This is an optimization exercise on Yosys and OpenROAD, whose aim is small area, not a production implementation.
The RTL was checked by simulation tests, not by an equivalence proof against the original design.
Some runs may be left out. An edit can pass the tests and still lose a function that they never use.

==> design.v <==
module Concatenate(
input [3:0] x10, x1,
output [6:0] out);
assign out = x10*(4'd10)+x1;
endmodule
module  Calc( 
input clk,
input [3:0] A10, A1, B10, B1,
input [2:0] operation,
output reg signed [14:0] outRes,
output reg flag
    );
wire [6:0]A,B;
Concatenate first(A10,A1,A);
Concatenate second(B10,B1,B);
always @(posedge clk) begin
case(operation) 
0 : begin           
flag=0;
outRes= B1+B10*10+A1*100+A10*1000;
end
1 : begin
outRes=A+B;
flag=0;
end
2 : begin
flag=0;
if(A>=B)
outRes=A-B;
else begin 
outRes=A-B;
 flag=1;
end
end
3 : begin
flag=0;
outRes=A*B;
end
4 : begin
flag=0;
outRes=(B==0)?15'd0:A/B;
end
default: begin           
flag=0;
outRes= B1+B10*10+A1*100+A10*1000;
end
endcase
end
endmodule
module breakDigits(
input [14:0] num,
output  [3:0] A1000, A100, A10, A1
    );
assign A1=num%10;
assign A10=(num/10)%10;
assign A100=(num/100)%10;
assign A1000=(num/1000);
endmodule
module sevSeg(input en, input [3:0] in, output reg [7:0] out);
    always @(*) begin
        if(en)
            case(in)
                 4'b0000: out = 8'b10000001;  
                 4'b0001: out = 8'b11001111;  
                 4'b0010: out = 8'b10010010;  
                 4'b0011: out = 8'b10000110;  
                 4'b0100: out = 8'b11001100;  
                 4'b0101: out = 8'b10100100;  
                 4'b0110: out = 8'b10100000;  
                 4'b0111: out = 8'b10001111;  
                 4'b1000: out = 8'b10000000;  
                 4'b1001: out = 8'b10000100;  
                 4'b1010: out=  8'b11111110; 
                 default: out=  8'b11111111;
            endcase
        else 
          out=8'b1111_111; 
     end       
endmodule
module debouncer(input clk, inp, output out);
reg Qmeta, Qsynch, Q1, Q2, Q3;
always @(posedge clk) begin
Qmeta <= inp;
Qsynch <=Qmeta;
Q1<= Qsynch;
Q2<= Q1;
Q3<=Q2;
end
assign out = Q1 & Q2 & Q3;
endmodule
module risingEdge(input clk, rst, level, output z);
    reg [1:0] state, nextState;
    parameter [1:0] A=2'b00, B=2'b01, C=2'b10;
    always @ (level or state)
    case (state)
    A: if (level) nextState = B;
    else nextState = A;
    B: if (level) nextState = C;
    else nextState = A;
    C: if (level) nextState = C;
    else nextState = A;
    default: nextState = A;
    endcase
    always @ (posedge clk or posedge rst) begin
    if(rst)
    state <= A;
    else
    state <= nextState;
    end
    assign z = (state == B);  
endmodule
module dbAndRise(
input clk, rst,
input [8:0] in, 
output [8:0] out
);
wire [8:0] w;
debouncer d0(clk, in[0], w[0]);
risingEdge r0(clk, rst, w[0], out[0]);
debouncer d1(clk, in[1], w[1]);
risingEdge r1(clk, rst, w[1], out[1]);
debouncer d2(clk, in[2], w[2]);
risingEdge r2(clk, rst, w[2], out[2]);
debouncer d3(clk, in[3], w[3]);
risingEdge r3(clk, rst, w[3], out[3]);
assign out[7:4] = in[7:4];
debouncer d8(clk, in[8], w[8]);
risingEdge r8(clk, rst, w[8], out[8]);
endmodule
module modNum #(parameter n=10, bits=4)(
input clk, reset, enable,
output reg [bits-1:0] count
    );
always @(posedge clk, posedge reset) begin
   if (reset ==1)
        count<=0;
    else begin
    if(enable ==1)begin
        if(count == n-1)
            count<=0;
        else
            count<=count+1;
        end
    else
        count<=count;
    end
end
endmodule
module handleNumberPresses(
input clk, reset,
input [3:0] But,
output  [3:0] A10, A1, B10, B1
);
modNum  modA10(clk, reset, But[0], A10);
modNum  modA1(clk, reset, But[1], A1);
modNum  modB10(clk, reset, But[2],B10);
modNum  modB1(clk, reset,But[3],B1);
endmodule
module handleOperationPresses(
input clk,
input [8:4] But,
output [2:0] operation);
assign operation = But[8]?0:But[4]?1:But[5]?2:But[6]?3:But[7]?4: 5;
endmodule
module clockDivider #(parameter n=50000000)(
input clk, reset,
output reg clk_out,
output rise
    );
reg [31:0] count;
always @ (posedge clk, posedge reset) begin
    if(reset == 1'b1)
        count<= 32'b0;
    else if(count == n-1)
        count<= 32'b0;
    else
        count<=count+1;
end
always @ (posedge clk, posedge reset) begin
    if(reset == 1'b1)
       clk_out<= 1'b0;
   else if(count == n-1)
       clk_out<= ~clk_out;
   else
       clk_out<=clk_out;
end
assign rise = (count == n-1) & ~clk_out;
endmodule
module  nBitCounter #(parameter n=2)(
input clk, 
reset, 
en,
output reg [n-1:0] count);
always @(posedge clk, posedge reset) begin
    if (reset ==1)
        count<=0;
    else if (en)
        count<=count+1;    
end
endmodule
module digitalCalc(
input clk, rst,
input [8:0] in,
output reg [3:0] digitSelect, 
output reg [7:0] out,
output signed [14:0] result
);
wire [8:0] But;  
dbAndRise stabilize(clk, rst, in, But);
wire [3:0] A10, A1, B10, B1; 
handleNumberPresses numberPresses(clk, rst ,But[3:0],A10, A1, B10, B1); 
wire [2:0] operation; 
handleOperationPresses operand(clk,But[8:4],operation);
wire signed [14:0] res;
wire neg;
Calc Calculator(clk, A10, A1, B10, B1, operation, res,neg);
assign result=res;
wire  [3:0] pr1, pr2, pr3, pr4;
breakDigits to_break((res<0?(0-res):res), pr1, pr2, pr3, pr4);
wire [7:0] outA10, outA1, outB10, outB1;
sevSeg ins4(1,(neg?10:pr1),outA10);
sevSeg ins5(1, pr2, outA1);
sevSeg ins6(1, pr3, outB10);
sevSeg ins7(1, pr4, outB1);
wire fastClock, fastRise; wire [1:0] twoCounter;
clockDivider #(4) divClk(clk, rst, fastClock, fastRise);
nBitCounter #(2) selctDig(clk, rst, fastRise, twoCounter);
always@(*) begin
    case(twoCounter) 
     2'b00: begin 
        digitSelect=4'b1110; 
        out=outB1;
     end
     2'b01: begin
      digitSelect=4'b1101; 
      out=outB10;
     end
     2'b10: begin
     digitSelect=4'b1011;
     out[6:0]=outA1[6:0];
     out[7]=0;
     end
     2'b11: begin 
     digitSelect=4'b0111; 
     out=outA10;
     end
    endcase
end
endmodule
==> run.sh <==
#!/bin/bash
# synth_recipe.tcl (not shown) runs the flow's synth.tcl, then flattens the netlist and writes it again
# the make line also repeats each setting of config.mk as NAME=value (left out here)
make -C /OpenROAD-flow-scripts/flow DESIGN_CONFIG=/design/flow/config.mk WORK_HOME=/design/flow/orfs CLKGATE_MAP_FILE= SYNTH_SCRIPT=/design/flow/synth_recipe.tcl finish
==> config.mk <==
export PLATFORM = sky130hd
export DESIGN_NAME = digitalCalc
export DESIGN_NICKNAME = digitalCalc
export VERILOG_FILES = /design/flow/design.v
export SDC_FILE = /design/flow/constraint.sdc
export NUM_CORES = 4
export LEC_CHECK = 0
export ABC_AREA = 1
export CAP_MARGIN = 20
export CORE_MARGIN = 2
export CORE_UTILIZATION = 40
export PLACE_DENSITY = 0.6
export SLEW_MARGIN = 20
==> constraint.sdc <==
create_clock -name core_clock -period 30.0 [get_ports {clk}]
set_input_delay 6.0000 -clock core_clock [delete_from_list [all_inputs] [get_ports {clk}]]
set_output_delay 6.0000 -clock core_clock [all_outputs]
set_load 0.01 [all_outputs]
### M1 wires, run 1

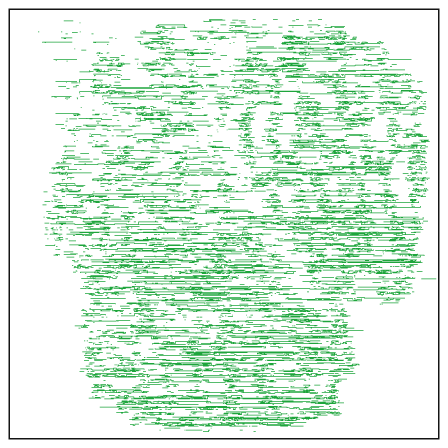
- share of all routed wire: 46%
- longest straight run: 53.8 um
- nets with wire on the layer: 2838
- main direction: horizontal
- wire length on this layer: 20.6 mm
met1 Track Usage GR: 25.3%
Via Count: 16732

### Met2 routing, run 1

Scale bar: 50 um.
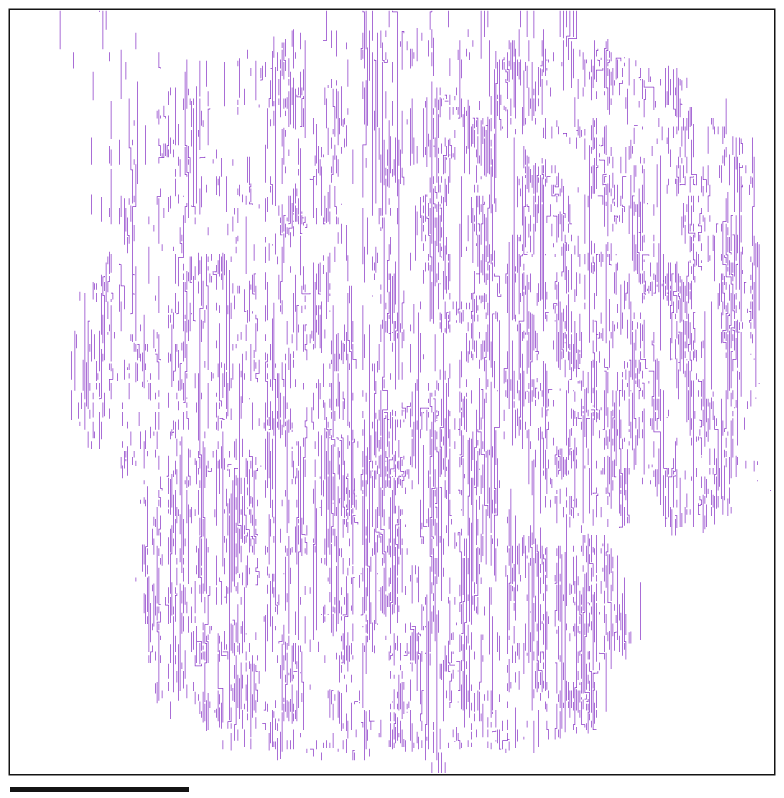
- main direction: vertical
- longest straight run: 63.1 um
final WL: 44500 um
routing usage on met2: 35.5%

==> reports/results.ini, run 1 <==
[timing]
relSlewSlack_pct = 31.7
drv_slew = 0
tightest_slew_ps = 1020
skew_ps = 19.8
hold_violations = 0
finalSetupTns_ps = 0
setup_violations = 0
fin_crit_sh_pct = 89.3
fin_crit_ps = 26790
rsz0062_at_grt = false
hold_slack_ps = 329
layout_setup_ws_ps = 3210

[layout]
clock_area_share_pct = 1.65
layout.nonclk_buf_share_pct = 2.42
num-multi-input-gates = 2048
seq_cells = 102
multi_input_area_share_pct = 69.4
drive_gt1_share_pct = 8.55
final_nets = 3037
fin_area_um2 = 19000
inv_count = 521
clkbuf_count = 9
nFillCells = 4451
area_delta_synth_final_pct = 8.13
register_area_um2 = 2350
final_common_cell = nand2_1
n_antenna_cell = 0
instances_no_fill = 3321
final_util_pct = 44.0
nNonClkBuffers = 49

[floorplan]
n_tap_cell = 585
num_rows = 76
die_area_um2 = 45700
core_area_um2 = 43300
dieWidth_um = 214

[setup_path]
critPathRequiredTime_ps = 30240
reg2reg_slack_ps = 3210
worstSetupEndpointType = flip-flop
critPathKind = flip-flop to flip-flop
slowest_delay_ps = 530
cp_data_arrival_time_ps = 27030
cp_slowest_cell = fa_1
crit_top_cell = a21o_1

[global_routing]
grt.overflow.total = 0
grt_pass1_wl_um = 75200
antenna_found_initial = 0
grt_max_degree = 62
grt.busiest_layer = met2
grtUsageTotal_pct = 20.0

[yosys]
synth_mux_area_share_pct = 0.121
netlist_instances = 2678
yosys-top-cells-area = ha_1 18%, nand2_1 12%, inv_1 9.9%
synth_top_area_share_pct = 17.7
yosysWarnings = 14
synth_compound_area_share_pct = 12.7
synth_enable_flop_cells = 0
synth-seq-area-share_pct = 13.3
yosys.area_share.simple_pct = 32.2
synth_most_common_cell = nand2_1
synth_fa_ha_area_share_pct = 22.9

[routing]
ant_nets = 0
routed_via_density = 5.04
routedWlPerCell_um = 13.4
drtIter0Drc = 828
routed.top_layer = met4
met3_length_um = 1680
wirelength_met1_um = 20600
wl_met2_um = 21000

[place]
gp_congestion = 0.909
placed_area_um2 = 18700
dp_hpwl_um = 36500
dp_slack_ps = 2930
port_buffers = 37

[cts]
h-tree-depth = 3
cts_setup_buffers = 0
cts_tree = done
insertion_delay_ps = 360
clock-root-buffer = clkbuf_16
clkSlewWorstSetupHoldPaths_ps = 80
cts_buffers = 9
cts.sinks = 102

[run_status]
status = timing/DRC/antenna clean

[job]
cap_violations = 0

### Signal wires on met3, run 1

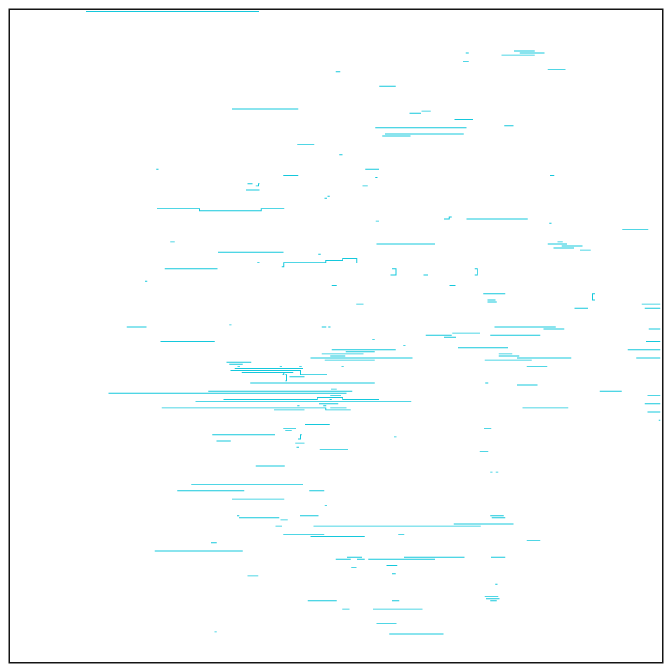
- nets with wire on the layer: 129
- main direction: horizontal
- share of all routed wire: 3.8%
- longest straight run: 77.7 um
GR Util met3: 2.30%

-- run 1: final timing paths --
path,startpoint,cells after the start,end
min reg2reg,stabilize.d3.Qmeta,0,stabilize.d3.Qsynch
max,numberPresses.modB10.count[1],171,Calculator.outRes[0]
max in group asynchronous,rst,3,stabilize.r3.state[0]
min,stabilize.d3.Qmeta,0,stabilize.d3.Qsynch
min in group asynchronous,rst,3,selctDig.count[0]
max reg2reg,numberPresses.modB10.count[1],171,Calculator.outRes[0]
-- run 1: critical path: cells and delay by family (launching register included) --
kind,cells,cell delay [ps]
AOI/OAI and AO/OA,63,10730
adders and majority gates,16,4890
buffers and inverters,28,3220
DFF,1,460
and+or+nand+nor,64,7320
-- run 1: state kept, by name, summed over array words and instances (netlist names), 4 cells and up --
signal	cells
divClk.count	32
numberPresses.modB1.count	4
numberPresses.modA10.count	4
numberPresses.modB10.count	4
Calculator.outRes	15
numberPresses.modA1.count	4
-- run 1: timing repair --
item                       in CTS  in global routing
setup endpoints to repair       0                  1
hold buffers                    0                  0
resized for setup               0                  4
### Final layout, run 1

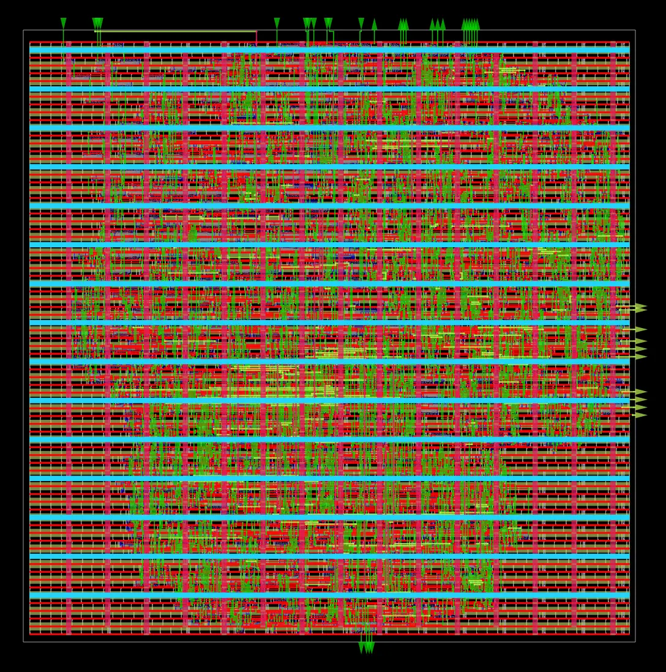

==> run 2: a larger rewrite; changed files in full <==
==> design.v <==
module Concatenate(
input [3:0] x10, x1,
output [6:0] out);
function [6:0] add7(input [6:0] a, input [6:0] b);
    integer i;
    reg c;
    begin
        c = 1'b0;
        for (i = 0; i < 7; i = i + 1) begin
            add7[i] = a[i] ^ b[i] ^ c;
            c = a[i] & b[i] | c & (a[i] ^ b[i]);
        end
    end
endfunction
assign out = add7(add7({2'b0, x10, 1'b0}, {3'b0, x1}), {x10[3:0], 3'b0});
endmodule
module Calc(
input clk,
input [3:0] A10, A1, B10, B1,
input [4:0] operation,
output reg [14:0] outRes
);
wire [6:0] A, B;
Concatenate first(A10, A1, A);
Concatenate second(B10, B1, B);
wire show = operation[0], add = operation[1], sub = operation[2],
     mul = operation[3], div = operation[4];
wire [6:0] Q;
divider quot(A, B, Q);
wire [6:0] M = ({7{mul}} & B) | ({7{show}} & 7'd100) | {6'd0, add | sub};
wire [7:0] S = ({8{show | add}} & {1'b0, B}) | ({8{sub}} & {1'b1, ~B}) | ({8{div}} & {1'b0, Q});
wire [14:0] X;
macc mac(A, M, S, sub, X);
always @(posedge clk)
    outRes <= {X[14:9] | {6{sub & ~X[8]}}, X[8] ^ sub, X[7:0]};
endmodule
module macc(input [6:0] A, M, input [7:0] S, input cin, output reg [14:0] X);
integer i, j;
reg c, a, b;
always @(*) begin
    X = {7'd0, S};
    for (i = 0; i < 7; i = i + 1) begin
        c = (i == 0) ? cin : 1'b0;
        for (j = i; j < 15; j = j + 1) begin
            a = X[j];
            b = (j - i < 7) ? (A[j - i] & M[i]) : 1'b0;
            X[j] = a ^ b ^ c;
            c = a & b | c & (a ^ b);
        end
    end
end
endmodule
module divider(input [6:0] A, B, output [6:0] Q);
integer i, j;
reg [6:0] rem, d, q;
reg hz, bo;
always @(*) begin
    rem = A;
    for (i = 6; i >= 0; i = i - 1) begin
        hz = 1'b1;
        for (j = 7 - i; j < 7; j = j + 1)
            hz = hz & ~B[j];
        bo = 1'b0;
        d = 7'd0;
        for (j = 0; j < 7 - i; j = j + 1) begin
            d[j] = rem[i + j] ^ B[j] ^ bo;
            bo = ~rem[i + j] & B[j] | ~(rem[i + j] ^ B[j]) & bo;
        end
        q[i] = hz & ~bo;
        for (j = 0; j < 7 - i; j = j + 1)
            if (q[i]) rem[i + j] = d[j];
    end
end
assign Q = q & {7{|B}};
endmodule
module breakDigits(
input [14:0] num,
input [1:0] sel,
output [3:0] digit
);
wire neg = num[14];
wire [6:0] nlow = ~num[6:0] + 7'd1;
wire [13:0] mag = neg ? {7'd0, nlow} : num[13:0];
function [3:0] add3(input [3:0] x);
    begin
        add3[3] = x[3] | x[2] & (x[1] | x[0]);
        add3[2] = x[2] & ~x[1] & ~x[0] | x[3] & x[0];
        add3[1] = ~x[2] & x[1] | x[2] & x[1] & x[0] | x[3] & ~x[0];
        add3[0] = ~x[3] & ~x[2] & x[0] | x[2] & x[1] & ~x[0] | x[3] & ~x[0];
    end
endfunction
function [15:0] bcd(input [13:0] n);
    integer i, j;
    begin
        bcd = 16'd0;
        for (i = 13; i >= 0; i = i - 1) begin
            for (j = 0; j < 4; j = j + 1)
                bcd[4*j +: 4] = add3(bcd[4*j +: 4]);
            bcd = {bcd[14:0], n[i]};
        end
    end
endfunction
wire [15:0] d = bcd(mag);
assign digit = (sel == 2'd3 && neg) ? 4'd10 : d[4*sel +: 4];
endmodule
module sevSeg(input [3:0] in, output reg [6:0] out);
    always @(*) begin
        case (in)
            4'd0: out = 7'b0000001;
            4'd1: out = 7'b1001111;
            4'd2: out = 7'b0010010;
            4'd3: out = 7'b0000110;
            4'd4: out = 7'b1001100;
            4'd5: out = 7'b0100100;
            4'd6: out = 7'b0100000;
            4'd7: out = 7'b0001111;
            4'd8: out = 7'b0000000;
            4'd9: out = 7'b0000100;
            default: out = 7'b1111110;
        endcase
    end
endmodule
module debouncer(input clk, inp, output out);
reg Qmeta, Qsynch;
reg [1:0] run;
always @(posedge clk) begin
    Qmeta <= inp;
    Qsynch <= Qmeta;
    run[0] <= Qsynch & (~run[0] | run[1]);
    run[1] <= Qsynch & (run[0] | run[1]);
end
assign out = run[1] & run[0];
endmodule
module risingEdge(input clk, rst, level, output z);
reg busy, edg;
always @(posedge clk or posedge rst) begin
    if (rst) begin
        busy <= 1'b0;
        edg <= 1'b0;
    end else begin
        busy <= level;
        edg <= level & ~busy;
    end
end
assign z = edg;
endmodule
module dbAndRise(
input clk, rst,
input [8:0] in,
output [8:0] out
);
wire [8:0] w;
debouncer d0(clk, in[0], w[0]);
risingEdge r0(clk, rst, w[0], out[0]);
debouncer d1(clk, in[1], w[1]);
risingEdge r1(clk, rst, w[1], out[1]);
debouncer d2(clk, in[2], w[2]);
risingEdge r2(clk, rst, w[2], out[2]);
debouncer d3(clk, in[3], w[3]);
risingEdge r3(clk, rst, w[3], out[3]);
assign out[7:4] = in[7:4];
debouncer d8(clk, in[8], w[8]);
risingEdge r8(clk, rst, w[8], out[8]);
endmodule
module modNum(
input clk, reset, enable,
output reg [3:0] count
);
always @(posedge clk, posedge reset) begin
    if (reset)
        count <= 4'd0;
    else if (enable)
        count <= (count == 4'd9) ? 4'd0 : count + 4'd1;
end
endmodule
module handleNumberPresses(
input clk, reset,
input [3:0] But,
output [3:0] A10, A1, B10, B1
);
modNum modA10(clk, reset, But[0], A10);
modNum modA1(clk, reset, But[1], A1);
modNum modB10(clk, reset, But[2], B10);
modNum modB1(clk, reset, But[3], B1);
endmodule
module handleOperationPresses(
input [8:4] But,
output [4:0] operation);
wire show = But[8] | ~(But[4] | But[5] | But[6] | But[7]);
assign operation[0] = show;
assign operation[1] = ~But[8] & But[4];
assign operation[2] = ~But[8] & ~But[4] & But[5];
assign operation[3] = ~But[8] & ~But[4] & ~But[5] & But[6];
assign operation[4] = ~But[8] & ~But[4] & ~But[5] & ~But[6] & But[7];
endmodule
module clockDivider(
input clk, reset,
output [1:0] digitIndex
);
wire [4:0] count;
nBitCounter #(5, 5'd4) scan(clk, reset, count);
assign digitIndex = count[4:3];
endmodule
module nBitCounter #(parameter n = 2, parameter [n-1:0] init = 0)(
input clk, reset,
output reg [n-1:0] count);
always @(posedge clk, posedge reset) begin
    if (reset)
        count <= init;
    else
        count <= count + 1'b1;
end
endmodule
module digitalCalc(
input clk, rst,
input [8:0] in,
output reg [3:0] digitSelect,
output [7:0] out,
output signed [14:0] result
);
wire [8:0] But;
dbAndRise stabilize(clk, rst, in, But);
wire [3:0] A10, A1, B10, B1;
handleNumberPresses numberPresses(clk, rst, But[3:0], A10, A1, B10, B1);
wire [4:0] operation;
handleOperationPresses operand(But[8:4], operation);
Calc Calculator(clk, A10, A1, B10, B1, operation, result);
wire [1:0] twoCounter;
clockDivider selctDig(clk, rst, twoCounter);
wire [3:0] digit;
breakDigits to_break(result, twoCounter, digit);
wire [6:0] seg;
sevSeg decode(digit, seg);
assign out = {~(twoCounter == 2'b10), seg};
always @(*) begin
    case (twoCounter)
        2'b00: digitSelect = 4'b1110;
        2'b01: digitSelect = 4'b1101;
        2'b10: digitSelect = 4'b1011;
        default: digitSelect = 4'b0111;
    endcase
end
endmodule
### Final layout, run 2

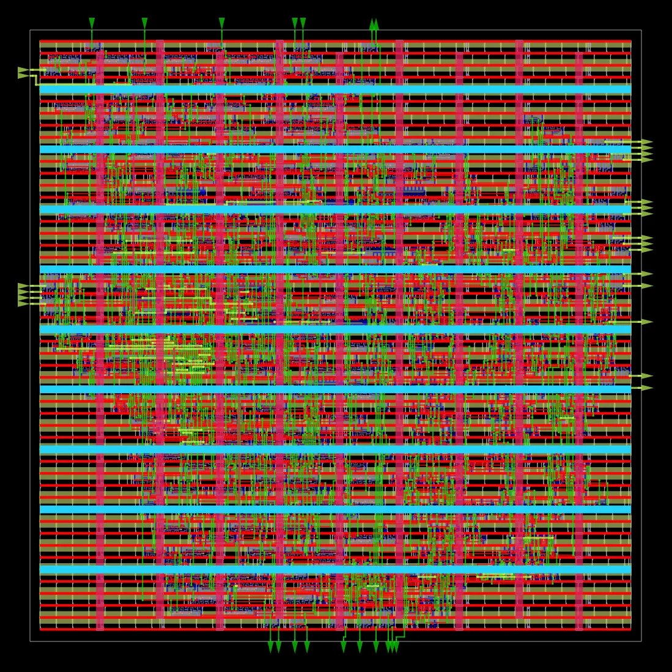
Die H: 139 um
FP Rows: 49
Die ar.: 19200 um2
non-filler instance count after layout: 1322
chip width: 139 um

### Signal wires on met3, run 2

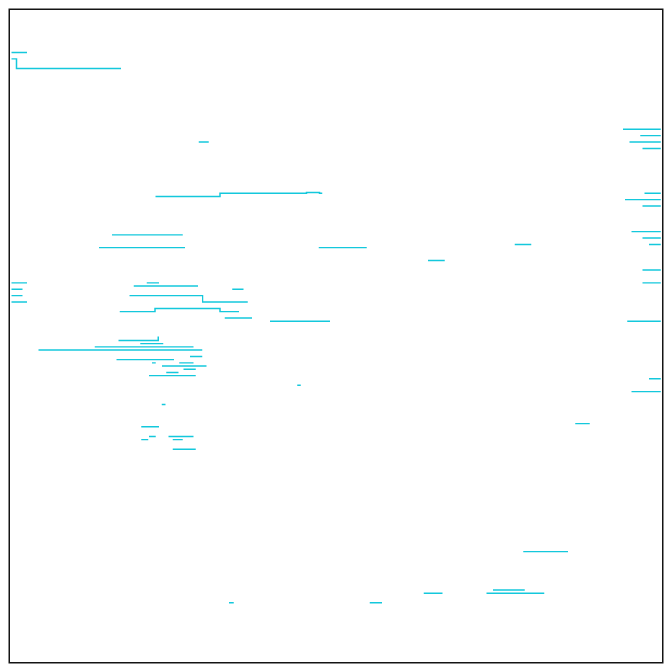
- main direction: horizontal
- longest straight run: 34.5 um
- wire length on this layer: 447 um
Via Count: 6275
GR Util met3: 2.42%
final WL: 14800 um

==> run 2 against run 1 <==
Count of clock-buffer cells in the layout is 1 higher. Core utilization is 2.0 points higher. Register-to-register slack better by 5100 ps. Maximum frequency is 24% higher. Routed wire length is 67% lower. Non-clock buffer count is 11 lower. First-iteration DRC count is 67% lower. Via count is 62% lower. Largest cell class unchanged. Highest routed layer unchanged.
==> reports/results.ini, run 2 <==
[routing]
wirelength_met1_um = 7170  ; was 20600 um
wl_met2_um = 7000  ; was 21000 um
routed.top_layer = met4  ; unchanged
met3_length_um = 447  ; was 1680 um

[layout]
final_common_cell = nand2_1  ; unchanged
n_antenna_cell = 0  ; unchanged
register_area_um2 = 1480  ; was 2350 um2
largest-register = Calculator.outRes  ; was divClk.count
final_nets = 1204  ; was 3037
clock_area_share_pct = 3.89  ; was 1.65%
seq_cells = 66  ; was 102
clkbuf_count = 10  ; was 9
area_delta_synth_final_pct = 13.1  ; was 8.13%
largest_reg_flops = 15  ; was 32
nFillCells = 1843  ; was 4451
layout.nonclk_buf_share_pct = 4.61  ; was 2.42%
drive_gt1_share_pct = 8.33  ; was 8.55%
inv_count = 223  ; was 521
final_util_pct = 45.9  ; was 44.0%
nNonClkBuffers = 38  ; was 49

[place]
dp_hpwl_um = 12400  ; was 36500 um
placed_area_um2 = 7870  ; was 18700 um2
gp_congestion = 0.872  ; was 0.909
port_buffers = 37  ; unchanged
dp_slack_ps = 8310  ; was 2930 ps

[min_path]
hp-start = stabilize.d0.Qmeta  ; was stabilize.d3.Qmeta
min_path_cells = 0  ; unchanged

[job]
cap_violations = 0  ; unchanged

[cts]
cts.sinks = 66  ; was 102
cts_buffers = 9  ; unchanged
cts_setup_buffers = 0  ; unchanged
clock-root-buffer = clkbuf_16  ; unchanged
clkSlewWorstSetupHoldPaths_ps = 60  ; was 80 ps
cts_resized = 0  ; unchanged
insertion_delay_ps = 330  ; was 360 ps

[timing]
setup_violations = 0  ; unchanged
fin_crit_ps = 21680  ; was 26790 ps
skew_ps = 11.1  ; was 19.8 ps
rsz0062_at_grt = false  ; unchanged
layout_setup_ws_ps = 8320  ; was 3210 ps
drv_slew = 0  ; unchanged
relSlewSlack_pct = 53.9  ; was 31.7%
tightest_slew_ps = 688  ; was 1020 ps

[setup_path]
crit_top_cell = fa_1  ; was a21o_1
critPathKind = flip-flop to flip-flop  ; unchanged
critPathLaunch = numberPresses.modB10.count[0]  ; was numberPresses.modB10.count[1]
cp_slowest_cell = fa_1  ; unchanged
slowest_delay_ps = 570  ; was 530 ps
r2r_cells = 93  ; was 171
critPathRequiredTime_ps = 30220  ; was 30240 ps
worstSetupEndpointType = flip-flop  ; unchanged

[yosys]
synth_enable_flop_cells = 0  ; unchanged
synth_most_common_cell = nand2_1  ; unchanged
yosys-top-cells-area = fa_1 18%, nand2_1 13%, inv_1 11%  ; was ha_1 18%, nand2_1 12%, inv_1 9.9%
synth_top_area_share_pct = 18.0  ; was 17.7%
synth-seq-area-share_pct = 20.4  ; was 13.3%
netlist_instances = 1044  ; was 2678
yosysWarnings = 11  ; was 14

[global_routing]
grt_pass1_wl_um = 26500  ; was 75200 um
grt.overflow.total = 0  ; unchanged
grt_pass1_vias = 5961  ; was 16022
antenna_found_initial = 0  ; unchanged
grtUsageTotal_pct = 16.2  ; was 20.0%
grt_max_degree = 32  ; was 62

[run_status]
status = timing/DRC/antenna clean  ; unchanged

[floorplan]
core_area_um2 = 17800  ; was 43300 um2

### Track usage over the die, run 2

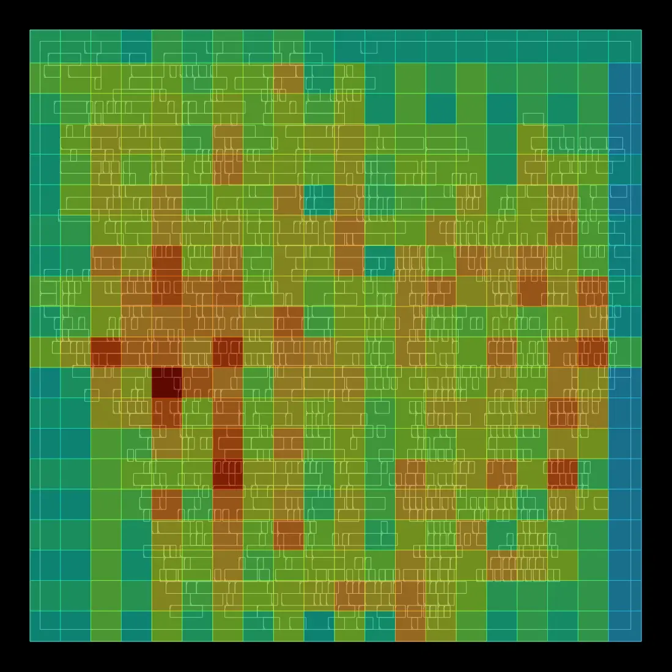
Most Crowded Layer GR: met2
drt wl/cell: 11.2 um
routing usage on met2: 28.1%

[run 2: changes by cell type in the layout (fill, tap and decap cells not counted), moves of 81 or more]
cell / before / now
nand2_1: 577 / 249
inv_1: 464 / 212
nand3_1: 166 / 63
o21ai_0: 123 / 25
nor2_1: 259 / 137
a21oi_1: 110 / 29
ha_1: 249 / 40
[run 2: final timing paths]
| kind | endpoint |
|---|---|
| max | Calculator.outRes[13] |
| min | stabilize.d0.Qsynch |
| max reg2reg | Calculator.outRes[13] |
| min reg2reg | stabilize.d0.Qsynch |
| max in group asynchronous | selctDig.scan.count[2] |
| min in group asynchronous | numberPresses.modB1.count[3] |
[run 2: kinds of logic (layout without fill, tap and decap cells)]
group,Yosys count,after routing,share of synthesized area [%]
and+or+nand+nor,525,525,31.6
DFF,66,66,20.4
xor gates and xnor gates,13,13,1.57
AOI/OAI and AO/OA,102,102,8.81
buffers and inverters,228,277,12.1
adders and majority gates,105,105,24.9
muxes,5,5,0.691
[run 2: worst max-delay path: cells and delay by family (launching register included)]
family / cells / cell delay, ps
compound gates: 12 / 1770
xor+xnor: 1 / 200
fa+ha+maj: 42 / 14630
buf+inv: 22 / 1800
flops: 1 / 410
mux: 1 / 310
simple gates: 15 / 2430
### M1 wires, run 2

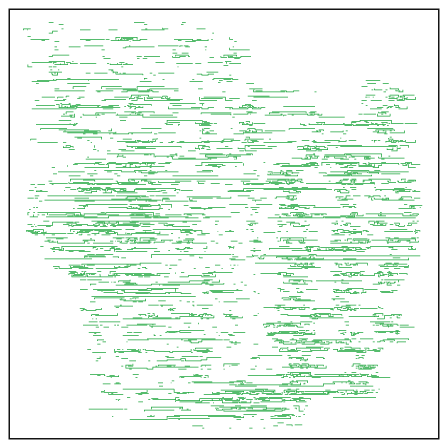

## Run 3: what changed since run 2
==> flow/run.sh (new file) <==
#!/bin/bash
# Own layout flow: the standard synthesis, then the combinational logic between the
# registers is re-mapped by ABC for area (registers, their names and cell types untouched),
# then the standard layout from floorplan to finish, with small port buffers and a
# clock tree of small buffers. Each tool's output goes to a log file in this folder.
set -euo pipefail
W=$PWD
R=$W/orfs/results/$FLOW_PLATFORM/digitalCalc/base
LIB=$FLOW_HOME/platforms/$FLOW_PLATFORM/lib/sky130_fd_sc_hd__tt_025C_1v80.lib
YOSYS=${YOSYS_EXE:-$FLOW_HOME/../tools/install/yosys/bin/yosys}
[ -x "$YOSYS" ] || YOSYS=$(command -v yosys)

# 1. standard synthesis
bash standard.sh synth > $W/log_synth.txt 2>&1

# 2. re-map the combinational logic for area
cp $R/1_2_yosys.v $W/synth_standard.v
python3 $W/flow/libfuncs.py $LIB $W/comb_cells.v > $W/log_libfuncs.txt 2>&1
DONTUSE=$(grep -o -- "-dont_use [A-Za-z0-9_]*" $W/orfs/logs/$FLOW_PLATFORM/digitalCalc/base/1_2_yosys.log | sort -u | tr '\n' ' ')
cat > $W/area.abc <<'ABC'
strash
&get -n
&deepsyn -T 30 -S 2
&nf -R 1000
&put
strash
&get -n
&deepsyn -T 30
&nf -R 1000
&put
ABC
cat > $W/reopt.ys <<YS
read_verilog $W/comb_cells.v
read_liberty -lib -ignore_redef $LIB
read_verilog $W/synth_standard.v
hierarchy -top $FLOW_TOP
flatten -noscopeinfo
rename -hide w:* i:* o:* %u %d
techmap
opt -purge
abc -script $W/area.abc -liberty $LIB $DONTUSE
opt_clean -purge
setundef -zero
hilomap -singleton -hicell sky130_fd_sc_hd__conb_1 HI -locell sky130_fd_sc_hd__conb_1 LO
insbuf -buf sky130_fd_sc_hd__buf_1 A X
opt_clean -purge
stat -liberty $LIB
write_verilog -noattr -noexpr -nohex -nodec $W/synth_area.v
YS
$YOSYS -s $W/reopt.ys > $W/log_reopt.txt 2>&1
cp $W/synth_area.v $R/1_2_yosys.v
rm -f $R/1_synth.odb $R/1_synth.sdc

# 3. standard layout from the re-mapped netlist
export BUFFER_PORTS_ARGS="-buffer_cell sky130_fd_sc_hd__buf_1"
export CTS_ARGS="-sink_clustering_enable -repair_clock_nets -buf_list {sky130_fd_sc_hd__clkbuf_4 sky130_fd_sc_hd__clkbuf_8} -root_buf sky130_fd_sc_hd__clkbuf_8 -dont_use_dummy_load"
bash standard.sh > $W/log_layout.txt 2>&1
==> flow/libfuncs.py (new file) <==
#!/usr/bin/env python3
"""Write Verilog models of the combinational cells of a liberty file (from their pin functions)."""
import re, sys
lib = open(sys.argv[1]).read()
out = []
pos = 0
def conv(f):
    f = f.strip().strip('"')
    f = f.replace('!', '~')
    # implicit AND: juxtaposed operands separated by space
    f = re.sub(r'(?<=[\w)])\s+(?=[\w(~])', ' & ', f)
    return f
for m in re.finditer(r'\n\s*cell\s*\(\s*"?([\w]+)"?\s*\)\s*\{', lib):
    name = m.group(1)
    # find the cell body by brace matching
    i = m.end(); depth = 1
    while depth:
        c = lib[i]
        if c == '{': depth += 1
        elif c == '}': depth -= 1
        i += 1
    body = lib[m.end():i]
    if re.search(r'\n\s*(ff|latch|statetable)\s*\(', body):
        continue
    pins = []
    for pm in re.finditer(r'\n\s*pin\s*\(\s*"?(\w+)"?\s*\)\s*\{', body):
        j = pm.end(); d = 1
        while d:
            c = body[j]
            if c == '{': d += 1
            elif c == '}': d -= 1
            j += 1
        pb = body[pm.end():j]
        dm = re.search(r'direction\s*:\s*"?(\w+)"?', pb)
        fm = re.search(r'\bfunction\s*:\s*"([^"]*)"', pb)
        pins.append((pm.group(1), dm.group(1) if dm else None, fm.group(1) if fm else None))
    outs = [p for p in pins if p[1] == 'output']
    ins = [p for p in pins if p[1] == 'input']
    if not outs or any(p[2] is None for p in outs):
        continue
    ports = [p[0] for p in ins] + [p[0] for p in outs]
    s = 'module %s(%s);\n' % (name, ', '.join(ports))
    for p in ins: s += '  input %s;\n' % p[0]
    for p in outs: s += '  output %s;\n  assign %s = %s;\n' % (p[0], p[0], conv(p[2]))
    s += 'endmodule\n'
    out.append(s)
open(sys.argv[2], 'w').write('\n'.join(out))
print(len(out), 'cells')
==> standard.sh (new file) <==
#!/bin/bash
# synth_recipe.tcl (not shown) runs the flow's synth.tcl, then flattens the netlist and writes it again
# the make line also repeats each setting of config.mk as NAME=value (left out here)
make -C /OpenROAD-flow-scripts/flow DESIGN_CONFIG=/design/flow/config.mk WORK_HOME=/design/flow/orfs CLKGATE_MAP_FILE= SYNTH_SCRIPT=/design/flow/synth_recipe.tcl "${@:-finish}"
--- a/config.mk
+++ b/config.mk
@@ -8,6 +8,7 @@
 export ABC_AREA = 1
 export CAP_MARGIN = 20
 export CORE_MARGIN = 2
-export CORE_UTILIZATION = 40
-export PLACE_DENSITY = 0.6
+export CORE_UTILIZATION = 60
+export GPL_TIMING_DRIVEN = 0
+export PLACE_DENSITY = 0.7
 export SLEW_MARGIN = 20
removed: run.sh
### M1 wires, run 3

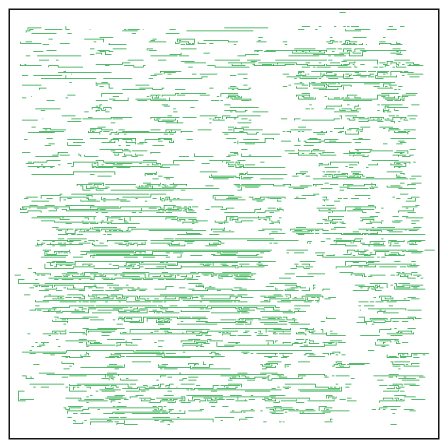
- main direction: horizontal
- share of all routed wire: 44%
- wire length on this layer: 6250 um
- nets with wire on the layer: 836
- longest straight run: 53.4 um
final WL: 14100 um
met1 Track Usage GR: 32.0%
Via Count: 5943

### Signal wires on met3, run 3

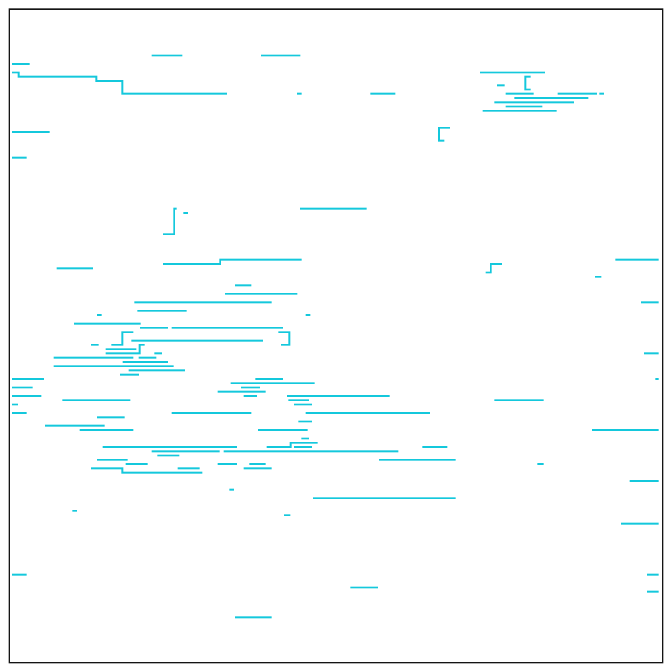
- share of all routed wire: 5.0%
- main direction: horizontal
- longest straight run: 27.6 um
- wire length on this layer: 700 um
GR Util met3: 4.57%

### Track usage over the die, run 3

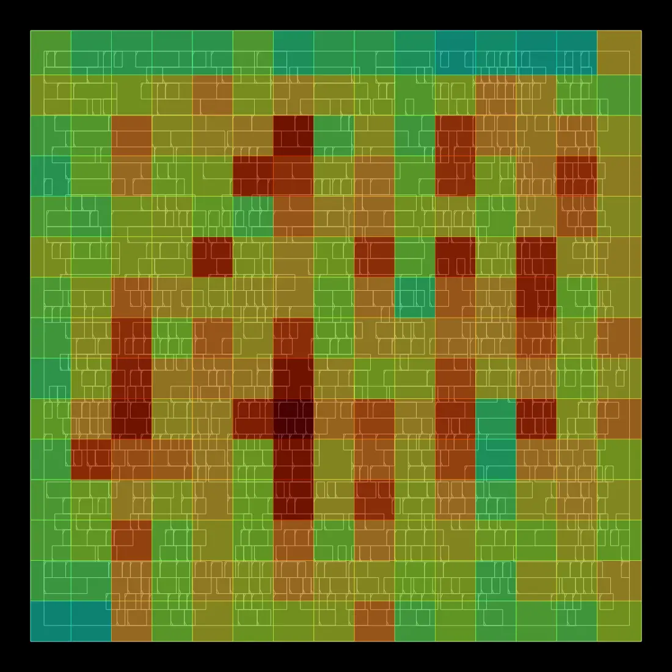
Final Core Density: 66.1%
routing usage on met2: 46.9%
drt wl/cell: 14.0 um
Tot GR Track Use: 26.1%

==> run 3 against run 2 <==
Register-to-register slack better by 3800 ps. Setup slack better by 3800 ps. Critical path depth is 10 lower. Sequential share of layout area is 4.9 points higher. Cell count is 24% lower. Synthesized cell count is 21% lower. Critical path type unchanged. Critical endpoint is now Calculator.outRes[11]. Highest routed layer unchanged.
==> reports/results.ini, run 3 <==
[cts]
cts.sinks = 66  ; unchanged
cts_tree = done  ; unchanged
cts_buffers = 9  ; unchanged
cts_setup_buffers = 0  ; unchanged
cts_buffer_depth = 2  ; unchanged
clkSlewWorstSetupHoldPaths_ps = 80  ; was 60 ps
hold_buffers = 0  ; unchanged
clock-root-buffer = clkbuf_8  ; was clkbuf_16
cts_resized = 0  ; unchanged
insertion_delay_ps = 350  ; was 330 ps
h-tree-depth = 3  ; unchanged

[floorplan]
die-height_um = 104  ; was 139 um
start_util_pct = 61.6  ; was 40.6%
core_area_um2 = 9770  ; was 17800 um2
num_rows = 36  ; was 49
die_area_um2 = 10800  ; was 19200 um2
dieWidth_um = 104  ; was 139 um
pin_count = 38  ; unchanged

[layout]
register_area_um2 = 1480  ; unchanged
area_delta_synth_final_pct = 7.25  ; was 13.1%
final_common_cell = nand2_1  ; unchanged
multi_input_area_um2 = 4410  ; was 4890 um2
nFillCells = 884  ; was 1843
n_antenna_cell = 0  ; unchanged
fin_area_um2 = 6460  ; was 8190 um2
instances_no_fill = 1006  ; was 1322
largest_reg_flops = 15  ; unchanged
final_nets = 886  ; was 1204
final_cell_mix = 108 x nand2_1, 92 x nor2_1, 75 x a21oi_1, 67 x xnor2_1, 58 x xor2_1  ; was 249 x nand2_1, 212 x inv_1, 137 x nor2_1, 65 x fa_1, 63 x nand3_1
drive_gt1_share_pct = 1.37  ; was 8.33%
largest-register = Calculator.outRes  ; unchanged

[job]
cap_violations = 0  ; unchanged

[setup_path]
worstSetupEndpointType = flip-flop  ; unchanged
slowest_delay_ps = 820  ; was 570 ps
crit_top_cell = a21oi_1  ; was fa_1
critPathRequiredTime_ps = 30270  ; was 30220 ps
crit_fanout = 12  ; was 8
critPathKind = flip-flop to flip-flop  ; unchanged
crit_path_start_kind = flip-flop  ; unchanged
cp_slowest_cell = xor2_1  ; was fa_1
cp_top_family = compound AO/OA/AOI/OAI gates  ; was adder cells
path_buf_inv = 0  ; was 22
cp_data_arrival_time_ps = 18130  ; was 21900 ps

[routing]
drtIter0Drc = 319  ; was 273
routed_via_density = 5.91  ; was 4.75
firstDrtPassIters = 5  ; unchanged
drc = 0  ; unchanged
ant_nets = 0  ; unchanged

[yosys]
yosysWarnings = 11  ; unchanged
avgSynthCellArea_um2 = 7.28  ; was 6.94 um2
netlist_instances = 827  ; was 1044
synth_area_um2 = 6020  ; was 7240 um2

[global_routing]
grt_max_degree = 32  ; unchanged
grt_pass1_wl_um = 23700  ; was 26500 um
antenna_found_initial = 0  ; unchanged
grt.overflow.total = 0  ; unchanged
grt_pass1_vias = 5327  ; was 5961

[timing]
layout_setup_ws_ps = 12140  ; was 8320 ps
tightest_slew_ps = 1100  ; was 688 ps
setup_violations = 0  ; unchanged
rsz0062_at_grt = false  ; unchanged
finalSetupTns_ps = 0  ; unchanged
drv_slew = 0  ; unchanged
hold_slack_ps = 310  ; was 325 ps
skew_ps = 25.1  ; was 11.1 ps
fin_crit_sh_pct = 59.5  ; was 72.3%
hold_violations = 0  ; unchanged
fin_crit_ps = 17860  ; was 21680 ps
clock.fmax_ghz = 0.0560  ; was 0.0461 GHz
relSlewSlack_pct = 26.0  ; was 53.9%

[place]
gp_congestion = 0.905  ; was 0.872
dp_slack_ps = 12510  ; was 8310 ps
dp_hpwl_um = 10900  ; was 12400 um
dp_cells = 997  ; was 1306
port_buffers = 37  ; unchanged
placed_area_um2 = 6330  ; was 7870 um2

[min_path]
worstHoldPathType = flip-flop to flip-flop  ; unchanged

[run_status]
status = timing/DRC/antenna clean  ; unchanged

## run 3: cell type report
type / count / area share, %
Multi-Input combinational cell: 723 / 68.3
Sequential cell: 66 / 22.9
Tap cell: 133 / 2.58
Timing Repair Buffer: 37 / 2.15
Inverter: 37 / 2.15
Clock buffer: 9 / 1.92
Buffer: 1 / 0.0581
## run 3: per-layer routing
| metal | part of all wire (%) | global-route usage [%] | vias up |
|---|---|---|---|
| met5 | 0 | 0 | - |
| met2 | 49 | 46.9 | 173 |
| li1 | - | - | 2983 |
| met4 | 1.7 | 7.72 | 0 |
| met3 | 5.0 | 4.57 | 26 |
| met1 | 44 | 32.0 | 2761 |
## run 3: path summary, 6_finish.rpt
kind                                                from                             to  slack, ps  depth (start not counted)
max                        numberPresses.modA10.count[0]          Calculator.outRes[11]      12140                         83
min                                   stabilize.d3.Qmeta            stabilize.d3.Qsynch        310                          0
max reg2reg                numberPresses.modA10.count[0]          Calculator.outRes[11]      12140                         83
min reg2reg                           stabilize.d3.Qmeta            stabilize.d3.Qsynch        310                          0
max in group asynchronous                            rst  numberPresses.modA10.count[0]      23870                          2
min in group asynchronous                            rst               stabilize.r2.edg       5690                          2
### Final layout, run 3

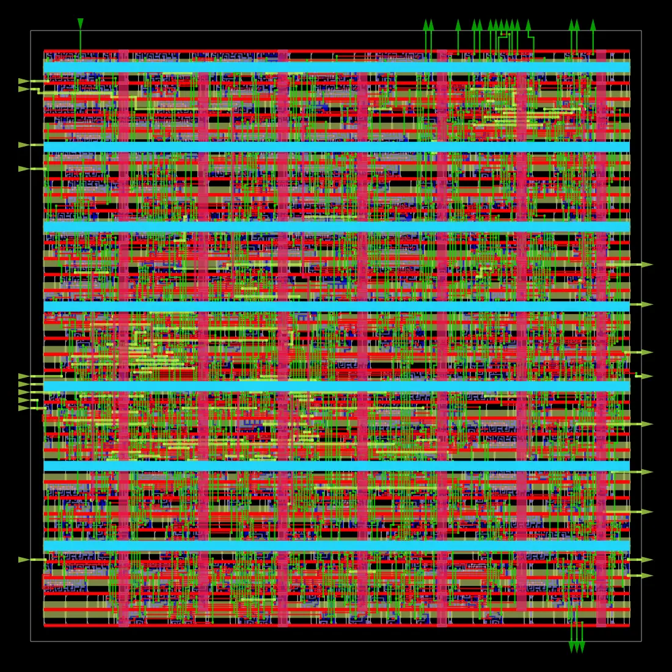

## Run 4: what changed since run 3
--- a/flow/run.sh
+++ b/flow/run.sh
@@ -34,15 +34,14 @@
 read_liberty -lib -ignore_redef $LIB
 read_verilog $W/synth_standard.v
 hierarchy -top $FLOW_TOP
-flatten -noscopeinfo
-rename -hide w:* i:* o:* %u %d
+flatten
 techmap
 opt -purge
 abc -script $W/area.abc -liberty $LIB $DONTUSE
 opt_clean -purge
 setundef -zero
 hilomap -singleton -hicell sky130_fd_sc_hd__conb_1 HI -locell sky130_fd_sc_hd__conb_1 LO
-insbuf -buf sky130_fd_sc_hd__buf_1 A X
+insbuf -buf sky130_fd_sc_hd__buf_4 A X
 opt_clean -purge
 stat -liberty $LIB
 write_verilog -noattr -noexpr -nohex -nodec $W/synth_area.v
--- a/config.mk
+++ b/config.mk
@@ -8,7 +8,6 @@
 export ABC_AREA = 1
 export CAP_MARGIN = 20
 export CORE_MARGIN = 2
-export CORE_UTILIZATION = 60
-export GPL_TIMING_DRIVEN = 0
-export PLACE_DENSITY = 0.7
+export CORE_UTILIZATION = 40
+export PLACE_DENSITY = 0.6
 export SLEW_MARGIN = 20
### Final layout, run 4

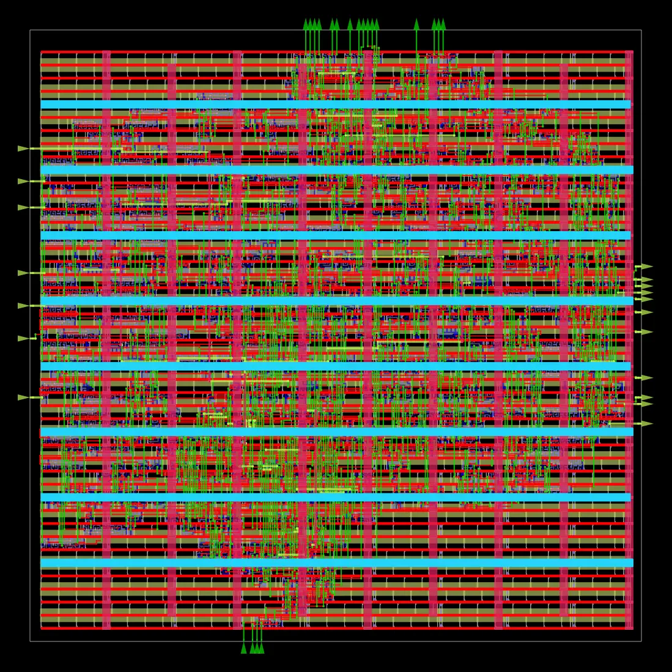
Final Core Density: 44.3%
Die ar.: 16100 um2
non-filler instance count after layout: 1050
chip width: 127 um

### Track usage over the die, run 4

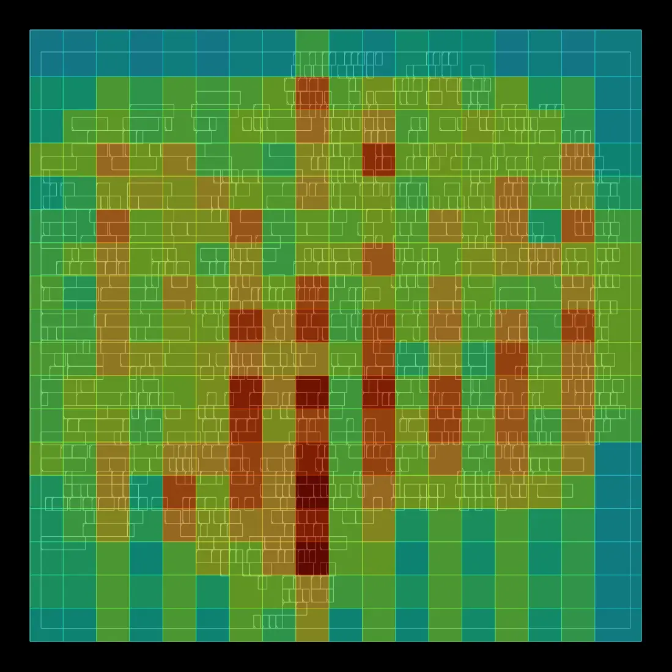
drt wl/cell: 12.8 um
routing usage on met2: 29.3%
Tot GR Track Use: 16.9%
met1 Track Usage GR: 21.4%

### Wiring heat map, run 4

Scale bar: 50 um. 25 x 25 tiles, from dark blue (low) to red (high), scaled to the fullest tile. Values are wire area over tile area, all layers added.
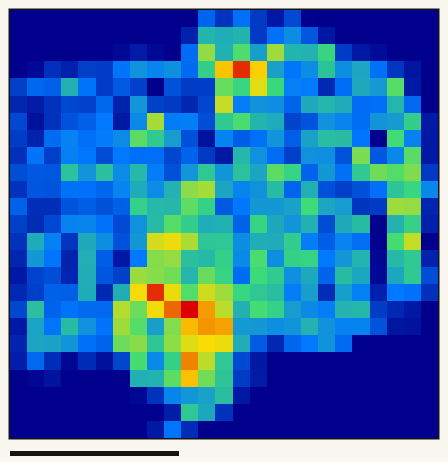
- emptiest ninth of the die: south-east
- nearly empty tiles: 25%
- fullest tile: 0.54
- tiles over half the peak: 11%
- mean over tiles: 0.13
- densest ninth of the die: centre
final WL: 13400 um
Via Count: 5513

==> run 4 against run 3 <==
Critical path depth fell by 6. Maximum frequency rose by 5.8%. Sequential cell count did not move. Register-to-register slack improved by 980 ps. First-iteration DRC count fell by 23%. Critical endpoint is now Calculator.outRes[12].
==> reports/results.ini, run 4 <==
[run_status]
status = timing/DRC/antenna clean  ; unchanged

[setup_path]
crit_path_start_kind = flip-flop  ; unchanged
cp_data_arrival_time_ps = 17100  ; was 18130 ps
critPathKind = flip-flop to flip-flop  ; unchanged
critPathLaunch = numberPresses.modA10.count[1]  ; was numberPresses.modA10.count[0]
crit_top_cell = xnor2_1  ; was a21oi_1
cp_slowest_cell = a21oi_1  ; was xor2_1
path_buf_inv = 3  ; was 0
r2r_cells = 77  ; was 83

[global_routing]
grt_max_degree = 32  ; unchanged
use_met3_pct = 3.25  ; was 4.57%
grt.overflow.total = 0  ; unchanged
antenna_found_initial = 0  ; unchanged
grt_pass1_wl_um = 22400  ; was 23700 um
grt_pass1_vias = 4929  ; was 5327

[layout]
nNonClkBuffers = 45  ; was 38
largest_cell_class = multi-input combinational cells  ; unchanged
num-multi-input-gates = 705  ; was 723
clock_area_share_pct = 1.91  ; was 1.92%
final_cell_mix = 107 x nand2_1, 91 x nor2_1, 83 x xnor2_1, 67 x a21oi_1, 58 x o21ai_0  ; was 108 x nand2_1, 92 x nor2_1, 75 x a21oi_1, 67 x xnor2_1, 58 x xor2_1
largest_reg_flops = 15  ; unchanged
n_antenna_cell = 0  ; unchanged
layout.nonclk_buf_share_pct = 3.07  ; was 2.21%
largest-register = Calculator.outRes  ; unchanged
clkbuf_count = 9  ; unchanged
multi_input_area_share_pct = 66.3  ; was 68.3%
inv_count = 41  ; was 37

[yosys]
netlist_instances = 828  ; was 827

[timing]
fin_crit_ps = 16880  ; was 17860 ps
tightest_slew_ps = 1020  ; was 1100 ps
clock.fmax_ghz = 0.0592  ; was 0.0560 GHz
rsz0062_at_grt = false  ; unchanged
skew_ps = 21.9  ; was 25.1 ps
finalSetupTns_ps = 0  ; unchanged

[floorplan]
n_tap_cell = 184  ; was 133
num_rows = 44  ; was 36
core_area_um2 = 14600  ; was 9770 um2
pin_count = 38  ; unchanged

[place]
port_buffers = 37  ; unchanged
dp_slack_ps = 13250  ; was 12510 ps
gp_congestion = 0.918  ; was 0.905

[routing]
firstDrtPassIters = 5  ; unchanged

[min_path]
worstHoldPathType = flip-flop to flip-flop  ; unchanged

[cts]
insertion_delay_ps = 340  ; was 350 ps
clkSlewWorstSetupHoldPaths_ps = 70  ; was 80 ps
cts_tree = done  ; unchanged
cts.sinks = 66  ; unchanged

## run 4: how the worst min path moves through the flow
stage	from	cells past startpoint	slack (ps)	end
3_5_place_dp	stabilize.d0.Qmeta	0	310	stabilize.d0.Qsynch
2_1_floorplan	stabilize.d0.Qmeta	0	310	stabilize.d0.Qsynch
3_3_place_gp	stabilize.d2.Qmeta	0	310	stabilize.d2.Qsynch
5_1_grt	stabilize.d8.Qmeta	0	330	stabilize.d8.Qsynch
4_1_cts	stabilize.d2.Qmeta	0	330	stabilize.d2.Qsynch
6_report	stabilize.d2.Qmeta	0	330	stabilize.d2.Qsynch
## run 4: stage by stage
| step | hold WS (ps) | instance area [um2] | cells |
|---|---|---|---|
| finish | 330 | 6480 | 1050 |
| global route | 334 | 6480 | 1050 |
| CTS | 332 | 6480 | 1050 |
| detailed placement | 314 | 6360 | 1041 |
| global placement | 311 | 6360 | 1041 |
| floorplan | 310 | 6050 | 828 |
### M1 wires, run 4

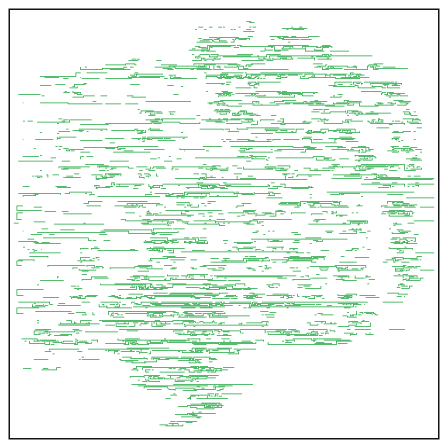

## Run 5: what changed since run 4
==> flow/run.sh (replaced) <==
#!/bin/bash
# Own layout flow:
#  2. the same synthesis without Yosys's early "abc -fast" pass, kept only if its registers
#     (names and cell types) are exactly the standard synthesis's;
#  3. the combinational logic between the registers re-mapped by ABC for area (registers,
#     their names and cell types untouched);
#  4. the standard layout from floorplan to finish, with small port buffers and a clock
#     tree of small buffers.
# Each tool's output goes to a log file in this folder.
set -euo pipefail
W=$PWD
R=$W/orfs/results/$FLOW_PLATFORM/digitalCalc/base
L=$W/orfs/logs/$FLOW_PLATFORM/digitalCalc/base
LIB=$FLOW_HOME/platforms/$FLOW_PLATFORM/lib/sky130_fd_sc_hd__tt_025C_1v80.lib
YOSYS=${YOSYS_EXE:-$FLOW_HOME/../tools/install/yosys/bin/yosys}
[ -x "$YOSYS" ] || YOSYS=$(command -v yosys)
regs() { grep -E "^\s*sky130_fd_sc_hd__(df|dl|sdf|edf)" "$1" | awk '{print $1, $2}' | sort; }

# 1. standard synthesis
bash standard.sh synth > $W/log_synth_standard.txt 2>&1
cp $R/1_2_yosys.v $W/synth_standard.v
cp $L/1_2_yosys.log $W/log_yosys_standard.txt
regs $W/synth_standard.v > $W/regs_standard.txt

# 2. the same without the early abc pass
START=$W/synth_standard.v
if bash standard.sh clean_synth > $W/log_synth_noabc.txt 2>&1 &&
   SYNTH_ARGS=-noabc bash standard.sh synth >> $W/log_synth_noabc.txt 2>&1; then
    cp $R/1_2_yosys.v $W/synth_noabc.v
    regs $W/synth_noabc.v > $W/regs_noabc.txt
    if cmp -s $W/regs_standard.txt $W/regs_noabc.txt; then
        START=$W/synth_noabc.v
    fi
fi
echo "start netlist: $START" > $W/log_start.txt

# 3. re-map the combinational logic for area
python3 $W/flow/libfuncs.py $LIB $W/comb_cells.v > $W/log_libfuncs.txt 2>&1
DONTUSE=$(grep -o -- "-dont_use [A-Za-z0-9_]*" $W/log_yosys_standard.txt | sort -u | tr '\n' ' ')
cat > $W/area.abc <<'ABC'
strash
&get -n
&deepsyn -T 30 -S 2
&nf -R 1000
&put
strash
&get -n
&deepsyn -T 30
&nf -R 1000
&put
ABC
cat > $W/reopt.ys <<YS
read_verilog $W/comb_cells.v
read_liberty -lib -ignore_redef $LIB
read_verilog $START
hierarchy -top $FLOW_TOP
flatten -noscopeinfo
rename -hide w:* i:* o:* %u %d
techmap
opt -purge
abc -script $W/area.abc -liberty $LIB $DONTUSE
opt_clean -purge
setundef -zero
hilomap -singleton -hicell sky130_fd_sc_hd__conb_1 HI -locell sky130_fd_sc_hd__conb_1 LO
insbuf -buf sky130_fd_sc_hd__buf_1 A X
opt_clean -purge
stat -liberty $LIB
write_verilog -noattr -noexpr -nohex -nodec $W/synth_area.v
YS
$YOSYS -s $W/reopt.ys > $W/log_reopt.txt 2>&1
regs $W/synth_area.v > $W/regs_area.txt
cmp $W/regs_standard.txt $W/regs_area.txt
cp $W/synth_area.v $R/1_2_yosys.v
rm -f $R/1_synth.odb $R/1_synth.sdc

# 4. standard layout from the re-mapped netlist
export BUFFER_PORTS_ARGS="-buffer_cell sky130_fd_sc_hd__buf_1"
export CTS_ARGS="$(cat $W/flow/cts_args.txt)"
bash standard.sh > $W/log_layout.txt 2>&1
==> flow/cts_args.txt (new file) <==
-sink_clustering_enable -repair_clock_nets -buf_list {sky130_fd_sc_hd__clkbuf_4} -root_buf sky130_fd_sc_hd__clkbuf_4 -dont_use_dummy_load
--- a/config.mk
+++ b/config.mk
@@ -9,5 +9,6 @@
 export CAP_MARGIN = 20
 export CORE_MARGIN = 2
 export CORE_UTILIZATION = 40
+export GPL_TIMING_DRIVEN = 0
 export PLACE_DENSITY = 0.6
 export SLEW_MARGIN = 20
### M1 wires, run 5

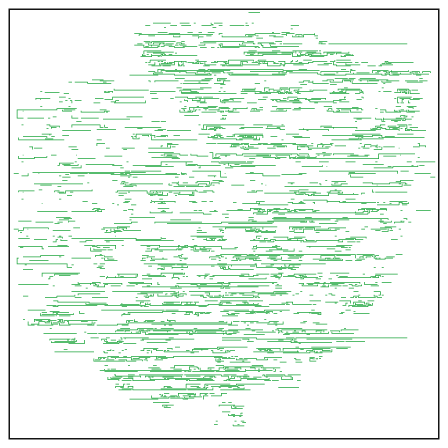
- longest straight run: 34.5 um
- wire length on this layer: 6760 um
Via Count: 5643
final WL: 13600 um

### Track usage over the die, run 5

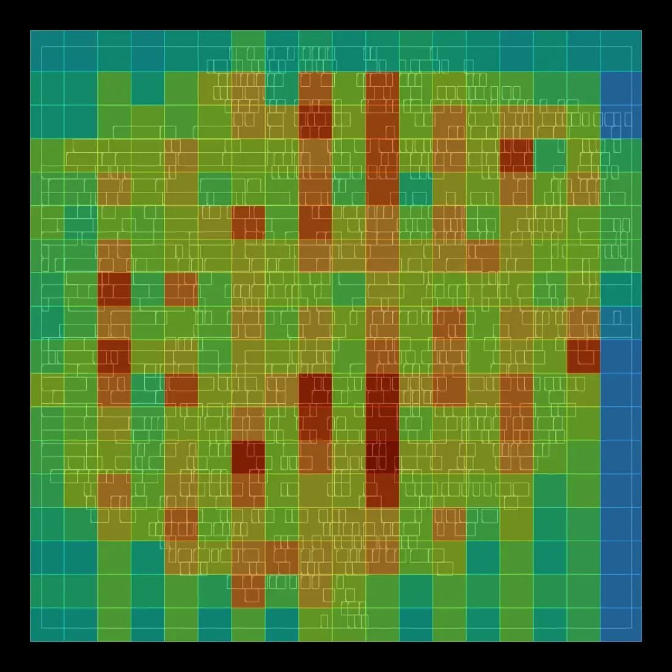
GR Util met3: 2.76%
drt wl/cell: 12.8 um
Tot GR Track Use: 17.6%
Final Core Density: 44.0%

==> run 5 against run 4 <==
Still clean on timing, DRC and antenna. Cell count grew 1.3%. Sequential cell count is the same. Cell area shrank 1.4%. Via count grew 2.4%. Critical path type unchanged. Critical endpoint unchanged. Highest routed layer unchanged.
==> reports/results.ini, run 5 <==
[layout]
inv_count = 39  ; was 41
final_nets = 893  ; was 879
n_antenna_cell = 0  ; unchanged
multi_input_area_share_pct = 67.5  ; was 66.3%
layout.nonclk_buf_share_pct = 2.35  ; was 3.07%
register_area_um2 = 1480  ; unchanged
nFillCells = 1509  ; was 1484
final_cell_mix = 121 x nand2_1, 114 x nor2_1, 77 x xnor2_1, 66 x a21oi_1, 65 x o21ai_0  ; was 107 x nand2_1, 91 x nor2_1, 83 x xnor2_1, 67 x a21oi_1, 58 x o21ai_0
num-multi-input-gates = 727  ; was 705
largest_reg_flops = 15  ; unchanged
area_delta_synth_final_pct = 7.77  ; was 7.16%
seq_share_pct = 23.1  ; was 22.8%
largest_cell_class = multi-input combinational cells  ; unchanged
largest-register = Calculator.outRes  ; unchanged
instances_no_fill = 1064  ; was 1050
clkbuf_count = 9  ; unchanged
clock_area_share_pct = 1.06  ; was 1.91%
seq_cells = 66  ; unchanged
multi_input_area_um2 = 4320  ; was 4300 um2
final_common_cell = nand2_1  ; unchanged
drive_gt1_share_pct = 1.59  ; was 2.08%
nNonClkBuffers = 39  ; was 45

[timing]
fin_crit_sh_pct = 59.7  ; was 56.3%
tightest_slew_ps = 1020  ; about the same
finalSetupTns_ps = 0  ; unchanged
drv_slew = 0  ; unchanged
clock.fmax_ghz = 0.0558  ; was 0.0592 GHz
relSlewSlack_pct = 31.7  ; was 31.8%
rsz0062_at_grt = false  ; unchanged
fin_crit_ps = 17920  ; was 16880 ps
hold_violations = 0  ; unchanged
skew_ps = 41.6  ; was 21.9 ps
setup_violations = 0  ; unchanged

[floorplan]
die-height_um = 126  ; was 127 um
core_area_um2 = 14500  ; was 14600 um2
n_tap_cell = 184  ; unchanged
dieWidth_um = 126  ; was 127 um
die_area_um2 = 15800  ; was 16100 um2
pin_count = 38  ; unchanged
start_util_pct = 40.8  ; was 41.3%
num_rows = 44  ; unchanged

[yosys]
synth_area_um2 = 5930  ; was 6050 um2
avgSynthCellArea_um2 = 7.12  ; was 7.30 um2
yosysWarnings = 11  ; unchanged
netlist_instances = 833  ; was 828

[routing]
firstDrtPassIters = 4  ; was 5
ant_nets = 0  ; unchanged
drtIter0Drc = 367  ; was 246
routed_via_density = 5.30  ; was 5.25
drc = 0  ; unchanged

[cts]
cts_setup_buffers = 0  ; unchanged
clkSlewWorstSetupHoldPaths_ps = 110  ; was 70 ps
insertion_delay_ps = 400  ; was 340 ps
h-tree-depth = 3  ; unchanged
cts_tree = done  ; unchanged
clock-root-buffer = clkbuf_4  ; was clkbuf_8
cts_buffers = 9  ; unchanged
cts_resized = 0  ; unchanged
cts.sinks = 66  ; unchanged
hold_buffers = 0  ; unchanged
cts_buffer_depth = 2  ; unchanged

[global_routing]
grt.overflow.total = 0  ; unchanged
grt_max_degree = 32  ; unchanged
grt_pass1_vias = 5059  ; was 4929
grt_pass1_wl_um = 23600  ; was 22400 um
met1_usage_pct = 25.1  ; was 21.4%
antenna_found_initial = 0  ; unchanged
grt.busiest_layer = met2  ; unchanged
grt_use_met2_pct = 28.4  ; was 29.3%

[place]
dp_hpwl_um = 10600  ; about the same
dp_cells = 1055  ; was 1041
gp_congestion = 0.869  ; was 0.918
port_buffers = 37  ; unchanged

[setup_path]
worstSetupEndpointType = flip-flop  ; unchanged
reg2reg_to = Calculator.outRes[12]  ; unchanged
slowest_delay_ps = 610  ; was 810 ps
r2r-start = numberPresses.modB10.count[0]  ; was numberPresses.modA10.count[1]
crit_top_cell = a21oi_1  ; was xnor2_1
cp_data_arrival_time_ps = 18170  ; was 17100 ps
cp_slowest_cell = mux2i_1  ; was a21oi_1
crit_end = Calculator.outRes[12]  ; unchanged
r2r_cells = 90  ; was 77
critPathKind = flip-flop to flip-flop  ; unchanged
critPathLaunch = numberPresses.modB10.count[0]  ; was numberPresses.modA10.count[1]
critPathRequiredTime_ps = 30250  ; was 30220 ps
crit_path_start_kind = flip-flop  ; unchanged
reg2reg_slack_ps = 12080  ; was 13120 ps
crit_fanout = 10  ; was 12

[job]
cap_violations = 0  ; unchanged

[min_path]
whs_endpoint = stabilize.d0.Qsynch  ; was stabilize.d2.Qsynch
worstHoldPathType = flip-flop to flip-flop  ; unchanged
min_path_cells = 0  ; unchanged
hp-start = stabilize.d0.Qmeta  ; was stabilize.d2.Qmeta

[run_status]
status = timing/DRC/antenna clean  ; unchanged

### Wiring heat map, run 5

Scale bar: 50 um. 25 x 25 tiles, from dark blue (low) to red (high), scaled to the fullest tile. Values are wire area over tile area, all layers added.
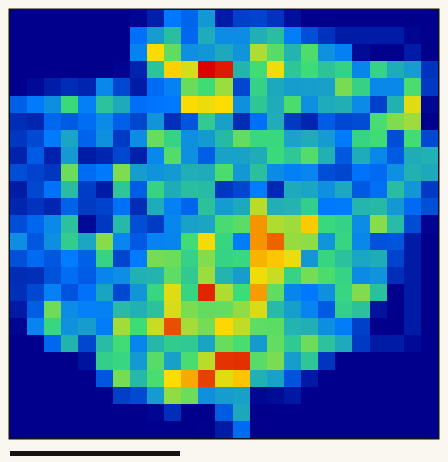
- tiles over half the peak: 17%
- fullest tile: 0.49
- emptiest ninth of the die: south-east
- densest ninth of the die: centre

==> run 5: layer usage <==
metal / wire length, um / vias up
li1: - / 2976
met1: 6760 / 2569
met2: 6240 / 87
met3: 484 / 11
met4: 137 / 0
met5: 0 / -
==> run 5: metrics by stage <==
step / worst slack (ps) / instance area (um2) / hold slack (ps)
3_5_place_dp: 12370 / 6320 / 315
5_1_grt: 10040 / 6390 / 314
2_1_floorplan: 14670 / 5930 / 310
4_1_cts: 12230 / 6390 / 307
3_3_place_gp: 12430 / 6300 / 313
6_report: 12080 / 6390 / 307
==> run 5: worst max-delay path: cells and delay by family (launching register included) <==
| family | cells | cell delay, ps |
|---|---|---|
| simple gates | 32 | 4840 |
| compound gates | 34 | 6130 |
| xor+xnor | 15 | 3100 |
| fa+ha+maj | 6 | 2200 |
| flops | 1 | 530 |
| buf+inv | 1 | 120 |
| mux | 2 | 870 |
### Signal wires on met3, run 5

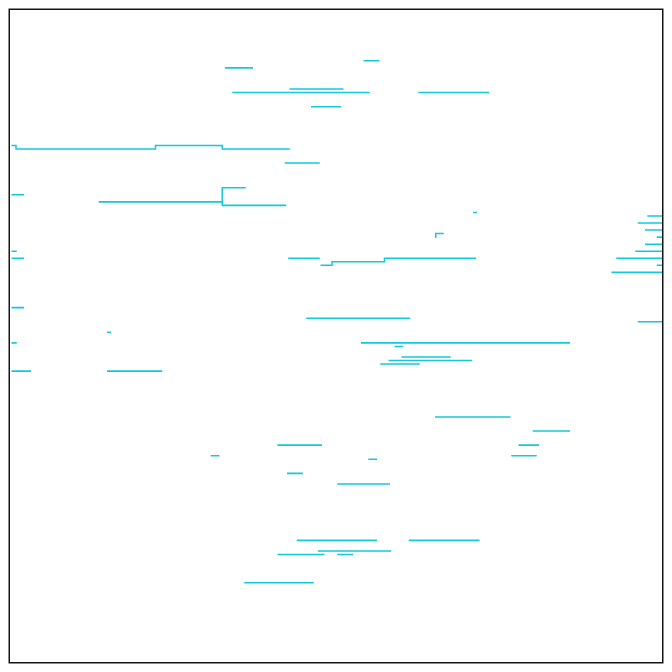

## Run 6: what changed since run 5
==> flow/cts_args.txt (replaced) <==
-sink_clustering_enable -repair_clock_nets -buf_list {sky130_fd_sc_hd__clkbuf_8} -root_buf sky130_fd_sc_hd__clkbuf_8 -sink_clustering_size 30 -dont_use_dummy_load
### Signal wires on met3, run 6

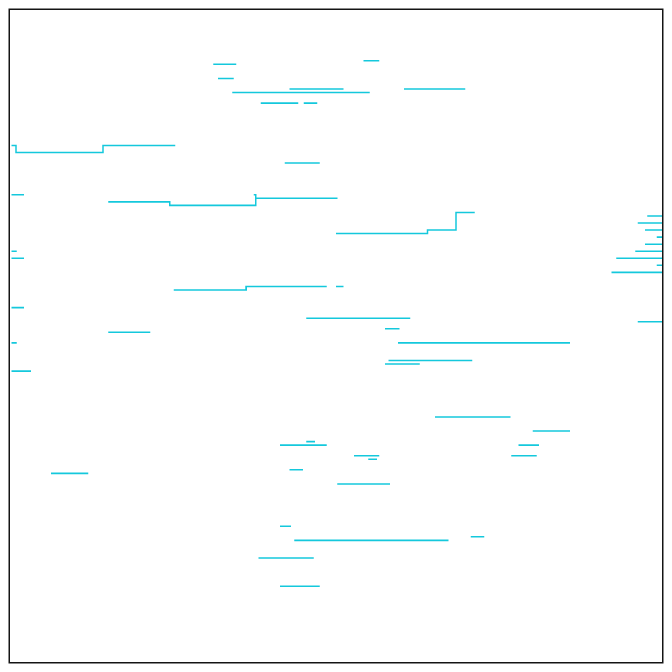
- share of all routed wire: 3.5%
- main direction: horizontal
- wire length on this layer: 469 um
- nets with wire on the layer: 45
- longest straight run: 32.9 um
GR Util met3: 2.89%
final WL: 13600 um

### M1 wires, run 6

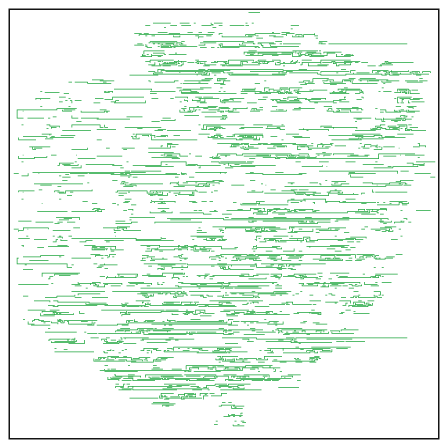
- share of all routed wire: 50%
- main direction: horizontal
- wire length on this layer: 6790 um
- longest straight run: 46.0 um
- nets with wire on the layer: 853
Via Count: 5642
met1 Track Usage GR: 25.2%

### Met2 routing, run 6

Scale bar: 50 um.
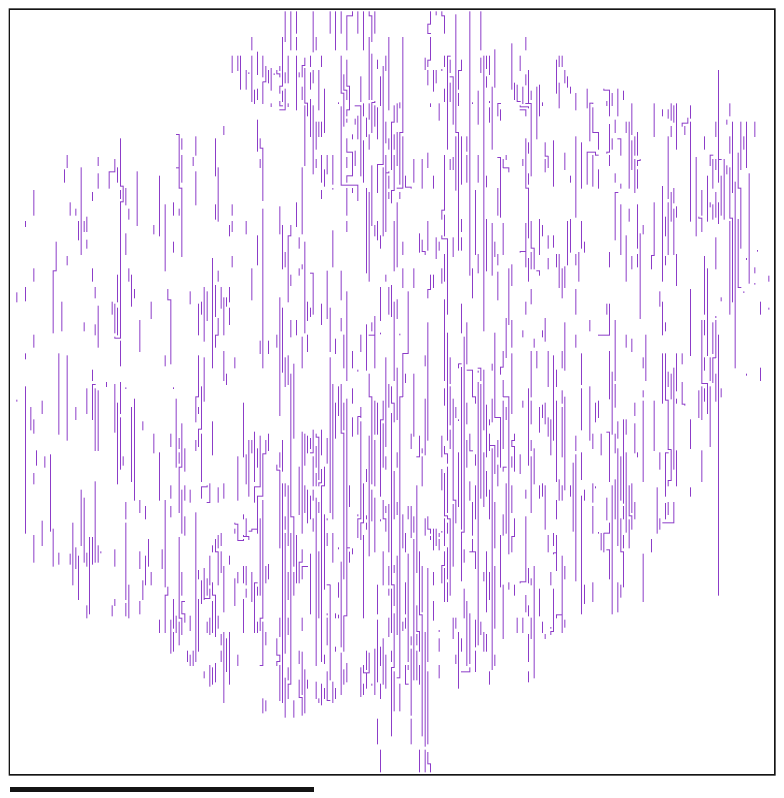
- main direction: vertical
- nets with wire on the layer: 755
- wire length on this layer: 6200 um
- share of all routed wire: 46%
- longest straight run: 46.3 um
routing usage on met2: 28.3%

==> run 6 against run 5 <==
Critical path depth unchanged. Global-route usage about the same. Sequential share of layout area down 0.20 points. Register-to-register slack about the same. Clock skew down 15 ps. Via count about the same. First-iteration DRC count up 1.4%. Synthesized area unchanged. Critical endpoint unchanged. Count of clock-buffer cells in the layout unchanged. Non-clock buffer count unchanged.
==> reports/results.ini, run 6 <==
[layout]
nFillCells = 1501  ; was 1509
drive_gt1_share_pct = 1.59  ; unchanged
final_common_cell = nand2_1  ; unchanged
area_delta_synth_final_pct = 8.72  ; was 7.77%
largest_reg_flops = 15  ; unchanged
final_util_pct = 44.3  ; was 44.0%
fin_area_um2 = 6440  ; was 6390 um2
instances_no_fill = 1064  ; unchanged
n_antenna_cell = 0  ; unchanged
final_nets = 893  ; unchanged

[cts]
insertion_delay_ps = 330  ; was 400 ps
clkSlewWorstSetupHoldPaths_ps = 70  ; was 110 ps
h-tree-depth = 3  ; unchanged
cts_setup_buffers = 0  ; unchanged
cts_tree = done  ; unchanged
cts.sinks = 66  ; unchanged
hold_buffers = 0  ; unchanged
clock-root-buffer = clkbuf_8  ; was clkbuf_4
cts_buffers = 9  ; unchanged
cts_resized = 0  ; unchanged

[timing]
clock.fmax_ghz = 0.0558  ; about the same
rsz0062_at_grt = false  ; unchanged
fin_crit_ps = 17920  ; about the same
tightest_slew_ps = 1030  ; was 1020 ps
drv_slew = 0  ; unchanged
finalSetupTns_ps = 0  ; unchanged
setup_violations = 0  ; unchanged
fin_crit_sh_pct = 59.7  ; about the same
relSlewSlack_pct = 30.9  ; was 31.7%

[routing]
firstDrtPassIters = 5  ; was 4
drc = 0  ; unchanged
routed_via_density = 5.30  ; about the same
ant_nets = 0  ; unchanged
routedWlPerCell_um = 12.8  ; about the same
drtIter0Drc = 372  ; was 367

[setup_path]
worstSetupEndpointType = flip-flop  ; unchanged
critPathLaunch = numberPresses.modB10.count[0]  ; unchanged
cp_top_family = compound AO/OA/AOI/OAI gates  ; unchanged
crit_path_start_kind = flip-flop  ; unchanged
r2r-start = numberPresses.modB10.count[0]  ; unchanged
path_buf_inv = 1  ; unchanged
critPathKind = flip-flop to flip-flop  ; unchanged
cp_data_arrival_time_ps = 18110  ; was 18170 ps
slowest_delay_ps = 610  ; about the same
critPathRequiredTime_ps = 30190  ; was 30250 ps
cp_slowest_cell = mux2i_1  ; unchanged

[global_routing]
grt_pass1_vias = 5052  ; was 5059
grt_max_degree = 32  ; unchanged
grt.overflow.total = 0  ; unchanged
grt_pass1_wl_um = 23600  ; about the same
grtUsageTotal_pct = 17.6  ; about the same

[yosys]
netlist_instances = 833  ; unchanged
avgSynthCellArea_um2 = 7.12  ; unchanged
synth_area_um2 = 5930  ; unchanged
yosysWarnings = 11  ; unchanged

[floorplan]
pin_count = 38  ; unchanged
num_rows = 44  ; unchanged
dieWidth_um = 126  ; unchanged
start_util_pct = 40.8  ; unchanged
core_area_um2 = 14500  ; unchanged
die_area_um2 = 15800  ; unchanged

[min_path]
worstHoldPathType = flip-flop to flip-flop  ; unchanged
hp-start = stabilize.d0.Qmeta  ; unchanged

[run_status]
status = timing/DRC/antenna clean  ; unchanged

[place]
dp_cells = 1055  ; unchanged
placed_area_um2 = 6320  ; unchanged
gp_congestion = 0.869  ; unchanged
port_buffers = 37  ; unchanged
dp_slack_ps = 12370  ; unchanged
dp_hpwl_um = 10600  ; unchanged

[job]
cap_violations = 0  ; unchanged

[run 6: changes by cell type in the layout (fill, tap and decap cells not counted)]
| cell | delta |
|---|---|
| clkbuf_4 | -9 |
| clkbuf_8 | +9 |
[run 6: cell type report]
class / instances / area (um2) / share of cell area (%)
Timing Repair Buffer: 38 / 146 / 2.27
Sequential cell: 66 / 1480 / 22.9
Multi-Input combinational cell: 727 / 4320 / 67.0
Tap cell: 184 / 230 / 3.57
Clock buffer: 9 / 124 / 1.92
Inverter: 39 / 148 / 2.29
Buffer: 1 / 3.75 / 0.0582
[run 6: metal layers]
layer | track usage [%] | wire, um | up-vias
li1 | - | - | 2973
met1 | 25.2 | 6790 | 2570
met2 | 28.3 | 6200 | 86
met3 | 2.89 | 469 | 13
met4 | 3.23 | 142 | 0
met5 | 0 | 0 | -
[run 6: worst paths after layout]
kind | end | cells after the start | slack [ps]
max in group asynchronous | selctDig.scan.count[2] | 2 | 23960
hold / removal | stabilize.d0.Qsynch | 0 | 310
setup / recovery | Calculator.outRes[12] | 90 | 12080
hold reg to reg | stabilize.d0.Qsynch | 0 | 310
min in group asynchronous | stabilize.r8.busy | 2 | 5670
setup reg to reg | Calculator.outRes[12] | 90 | 12080
### Wiring heat map, run 6

Scale bar: 50 um. 25 x 25 tiles, from dark blue (low) to red (high), scaled to the fullest tile. Values are wire area over tile area, all layers added.
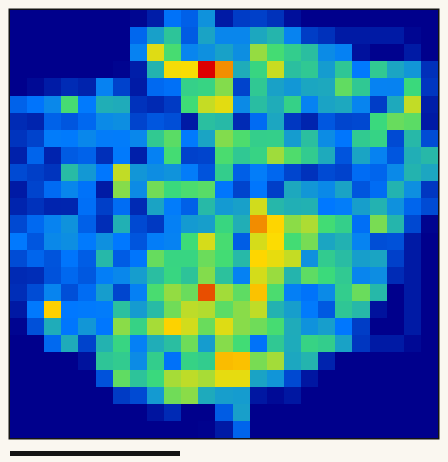

## Run 7: what changed since run 6
--- a/design.v
+++ b/design.v
@@ -166,11 +166,16 @@
 input clk, reset, enable,
 output reg [3:0] count
 );
+wire [3:0] t;    
+assign t[0] = enable;
+assign t[1] = enable & count[0] & ~count[3];
+assign t[2] = enable & count[0] & count[1];
+assign t[3] = enable & count[0] & (count[3] | count[1] & count[2]);
 always @(posedge clk, posedge reset) begin
     if (reset)
         count <= 4'd0;
-    else if (enable)
-        count <= (count == 4'd9) ? 4'd0 : count + 4'd1;
+    else
+        count <= count ^ t;
 end
 endmodule
 module handleNumberPresses(
==> flow/cts_args.txt (replaced) <==
-sink_clustering_enable -repair_clock_nets -buf_list {sky130_fd_sc_hd__clkbuf_8} -root_buf sky130_fd_sc_hd__clkbuf_8 -sink_clustering_size 40 -sink_clustering_max_diameter 150 -dont_use_dummy_load
### Wiring heat map, run 7

Scale bar: 50 um. 25 x 25 tiles, from dark blue (low) to red (high), scaled to the fullest tile. Values are wire area over tile area, all layers added.
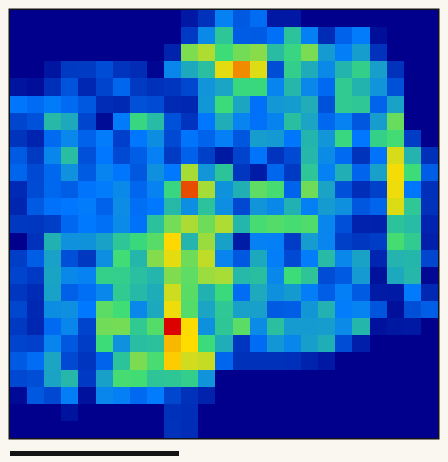
- mean over tiles: 0.13
- fullest tile: 0.54
- tiles over half the peak: 10%
- densest ninth of the die: centre
- emptiest ninth of the die: south-east
Tot GR Track Use: 16.7%
Via Count: 5588

### M1 wires, run 7

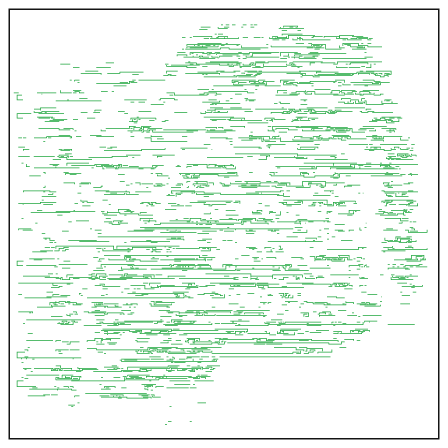
- main direction: horizontal
- nets with wire on the layer: 843
- longest straight run: 43.7 um
- wire length on this layer: 6290 um
- share of all routed wire: 49%
met1 Track Usage GR: 21.5%
final WL: 12900 um

### Final layout, run 7

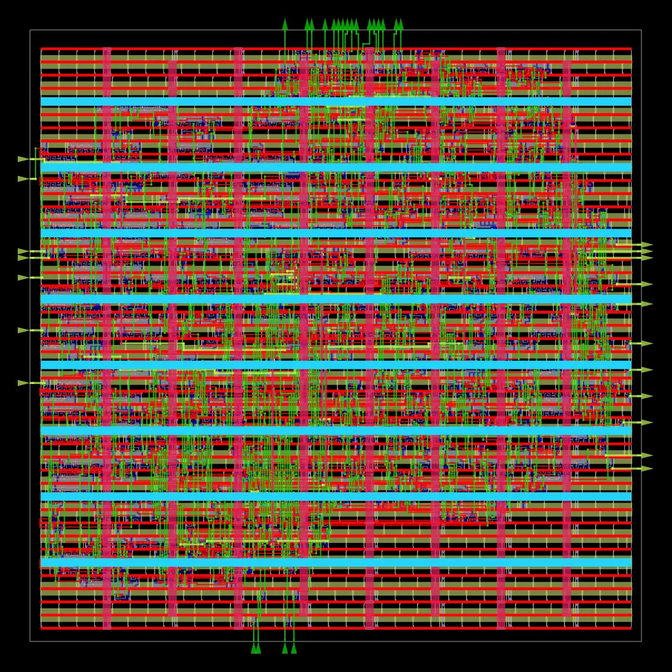
FP Rows: 44
Die ar.: 15900 um2
I/O pins: 38

==> run 7 against run 6 <==
Still clean. Clock skew down 10 ps. Via count shrank 0.96%. Count of clock-buffer cells in the layout is the same. Synthesized area is 0.91% higher. Register-to-register slack got worse by 70 ps. Largest cell class unchanged.
==> reports/results.ini, run 7 <==
[global_routing]
grt_pass1_vias = 4997  ; was 5052
grt_pass1_wl_um = 22500  ; was 23600 um
antenna_found_initial = 0  ; unchanged
grt_max_degree = 32  ; unchanged
grt.overflow.total = 0  ; unchanged

[timing]
fin_crit_sh_pct = 60.0  ; was 59.7%
clock.fmax_ghz = 0.0556  ; was 0.0558 GHz
setup_violations = 0  ; unchanged
layout_setup_ws_ps = 12010  ; was 12080 ps
tightest_slew_ps = 1060  ; was 1030 ps
hold_slack_ps = 309  ; was 312 ps
skew_ps = 16.3  ; was 26.4 ps
fin_crit_ps = 17990  ; was 17920 ps
rsz0062_at_grt = false  ; unchanged
drv_slew = 0  ; unchanged
relSlewSlack_pct = 28.7  ; was 30.9%
hold_violations = 0  ; unchanged
finalSetupTns_ps = 0  ; unchanged

[setup_path]
crit_top_cell = xnor2_1  ; was a21oi_1
crit_path_start_kind = flip-flop  ; unchanged
path_buf_inv = 3  ; was 1
cp_slowest_cell = dfrtp_1  ; was mux2i_1
worstSetupEndpointType = flip-flop  ; unchanged
critPathLaunch = numberPresses.modB10.count[0]  ; unchanged
critPathKind = flip-flop to flip-flop  ; unchanged
r2r-start = numberPresses.modB10.count[0]  ; unchanged
cp_data_arrival_time_ps = 18190  ; was 18110 ps
cp_top_family = compound AO/OA/AOI/OAI gates  ; unchanged
crit_fanout = 10  ; unchanged
critPathRequiredTime_ps = 30200  ; was 30190 ps
slowest_delay_ps = 570  ; was 610 ps

[cts]
clock-root-buffer = clkbuf_8  ; unchanged
cts_buffers = 9  ; unchanged
hold_buffers = 0  ; unchanged
clkSlewWorstSetupHoldPaths_ps = 70  ; about the same
cts_tree = done  ; unchanged
cts_buffer_depth = 2  ; unchanged
h-tree-depth = 3  ; unchanged
insertion_delay_ps = 340  ; was 330 ps
cts_setup_buffers = 0  ; unchanged
cts.sinks = 66  ; unchanged
cts_resized = 0  ; unchanged

[place]
dp_cells = 1052  ; was 1055
port_buffers = 37  ; unchanged
dp_hpwl_um = 10500  ; was 10600 um
gp_congestion = 0.852  ; was 0.869
placed_area_um2 = 6360  ; was 6320 um2
dp_slack_ps = 12060  ; was 12370 ps

[yosys]
synth_area_um2 = 5980  ; was 5930 um2
avgSynthCellArea_um2 = 7.20  ; was 7.12 um2
netlist_instances = 831  ; was 833
yosysWarnings = 11  ; unchanged

[layout]
register_area_um2 = 1480  ; unchanged
final_nets = 891  ; was 893
largest-register = Calculator.outRes  ; unchanged
final_cell_mix = 109 x nand2_1, 106 x nor2_1, 82 x xnor2_1, 63 x a21oi_1, 57 x o21ai_0  ; was 121 x nand2_1, 114 x nor2_1, 77 x xnor2_1, 66 x a21oi_1, 65 x o21ai_0
final_common_cell = nand2_1  ; unchanged
nFillCells = 1508  ; was 1501
n_antenna_cell = 0  ; unchanged
final_util_pct = 44.5  ; was 44.3%
area_delta_synth_final_pct = 8.55  ; was 8.72%
drive_gt1_share_pct = 1.59  ; about the same
fin_area_um2 = 6490  ; was 6440 um2
instances_no_fill = 1062  ; was 1064
multi_input_area_um2 = 4340  ; was 4320 um2
largest_reg_flops = 15  ; unchanged

[floorplan]
core_area_um2 = 14600  ; was 14500 um2
dieWidth_um = 126  ; about the same
die-height_um = 126  ; about the same
start_util_pct = 41.0  ; was 40.8%

[min_path]
hp-start = stabilize.d1.Qmeta  ; was stabilize.d0.Qmeta
worstHoldPathType = flip-flop to flip-flop  ; unchanged

[routing]
routed_via_density = 5.26  ; was 5.30
drc = 0  ; unchanged
ant_nets = 0  ; unchanged
drtIter0Drc = 263  ; was 372
routedWlPerCell_um = 12.2  ; was 12.8 um
firstDrtPassIters = 5  ; unchanged

[job]
cap_violations = 0  ; unchanged

[run_status]
status = timing/DRC/antenna clean  ; unchanged

## run 7: worst paths after layout
path                       slack (ps)  cells after the start                     end
min                               310                      0     stabilize.d1.Qsynch
min reg2reg                       310                      0     stabilize.d1.Qsynch
max reg2reg                     12010                     94   Calculator.outRes[12]
min in group asynchronous        5640                      2       stabilize.r0.busy
max in group asynchronous       24000                      2  selctDig.scan.count[2]
max                             12010                     94   Calculator.outRes[12]
## run 7: per-layer routing
layer	global-route usage, %	vias to the layer above	part of all wire (%)
met5	0	-	0
met4	5.04	0	1.6
met3	3.25	14	2.7
met2	28.6	72	47
met1	21.5	2539	49
li1	-	2963	-
## run 7: area by class of cell
type | instances | area share (%)
Sequential cell | 66 | 22.8
Tap cell | 184 | 3.55
Multi-Input combinational cell | 719 | 66.9
Inverter | 45 | 2.62
Buffer | 1 | 0.0578
Timing Repair Buffer | 38 | 2.22
Clock buffer | 9 | 1.91
### Met2 routing, run 7

Scale bar: 50 um.
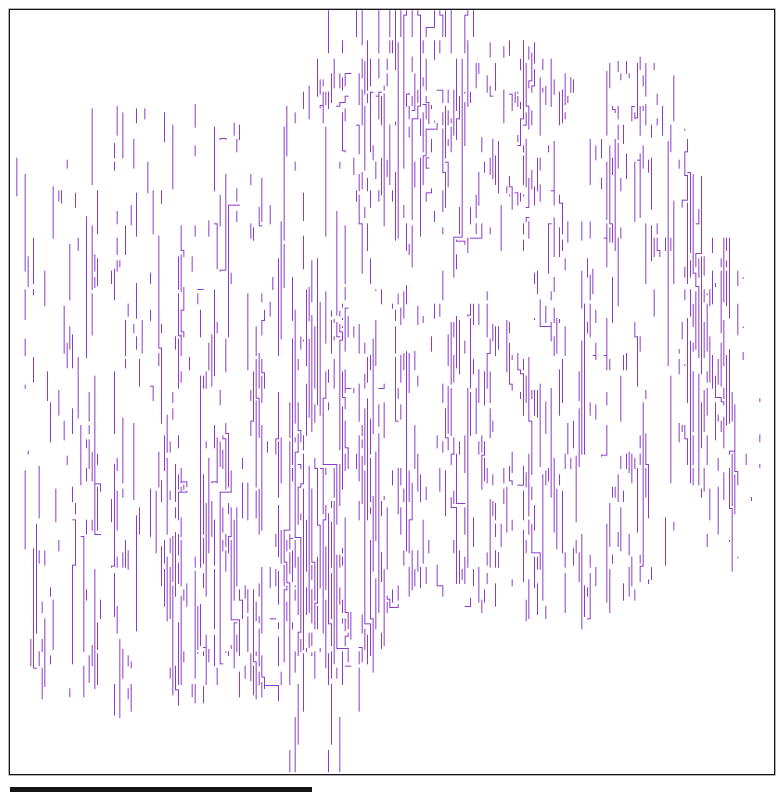

## Run 8: what changed since run 7
--- a/flow/run.sh
+++ b/flow/run.sh
@@ -34,43 +34,49 @@
 fi
 echo "start netlist: $START" > $W/log_start.txt
 
-# 3. re-map the combinational logic for area
+# 3. re-map the combinational logic for area: several ABC runs (two start netlists, different
+#    seeds) in parallel; the smallest result whose registers match is kept
 python3 $W/flow/libfuncs.py $LIB $W/comb_cells.v > $W/log_libfuncs.txt 2>&1
 DONTUSE=$(grep -o -- "-dont_use [A-Za-z0-9_]*" $W/log_yosys_standard.txt | sort -u | tr '\n' ' ')
-cat > $W/area.abc <<'ABC'
-strash
-&get -n
-&deepsyn -T 30 -S 2
-&nf -R 1000
-&put
-strash
-&get -n
-&deepsyn -T 30
-&nf -R 1000
-&put
-ABC
-cat > $W/reopt.ys <<YS
+reopt() {  # reopt NAME START SEED1 SEED2 SEED3
+    local N=$1
+    printf 'strash\n&get -n\n&deepsyn -T 30 -S %s\n&nf -R 1000\n&put\nstrash\n&get -n\n&deepsyn -T 30 -S %s\n&nf -R 1000\n&put\nstrash\n&get -n\n&deepsyn -T 30 -S %s\n&nf -R 1000\n&put\n' $3 $4 $5 > $W/area_$N.abc
+    cat > $W/reopt_$N.ys <<YS
 read_verilog $W/comb_cells.v
 read_liberty -lib -ignore_redef $LIB
-read_verilog $START
+read_verilog $2
 hierarchy -top $FLOW_TOP
 flatten -noscopeinfo
 rename -hide w:* i:* o:* %u %d
 techmap
 opt -purge
-abc -script $W/area.abc -liberty $LIB $DONTUSE
+abc -script $W/area_$N.abc -liberty $LIB $DONTUSE
 opt_clean -purge
 setundef -zero
 hilomap -singleton -hicell sky130_fd_sc_hd__conb_1 HI -locell sky130_fd_sc_hd__conb_1 LO
 insbuf -buf sky130_fd_sc_hd__buf_1 A X
 opt_clean -purge
-stat -liberty $LIB
-write_verilog -noattr -noexpr -nohex -nodec $W/synth_area.v
+tee -o $W/area_$N.txt stat -liberty $LIB
+write_verilog -noattr -noexpr -nohex -nodec $W/synth_area_$N.v
 YS
-$YOSYS -s $W/reopt.ys > $W/log_reopt.txt 2>&1
-regs $W/synth_area.v > $W/regs_area.txt
-cmp $W/regs_standard.txt $W/regs_area.txt
-cp $W/synth_area.v $R/1_2_yosys.v
+    $YOSYS -s $W/reopt_$N.ys > $W/log_reopt_$N.txt 2>&1 || true
+}
+reopt a $START 2 3 5 &
+reopt b $START 7 11 13 &
+reopt c $W/synth_standard.v 2 3 5 &
+reopt d $START 17 19 23 &
+wait
+BEST=""; BESTA=""
+for N in a b c d; do
+    [ -s $W/synth_area_$N.v ] || continue
+    regs $W/synth_area_$N.v > $W/regs_area_$N.txt
+    cmp -s $W/regs_standard.txt $W/regs_area_$N.txt || continue
+    A=$(grep "Chip area" $W/area_$N.txt | awk '{print $NF}')
+    echo "$N $A" >> $W/log_start.txt
+    if [ -z "$BEST" ] || python3 -c "import sys; sys.exit(0 if $A < $BESTA else 1)"; then BEST=$N; BESTA=$A; fi
+done
+echo "best: $BEST $BESTA" >> $W/log_start.txt
+cp $W/synth_area_$BEST.v $R/1_2_yosys.v
 rm -f $R/1_synth.odb $R/1_synth.sdc
 
 # 4. standard layout from the re-mapped netlist
==> flow/cts_args.txt (replaced) <==
-sink_clustering_enable -repair_clock_nets -buf_list {sky130_fd_sc_hd__clkbuf_4} -root_buf sky130_fd_sc_hd__clkbuf_4 -dont_use_dummy_load
### Met2 routing, run 8

Scale bar: 20 um.
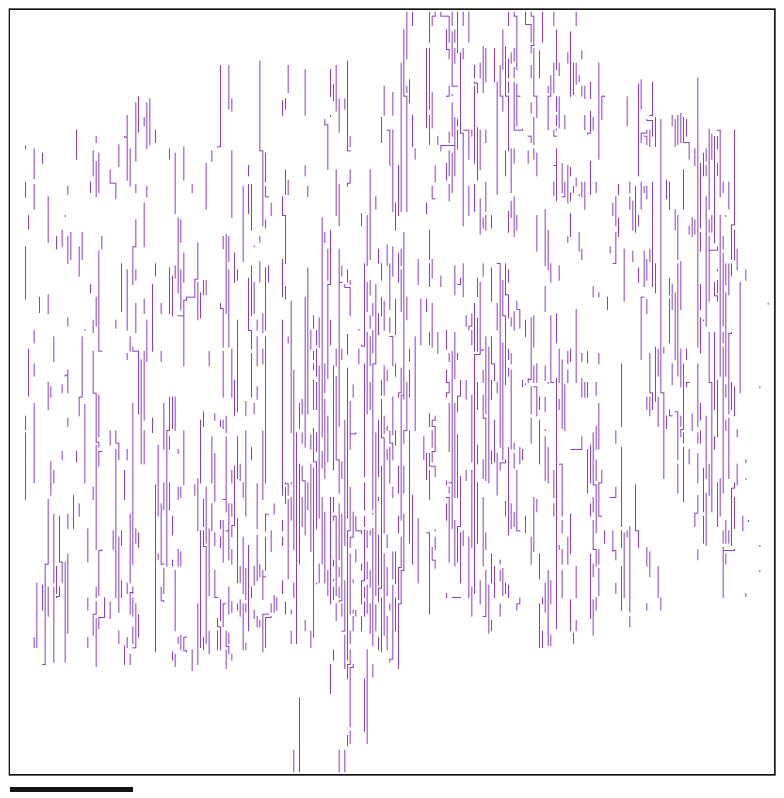
- longest straight run: 44.5 um
- nets with wire on the layer: 732
- wire length on this layer: 6070 um
final WL: 12600 um
Via Count: 5460
routing usage on met2: 30.1%

### Track usage over the die, run 8

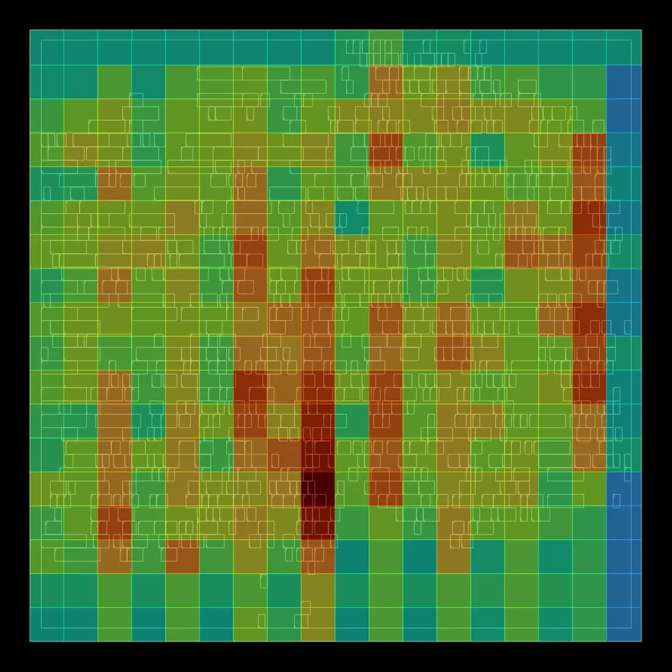
met1 Track Usage GR: 21.6%
drt wl/cell: 12.2 um
Tot GR Track Use: 17.1%
Final Core Density: 43.4%
GR Util met3: 2.62%

==> run 8 against run 7 <==
Still clean on timing, DRC and antenna. Global-route usage rose by 0.39 points. Sequential cell count did not move. Setup slack improved by 580 ps. Register-to-register slack improved by 720 ps. Core utilization fell by 1.1 points. Non-clock buffer count fell by 1. Maximum frequency rose by 3.3%. Sequential share of layout area rose by 0.93 points. Highest routed layer unchanged.
==> reports/results.ini, run 8 <==
[global_routing]
grt_pass1_wl_um = 22700  ; was 22500 um
grt.overflow.total = 0  ; unchanged
antenna_found_initial = 0  ; unchanged
grt_max_degree = 32  ; unchanged

[floorplan]
die-height_um = 124  ; was 126 um
num_rows = 44  ; unchanged
core_area_um2 = 14400  ; was 14600 um2
start_util_pct = 40.4  ; was 41.0%
die_area_um2 = 15500  ; was 15900 um2
pin_count = 38  ; unchanged

[place]
dp_cells = 1027  ; was 1052
placed_area_um2 = 6170  ; was 6360 um2
dp_slack_ps = 12790  ; was 12060 ps
gp_congestion = 0.855  ; was 0.852
port_buffers = 37  ; unchanged

[layout]
instances_no_fill = 1036  ; was 1062
n_antenna_cell = 0  ; unchanged
largest_reg_flops = 15  ; unchanged
drive_gt1_share_pct = 1.29  ; was 1.59%
largest-register = Calculator.outRes  ; unchanged
final_common_cell = nor2_1  ; was nand2_1
final_nets = 865  ; was 891

[cts]
clock-root-buffer = clkbuf_4  ; was clkbuf_8
cts_buffer_depth = 2  ; unchanged
insertion_delay_ps = 420  ; was 340 ps
clkSlewWorstSetupHoldPaths_ps = 90  ; was 70 ps
cts_tree = done  ; unchanged
cts_buffers = 9  ; unchanged
h-tree-depth = 3  ; unchanged
cts_setup_buffers = 0  ; unchanged
cts_resized = 0  ; unchanged

[min_path]
worstHoldPathType = flip-flop to flip-flop  ; unchanged
min_path_cells = 0  ; unchanged

[timing]
relSlewSlack_pct = 28.7  ; about the same
fin_crit_ps = 17410  ; was 17990 ps
hold_slack_ps = 330  ; was 309 ps
setup_violations = 0  ; unchanged
layout_setup_ws_ps = 12590  ; was 12010 ps
hold_violations = 0  ; unchanged

[setup_path]
critPathKind = flip-flop to output pin  ; was flip-flop to flip-flop
cp_slowest_cell = dfxtp_1  ; was dfrtp_1
crit_top_cell = o21ai_0  ; was xnor2_1
crit_path_start_kind = flip-flop  ; unchanged
critPathRequiredTime_ps = 24000  ; was 30200 ps
worstSetupEndpointType = output pin  ; was flip-flop

[yosys]
yosysWarnings = 11  ; unchanged
netlist_instances = 806  ; was 831

[job]
cap_violations = 0  ; unchanged

[run_status]
status = timing/DRC/antenna clean  ; unchanged

[routing]
routed_via_density = 5.27  ; was 5.26

### Signal wires on met3, run 8

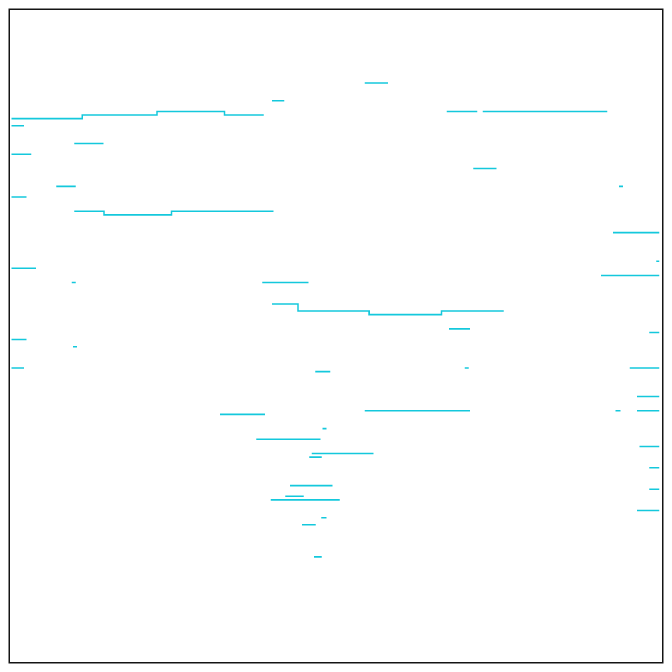
- longest straight run: 23.5 um
- wire length on this layer: 344 um
- share of all routed wire: 2.7%
- main direction: horizontal

[run 8: critical path: cells and delay by family (launching register included)]
kind	cells	cell delay, ps
flops	1	650
compound gates	25	6180
simple gates	12	2040
buf+inv	5	970
xor+xnor	4	820
mux	1	320
[run 8: path summary, 6_finish.rpt]
path	slack (ps)	endpoint
max in group asynchronous	24060	selctDig.scan.count[2]
worst max-delay path	12590	out[3]
worst min register to register	330	stabilize.d8.Qsynch
worst min-delay path	330	stabilize.d8.Qsynch
min in group asynchronous	5580	stabilize.r0.busy
worst max register to register	12730	Calculator.outRes[12]
[run 8: per-layer routing]
layer / up-vias / part of all wire, % / GRT usage, %
li1: 2913 / - / -
met2: 61 / 48 / 30.1
met4: 0 / 1.8 / 5.22
met1: 2466 / 47 / 21.6
met3: 20 / 2.7 / 2.62
met5: - / 0 / 0
[run 8: cell type report]
type	count	area (um2)
Buffer	1	3.75
Clock buffer	9	67.6
Fill cell	1514	8130
Inverter	35	133
Multi-Input combinational cell	704	4190
Sequential cell	66	1480
Tap cell	184	230
Timing Repair Buffer	37	139
### Final layout, run 8

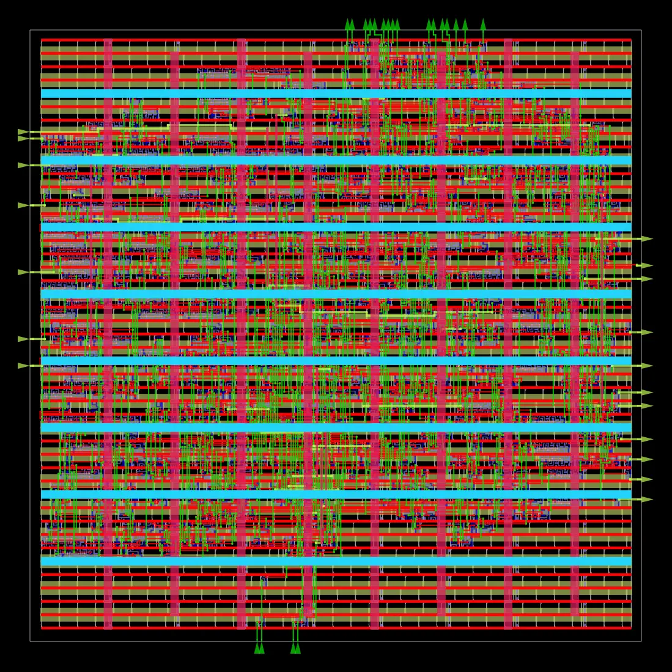

## Run 9: what changed since run 8
--- a/flow/run.sh
+++ b/flow/run.sh
@@ -34,49 +34,57 @@
 fi
 echo "start netlist: $START" > $W/log_start.txt
 
-# 3. re-map the combinational logic for area: several ABC runs (two start netlists, different
-#    seeds) in parallel; the smallest result whose registers match is kept
+# 3. re-map the combinational logic for area. Four chains run in parallel (two from each start
+#    netlist); each chain runs ABC round after round (deep synthesis with a new seed, then area
+#    mapping) on its best netlist so far and keeps a round's result only if it is smaller. The
+#    smallest result whose registers match the standard synthesis's is kept.
 python3 $W/flow/libfuncs.py $LIB $W/comb_cells.v > $W/log_libfuncs.txt 2>&1
 DONTUSE=$(grep -o -- "-dont_use [A-Za-z0-9_]*" $W/log_yosys_standard.txt | sort -u | tr '\n' ' ')
-reopt() {  # reopt NAME START SEED1 SEED2 SEED3
-    local N=$1
-    printf 'strash\n&get -n\n&deepsyn -T 30 -S %s\n&nf -R 1000\n&put\nstrash\n&get -n\n&deepsyn -T 30 -S %s\n&nf -R 1000\n&put\nstrash\n&get -n\n&deepsyn -T 30 -S %s\n&nf -R 1000\n&put\n' $3 $4 $5 > $W/area_$N.abc
-    cat > $W/reopt_$N.ys <<YS
+ROUNDS=${REOPT_ROUNDS:-8}
+round() {  # round IN OUT SEED TAG
+    printf 'strash\n&get -n\n&deepsyn -T 30 -S %s\n&nf -R 1000\n&put\n' $3 > $W/area_$4.abc
+    cat > $W/reopt_$4.ys <<YS
 read_verilog $W/comb_cells.v
 read_liberty -lib -ignore_redef $LIB
-read_verilog $2
+read_verilog $1
 hierarchy -top $FLOW_TOP
 flatten -noscopeinfo
 rename -hide w:* i:* o:* %u %d
 techmap
 opt -purge
-abc -script $W/area_$N.abc -liberty $LIB $DONTUSE
+abc -script $W/area_$4.abc -liberty $LIB $DONTUSE
 opt_clean -purge
 setundef -zero
 hilomap -singleton -hicell sky130_fd_sc_hd__conb_1 HI -locell sky130_fd_sc_hd__conb_1 LO
 insbuf -buf sky130_fd_sc_hd__buf_1 A X
 opt_clean -purge
-tee -o $W/area_$N.txt stat -liberty $LIB
-write_verilog -noattr -noexpr -nohex -nodec $W/synth_area_$N.v
+tee -q -o $W/area_$4.txt stat -liberty $LIB
+write_verilog -noattr -noexpr -nohex -nodec $2
 YS
-    $YOSYS -s $W/reopt_$N.ys > $W/log_reopt_$N.txt 2>&1 || true
+    $YOSYS -s $W/reopt_$4.ys > $W/log_reopt_$4.txt 2>&1 || return 1
+    regs $2 | cmp -s $W/regs_standard.txt - || return 1
+    grep "Chip area" $W/area_$4.txt | awk '{print $NF}'
 }
-reopt a $START 2 3 5 &
-reopt b $START 7 11 13 &
-reopt c $W/synth_standard.v 2 3 5 &
-reopt d $START 17 19 23 &
+chain() {  # chain NAME START SEEDBASE
+    local best=$2 besta=1e99 k a
+    for k in $(seq 1 $ROUNDS); do
+        if a=$(round $best $W/try_$1_$k.v $(( $3 + k )) $1_$k); then
+            echo "$1 round $k: $a" >> $W/log_chain_$1.txt
+            if python3 -c "import sys; sys.exit(0 if $a < $besta else 1)"; then best=$W/try_$1_$k.v; besta=$a; fi
+        fi
+    done
+    echo "$besta $best" > $W/best_$1.txt
+}
+chain a $START 100 &
+chain b $START 200 &
+chain c $W/synth_standard.v 300 &
+chain d $W/synth_standard.v 400 &
 wait
-BEST=""; BESTA=""
-for N in a b c d; do
-    [ -s $W/synth_area_$N.v ] || continue
-    regs $W/synth_area_$N.v > $W/regs_area_$N.txt
-    cmp -s $W/regs_standard.txt $W/regs_area_$N.txt || continue
-    A=$(grep "Chip area" $W/area_$N.txt | awk '{print $NF}')
-    echo "$N $A" >> $W/log_start.txt
-    if [ -z "$BEST" ] || python3 -c "import sys; sys.exit(0 if $A < $BESTA else 1)"; then BEST=$N; BESTA=$A; fi
-done
-echo "best: $BEST $BESTA" >> $W/log_start.txt
-cp $W/synth_area_$BEST.v $R/1_2_yosys.v
+sort -g $W/best_?.txt > $W/log_best.txt
+BEST=$(head -1 $W/log_best.txt | awk '{print $2}')
+echo "best: $(head -1 $W/log_best.txt)" >> $W/log_start.txt
+cp $BEST $W/synth_area.v
+cp $W/synth_area.v $R/1_2_yosys.v
 rm -f $R/1_synth.odb $R/1_synth.sdc
 
 # 4. standard layout from the re-mapped netlist
### Final layout, run 9

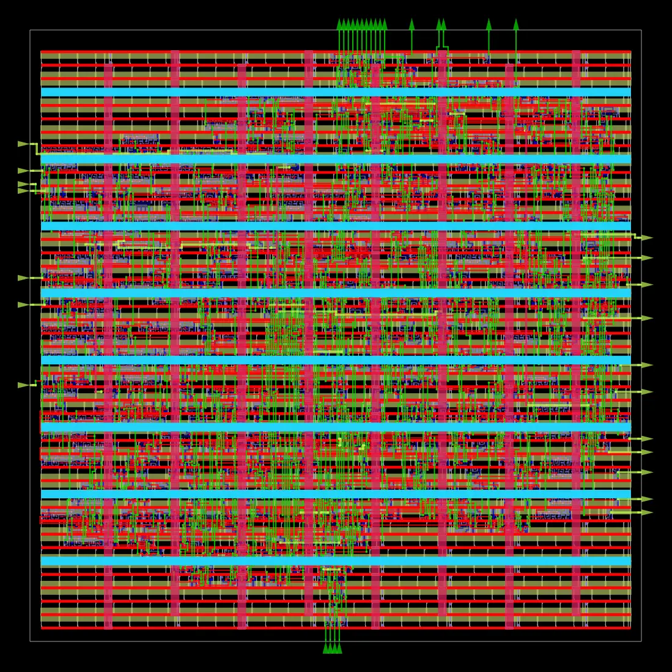
final WL: 12300 um
chip width: 124 um
Die ar.: 15400 um2

### Track usage over the die, run 9

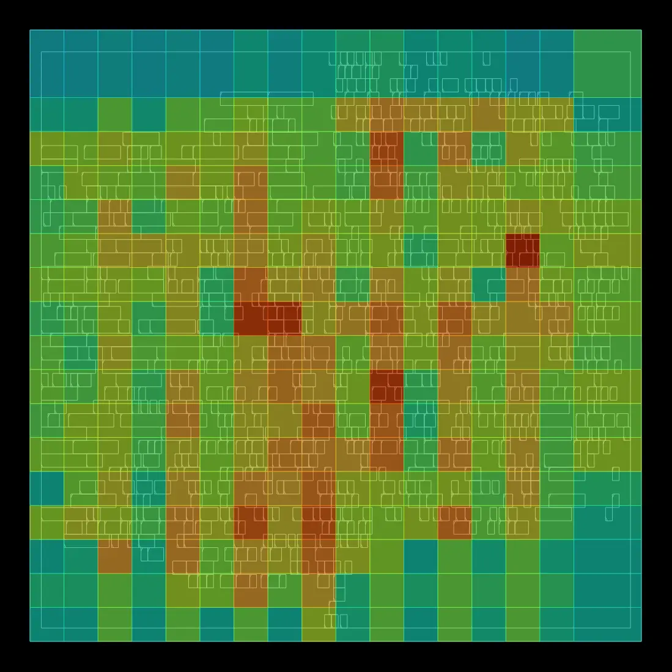
routing usage on met2: 29.8%
GR Util met3: 2.88%
drt wl/cell: 11.9 um
Tot GR Track Use: 16.6%
met1 Track Usage GR: 20.5%

==> run 9 against run 8 <==
Clock skew is 5.6 ps higher. Critical path depth rose by 46. Routed wire length down 2.8%. Count of clock-buffer cells in the layout is the same. Via count is 2.1% lower. Non-clock buffer count grew 1. Maximum frequency is 11% lower. Synthesized area fell by 0.52%. Sequential cell count unchanged. Die area shrank 0.51%. Largest cell class unchanged. Highest routed layer unchanged.
==> reports/results.ini, run 9 <==
[run_status]
status = timing/DRC/antenna clean  ; unchanged

[layout]
inv_count = 43  ; was 35
final_nets = 863  ; was 865
seq_cells = 66  ; unchanged
seq_share_pct = 23.6  ; was 23.7%
multi_input_area_share_pct = 66.6  ; was 67.1%
largest-register = Calculator.outRes  ; unchanged
layout.nonclk_buf_share_pct = 2.52  ; was 2.29%
fin_area_um2 = 6250  ; was 6240 um2

[cts]
cts_setup_buffers = 0  ; unchanged
insertion_delay_ps = 410  ; was 420 ps
cts_resized = 0  ; unchanged
cts_tree = done  ; unchanged

[place]
placed_area_um2 = 6170  ; about the same
dp_slack_ps = 10560  ; was 12790 ps
gp_congestion = 0.872  ; was 0.855
dp_hpwl_um = 9820  ; was 10200 um
port_buffers = 37  ; unchanged

[min_path]
worstHoldPathType = flip-flop to flip-flop  ; unchanged

[timing]
clock.fmax_ghz = 0.0511  ; was 0.0574 GHz
rsz0062_at_grt = false  ; unchanged
layout_setup_ws_ps = 10440  ; was 12590 ps
tightest_slew_ps = 1030  ; was 1060 ps
hold_slack_ps = 310  ; was 330 ps

[global_routing]
grt_pass1_vias = 4731  ; was 5154
antenna_found_initial = 0  ; unchanged

[routing]
drtIter0Drc = 232  ; was 243
drc = 0  ; unchanged
routed_via_density = 5.19  ; was 5.27
wirelength_met1_um = 5940  ; was 5980 um

[setup_path]
slowest_delay_ps = 810  ; was 650 ps
crit_fanout = 8  ; was 12

### Met2 routing, run 9

Scale bar: 20 um.
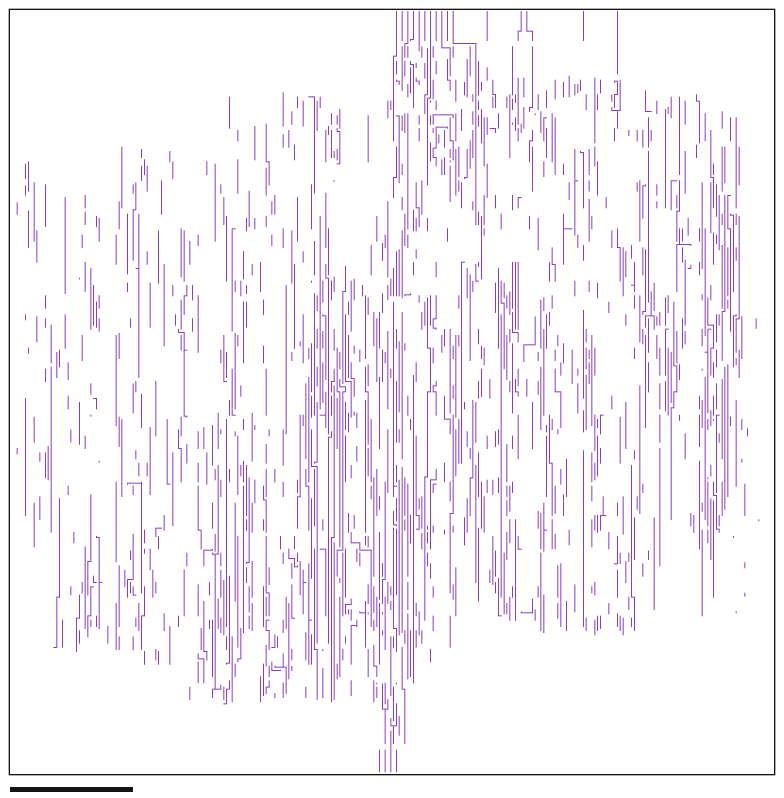
- main direction: vertical
- wire length on this layer: 5890 um
- share of all routed wire: 48%
- nets with wire on the layer: 728
Via Count: 5344

==> run 9: worst max-delay path, delay by kind of cell, from the launching register on <==
| kind | cells | cell delay, ps |
|---|---|---|
| flops | 1 | 460 |
| fa+ha+maj | 8 | 2970 |
| compound gates | 33 | 6890 |
| xor+xnor | 14 | 3100 |
| simple gates | 35 | 5460 |
| buf+inv | 3 | 530 |
==> run 9: worst paths after layout <==
path / end / slack (ps) / cells past startpoint
min in group asynchronous: stabilize.r0.busy / 5480 / 2
min reg2reg: stabilize.d8.Qsynch / 310 / 0
max in group asynchronous: stabilize.r2.edg / 24050 / 3
max: Calculator.outRes[13] / 10440 / 93
min: stabilize.d8.Qsynch / 310 / 0
max reg2reg: Calculator.outRes[13] / 10440 / 93
==> run 9: routing by layer <==
layer / GRT usage [%] / vias up
met2: 29.8 / 53
met3: 2.88 / 10
met1: 20.5 / 2408
li1: - / 2873
met5: 0 / -
met4: 4.07 / 0
### M1 wires, run 9

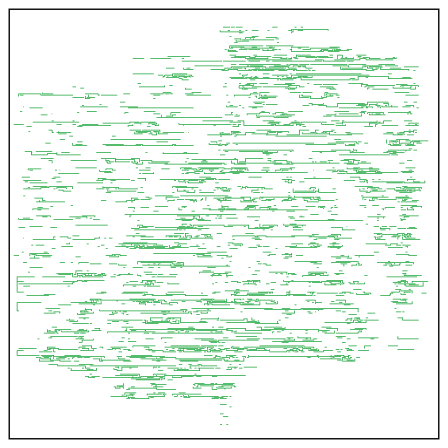

## Run 10: what changed since run 9
--- a/flow/run.sh
+++ b/flow/run.sh
@@ -40,9 +40,13 @@
 #    smallest result whose registers match the standard synthesis's is kept.
 python3 $W/flow/libfuncs.py $LIB $W/comb_cells.v > $W/log_libfuncs.txt 2>&1
 DONTUSE=$(grep -o -- "-dont_use [A-Za-z0-9_]*" $W/log_yosys_standard.txt | sort -u | tr '\n' ' ')
-ROUNDS=${REOPT_ROUNDS:-8}
+ROUNDS=${REOPT_ROUNDS:-3}
 round() {  # round IN OUT SEED TAG
-    printf 'strash\n&get -n\n&deepsyn -T 30 -S %s\n&nf -R 1000\n&put\n' $3 > $W/area_$4.abc
+    local k
+    : > $W/area_$4.abc
+    for k in 1 2 3; do
+        printf 'strash\n&get -n\n&deepsyn -T 30 -S %s\n&nf -R 1000\n&put\n' $(( $3 * 10 + k )) >> $W/area_$4.abc
+    done
     cat > $W/reopt_$4.ys <<YS
 read_verilog $W/comb_cells.v
 read_liberty -lib -ignore_redef $LIB
--- a/config.mk
+++ b/config.mk
@@ -6,9 +6,9 @@
 export NUM_CORES = 4
 export LEC_CHECK = 0
 export ABC_AREA = 1
-export CAP_MARGIN = 20
+export CAP_MARGIN = 0
 export CORE_MARGIN = 2
 export CORE_UTILIZATION = 40
 export GPL_TIMING_DRIVEN = 0
 export PLACE_DENSITY = 0.6
-export SLEW_MARGIN = 20
+export SLEW_MARGIN = 0
### M1 wires, run 10

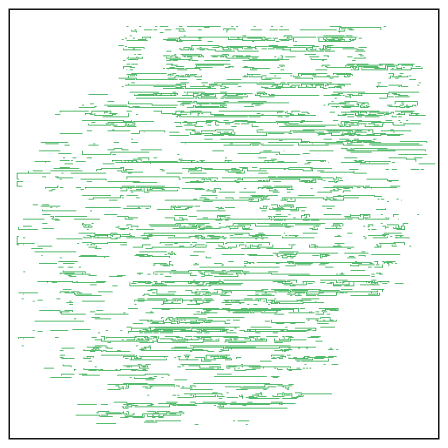
- share of all routed wire: 52%
- main direction: horizontal
- nets with wire on the layer: 802
Via Count: 5562
met1 Track Usage GR: 25.6%
final WL: 13600 um

### Met2 routing, run 10

Scale bar: 20 um.
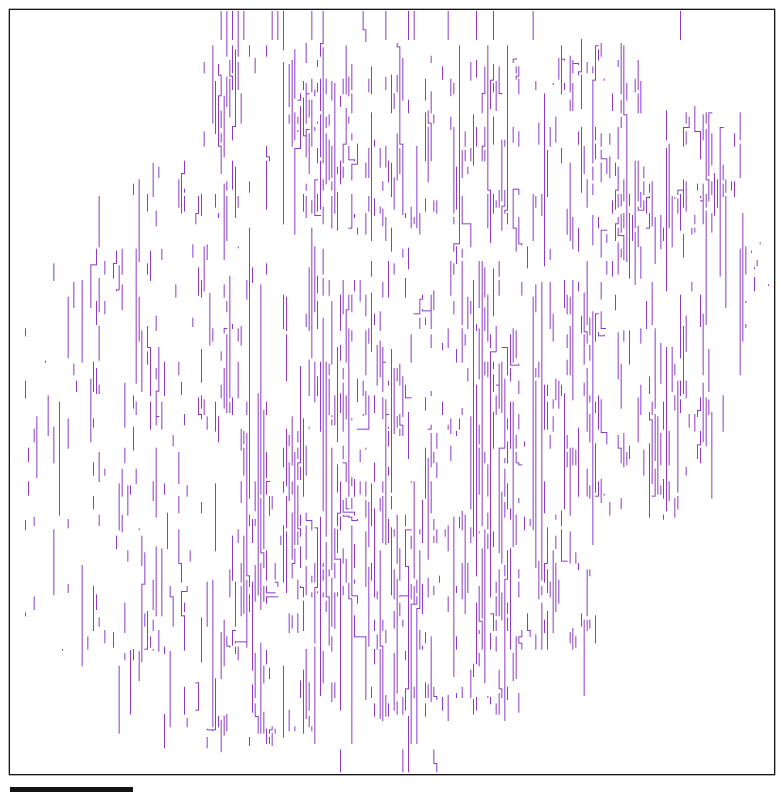
- main direction: vertical
- nets with wire on the layer: 719
routing usage on met2: 29.1%

==> run 10 against run 9 <==
Cell area fell by 0.82%. Synthesized area decreased by 0.30%. Register-to-register slack improved by 2800 ps. Critical path depth is 11 lower. Hold slack better by 14 ps. Sequential cell count stayed put. Core utilization is 0.37 points lower. Via count rose by 4.1%. Cell count fell by 1.1%. Synthesized cell count shrank 1.4%. Critical endpoint is now Calculator.outRes[12]. Count of clock-buffer cells in the layout did not move.
==> reports/results.ini, run 10 <==
[run_status]
status = timing/DRC/antenna clean  ; unchanged

[setup_path]
crit_fanout = 15  ; was 8
r2r_cells = 82  ; was 93
path_depth = 82  ; was 93
critPathRequiredTime_ps = 30280  ; about the same
worstSetupEndpointType = flip-flop  ; unchanged
path_buf_inv = 2  ; was 3
slowest_delay_ps = 690  ; was 810 ps
reg2reg_slack_ps = 13250  ; was 10440 ps
critPathLaunch = numberPresses.modA10.count[0]  ; was numberPresses.modB10.count[1]
r2r-start = numberPresses.modA10.count[0]  ; was numberPresses.modB10.count[1]

[timing]
fin_crit_sh_pct = 55.8  ; was 65.2%
tightest_slew_ps = 1320  ; was 1030 ps
clock.fmax_ghz = 0.0597  ; was 0.0511 GHz
rsz0062_at_grt = false  ; unchanged
hold_slack_ps = 323  ; was 310 ps
hold_violations = 0  ; unchanged
skew_ps = 30.3  ; was 38.3 ps
finalSetupTns_ps = 0  ; unchanged

[layout]
drive_gt1_share_pct = 1.31  ; was 1.76%
area_delta_synth_final_pct = 7.70  ; was 8.26%
nFillCells = 1497  ; was 1488
final_common_cell = nand2_1  ; unchanged
largest_reg_flops = 15  ; unchanged

[place]
dp_slack_ps = 13400  ; was 10560 ps
gp_congestion = 0.870  ; was 0.872
port_buffers = 37  ; unchanged
dp_hpwl_um = 10200  ; was 9820 um
dp_cells = 1010  ; was 1021

[cts]
clkSlewWorstSetupHoldPaths_ps = 90  ; was 120 ps
cts_setup_buffers = 0  ; unchanged
clock-root-buffer = clkbuf_4  ; unchanged
insertion_delay_ps = 430  ; was 410 ps
cts.sinks = 66  ; unchanged
cts_buffers = 9  ; unchanged
cts_buffer_depth = 2  ; unchanged
cts_tree = done  ; unchanged
hold_buffers = 0  ; unchanged

[routing]
drc = 0  ; unchanged
routedWlPerCell_um = 13.3  ; was 11.9 um
firstDrtPassIters = 5  ; was 4
drtIter0Drc = 309  ; was 232
met3_length_um = 469  ; was 292 um

[floorplan]
die_area_um2 = 15400  ; about the same
pin_count = 38  ; unchanged

[global_routing]
grt.busiest_layer = met2  ; unchanged
grt_pass1_vias = 4708  ; was 4731

[yosys]
avgSynthCellArea_um2 = 7.27  ; was 7.19 um2
yosysWarnings = 11  ; unchanged

### Final layout, run 10

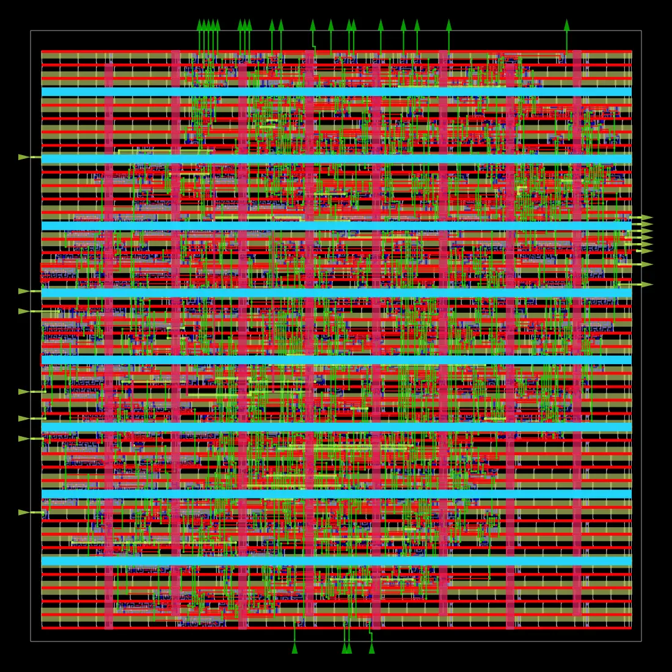
Die H: 124 um
Final Core Density: 44.3%
Finished Cell Area: 6200 um2
non-filler instance count after layout: 1019
FP Rows: 43

run 10: area by class of cell:
cell class | count | area, um2 | share of cell area (%)
multi-input combinational | 691 | 4150 | 66.9
sequential | 66 | 1480 | 23.8
tap | 180 | 225 | 3.63
timing repair buffer | 38 | 150 | 2.42
inverter | 34 | 128 | 2.06
clock buffer | 9 | 67.6 | 1.09
buffer | 1 | 3.75 | 0.0606
run 10: how the worst min path moves through the flow:
stage / startpoint / end / cells past startpoint
after floorplan: stabilize.d0.Qmeta / stabilize.d0.Qsynch / 0
after global placement: stabilize.d8.Qmeta / stabilize.d8.Qsynch / 0
after detailed placement: stabilize.d3.Qmeta / stabilize.d3.Qsynch / 0
after CTS: stabilize.d8.Qmeta / stabilize.d8.Qsynch / 0
after global routing: stabilize.d8.Qmeta / stabilize.d8.Qsynch / 0
final: stabilize.d8.Qmeta / stabilize.d8.Qsynch / 0

-- afterwards: timing with drivers on the ports --
No port has a modelled driver above. Below, the same layouts with a new extraction and two added sets of constraints. Step 1 (the two cells are an assumption about what drives the block):
set clk [get_ports {clk}]
set_driving_cell -lib_cell sky130_fd_sc_hd__clkbuf_16 $clk
set_driving_cell -lib_cell sky130_fd_sc_hd__buf_2 [delete_from_list [all_inputs] $clk]
Step 2 adds t to the input delays and takes it off the output delays; t is the mean of the earliest and latest rising clock arrival at the registers after step 1. Input paths then give back, and output paths get back, about the clock's delay inside the block. Three values: ideal ports, drivers, drivers and shift; two values: the first two.
| run | t (ns) | setup slack, ns | worst data-port slew with drivers (ns) |
|---|---|---|---|
| run 1 | 0.395 | 3.214 / 3.214 / 3.214 | 0.05 |
| run 2 | 0.365 | 8.321 / 8.321 / 8.321 | 0.03 |
| run 3 | 0.373 | 12.144 / 12.144 / 12.144 | 0.03 |
| run 4 | 0.366 | 13.120 / 13.120 / 13.120 | 0.03 |
| run 5 | 0.406 | 12.084 / 12.084 / 12.084 | 0.03 |
| run 6 | 0.357 | 12.081 / 12.081 / 12.081 | 0.03 |
| run 7 | 0.371 | 12.007 / 12.007 / 12.007 | 0.03 |
| run 8 | 0.428 | 12.590 / 12.560 / 12.734 | 0.03 |
| run 9 | 0.419 | 10.439 / 10.439 / 10.439 | 0.03 |
| run 10 | 0.443 | 13.254 / 13.254 / 13.254 | 0.03 |
After both steps every run listed still meets setup and hold.
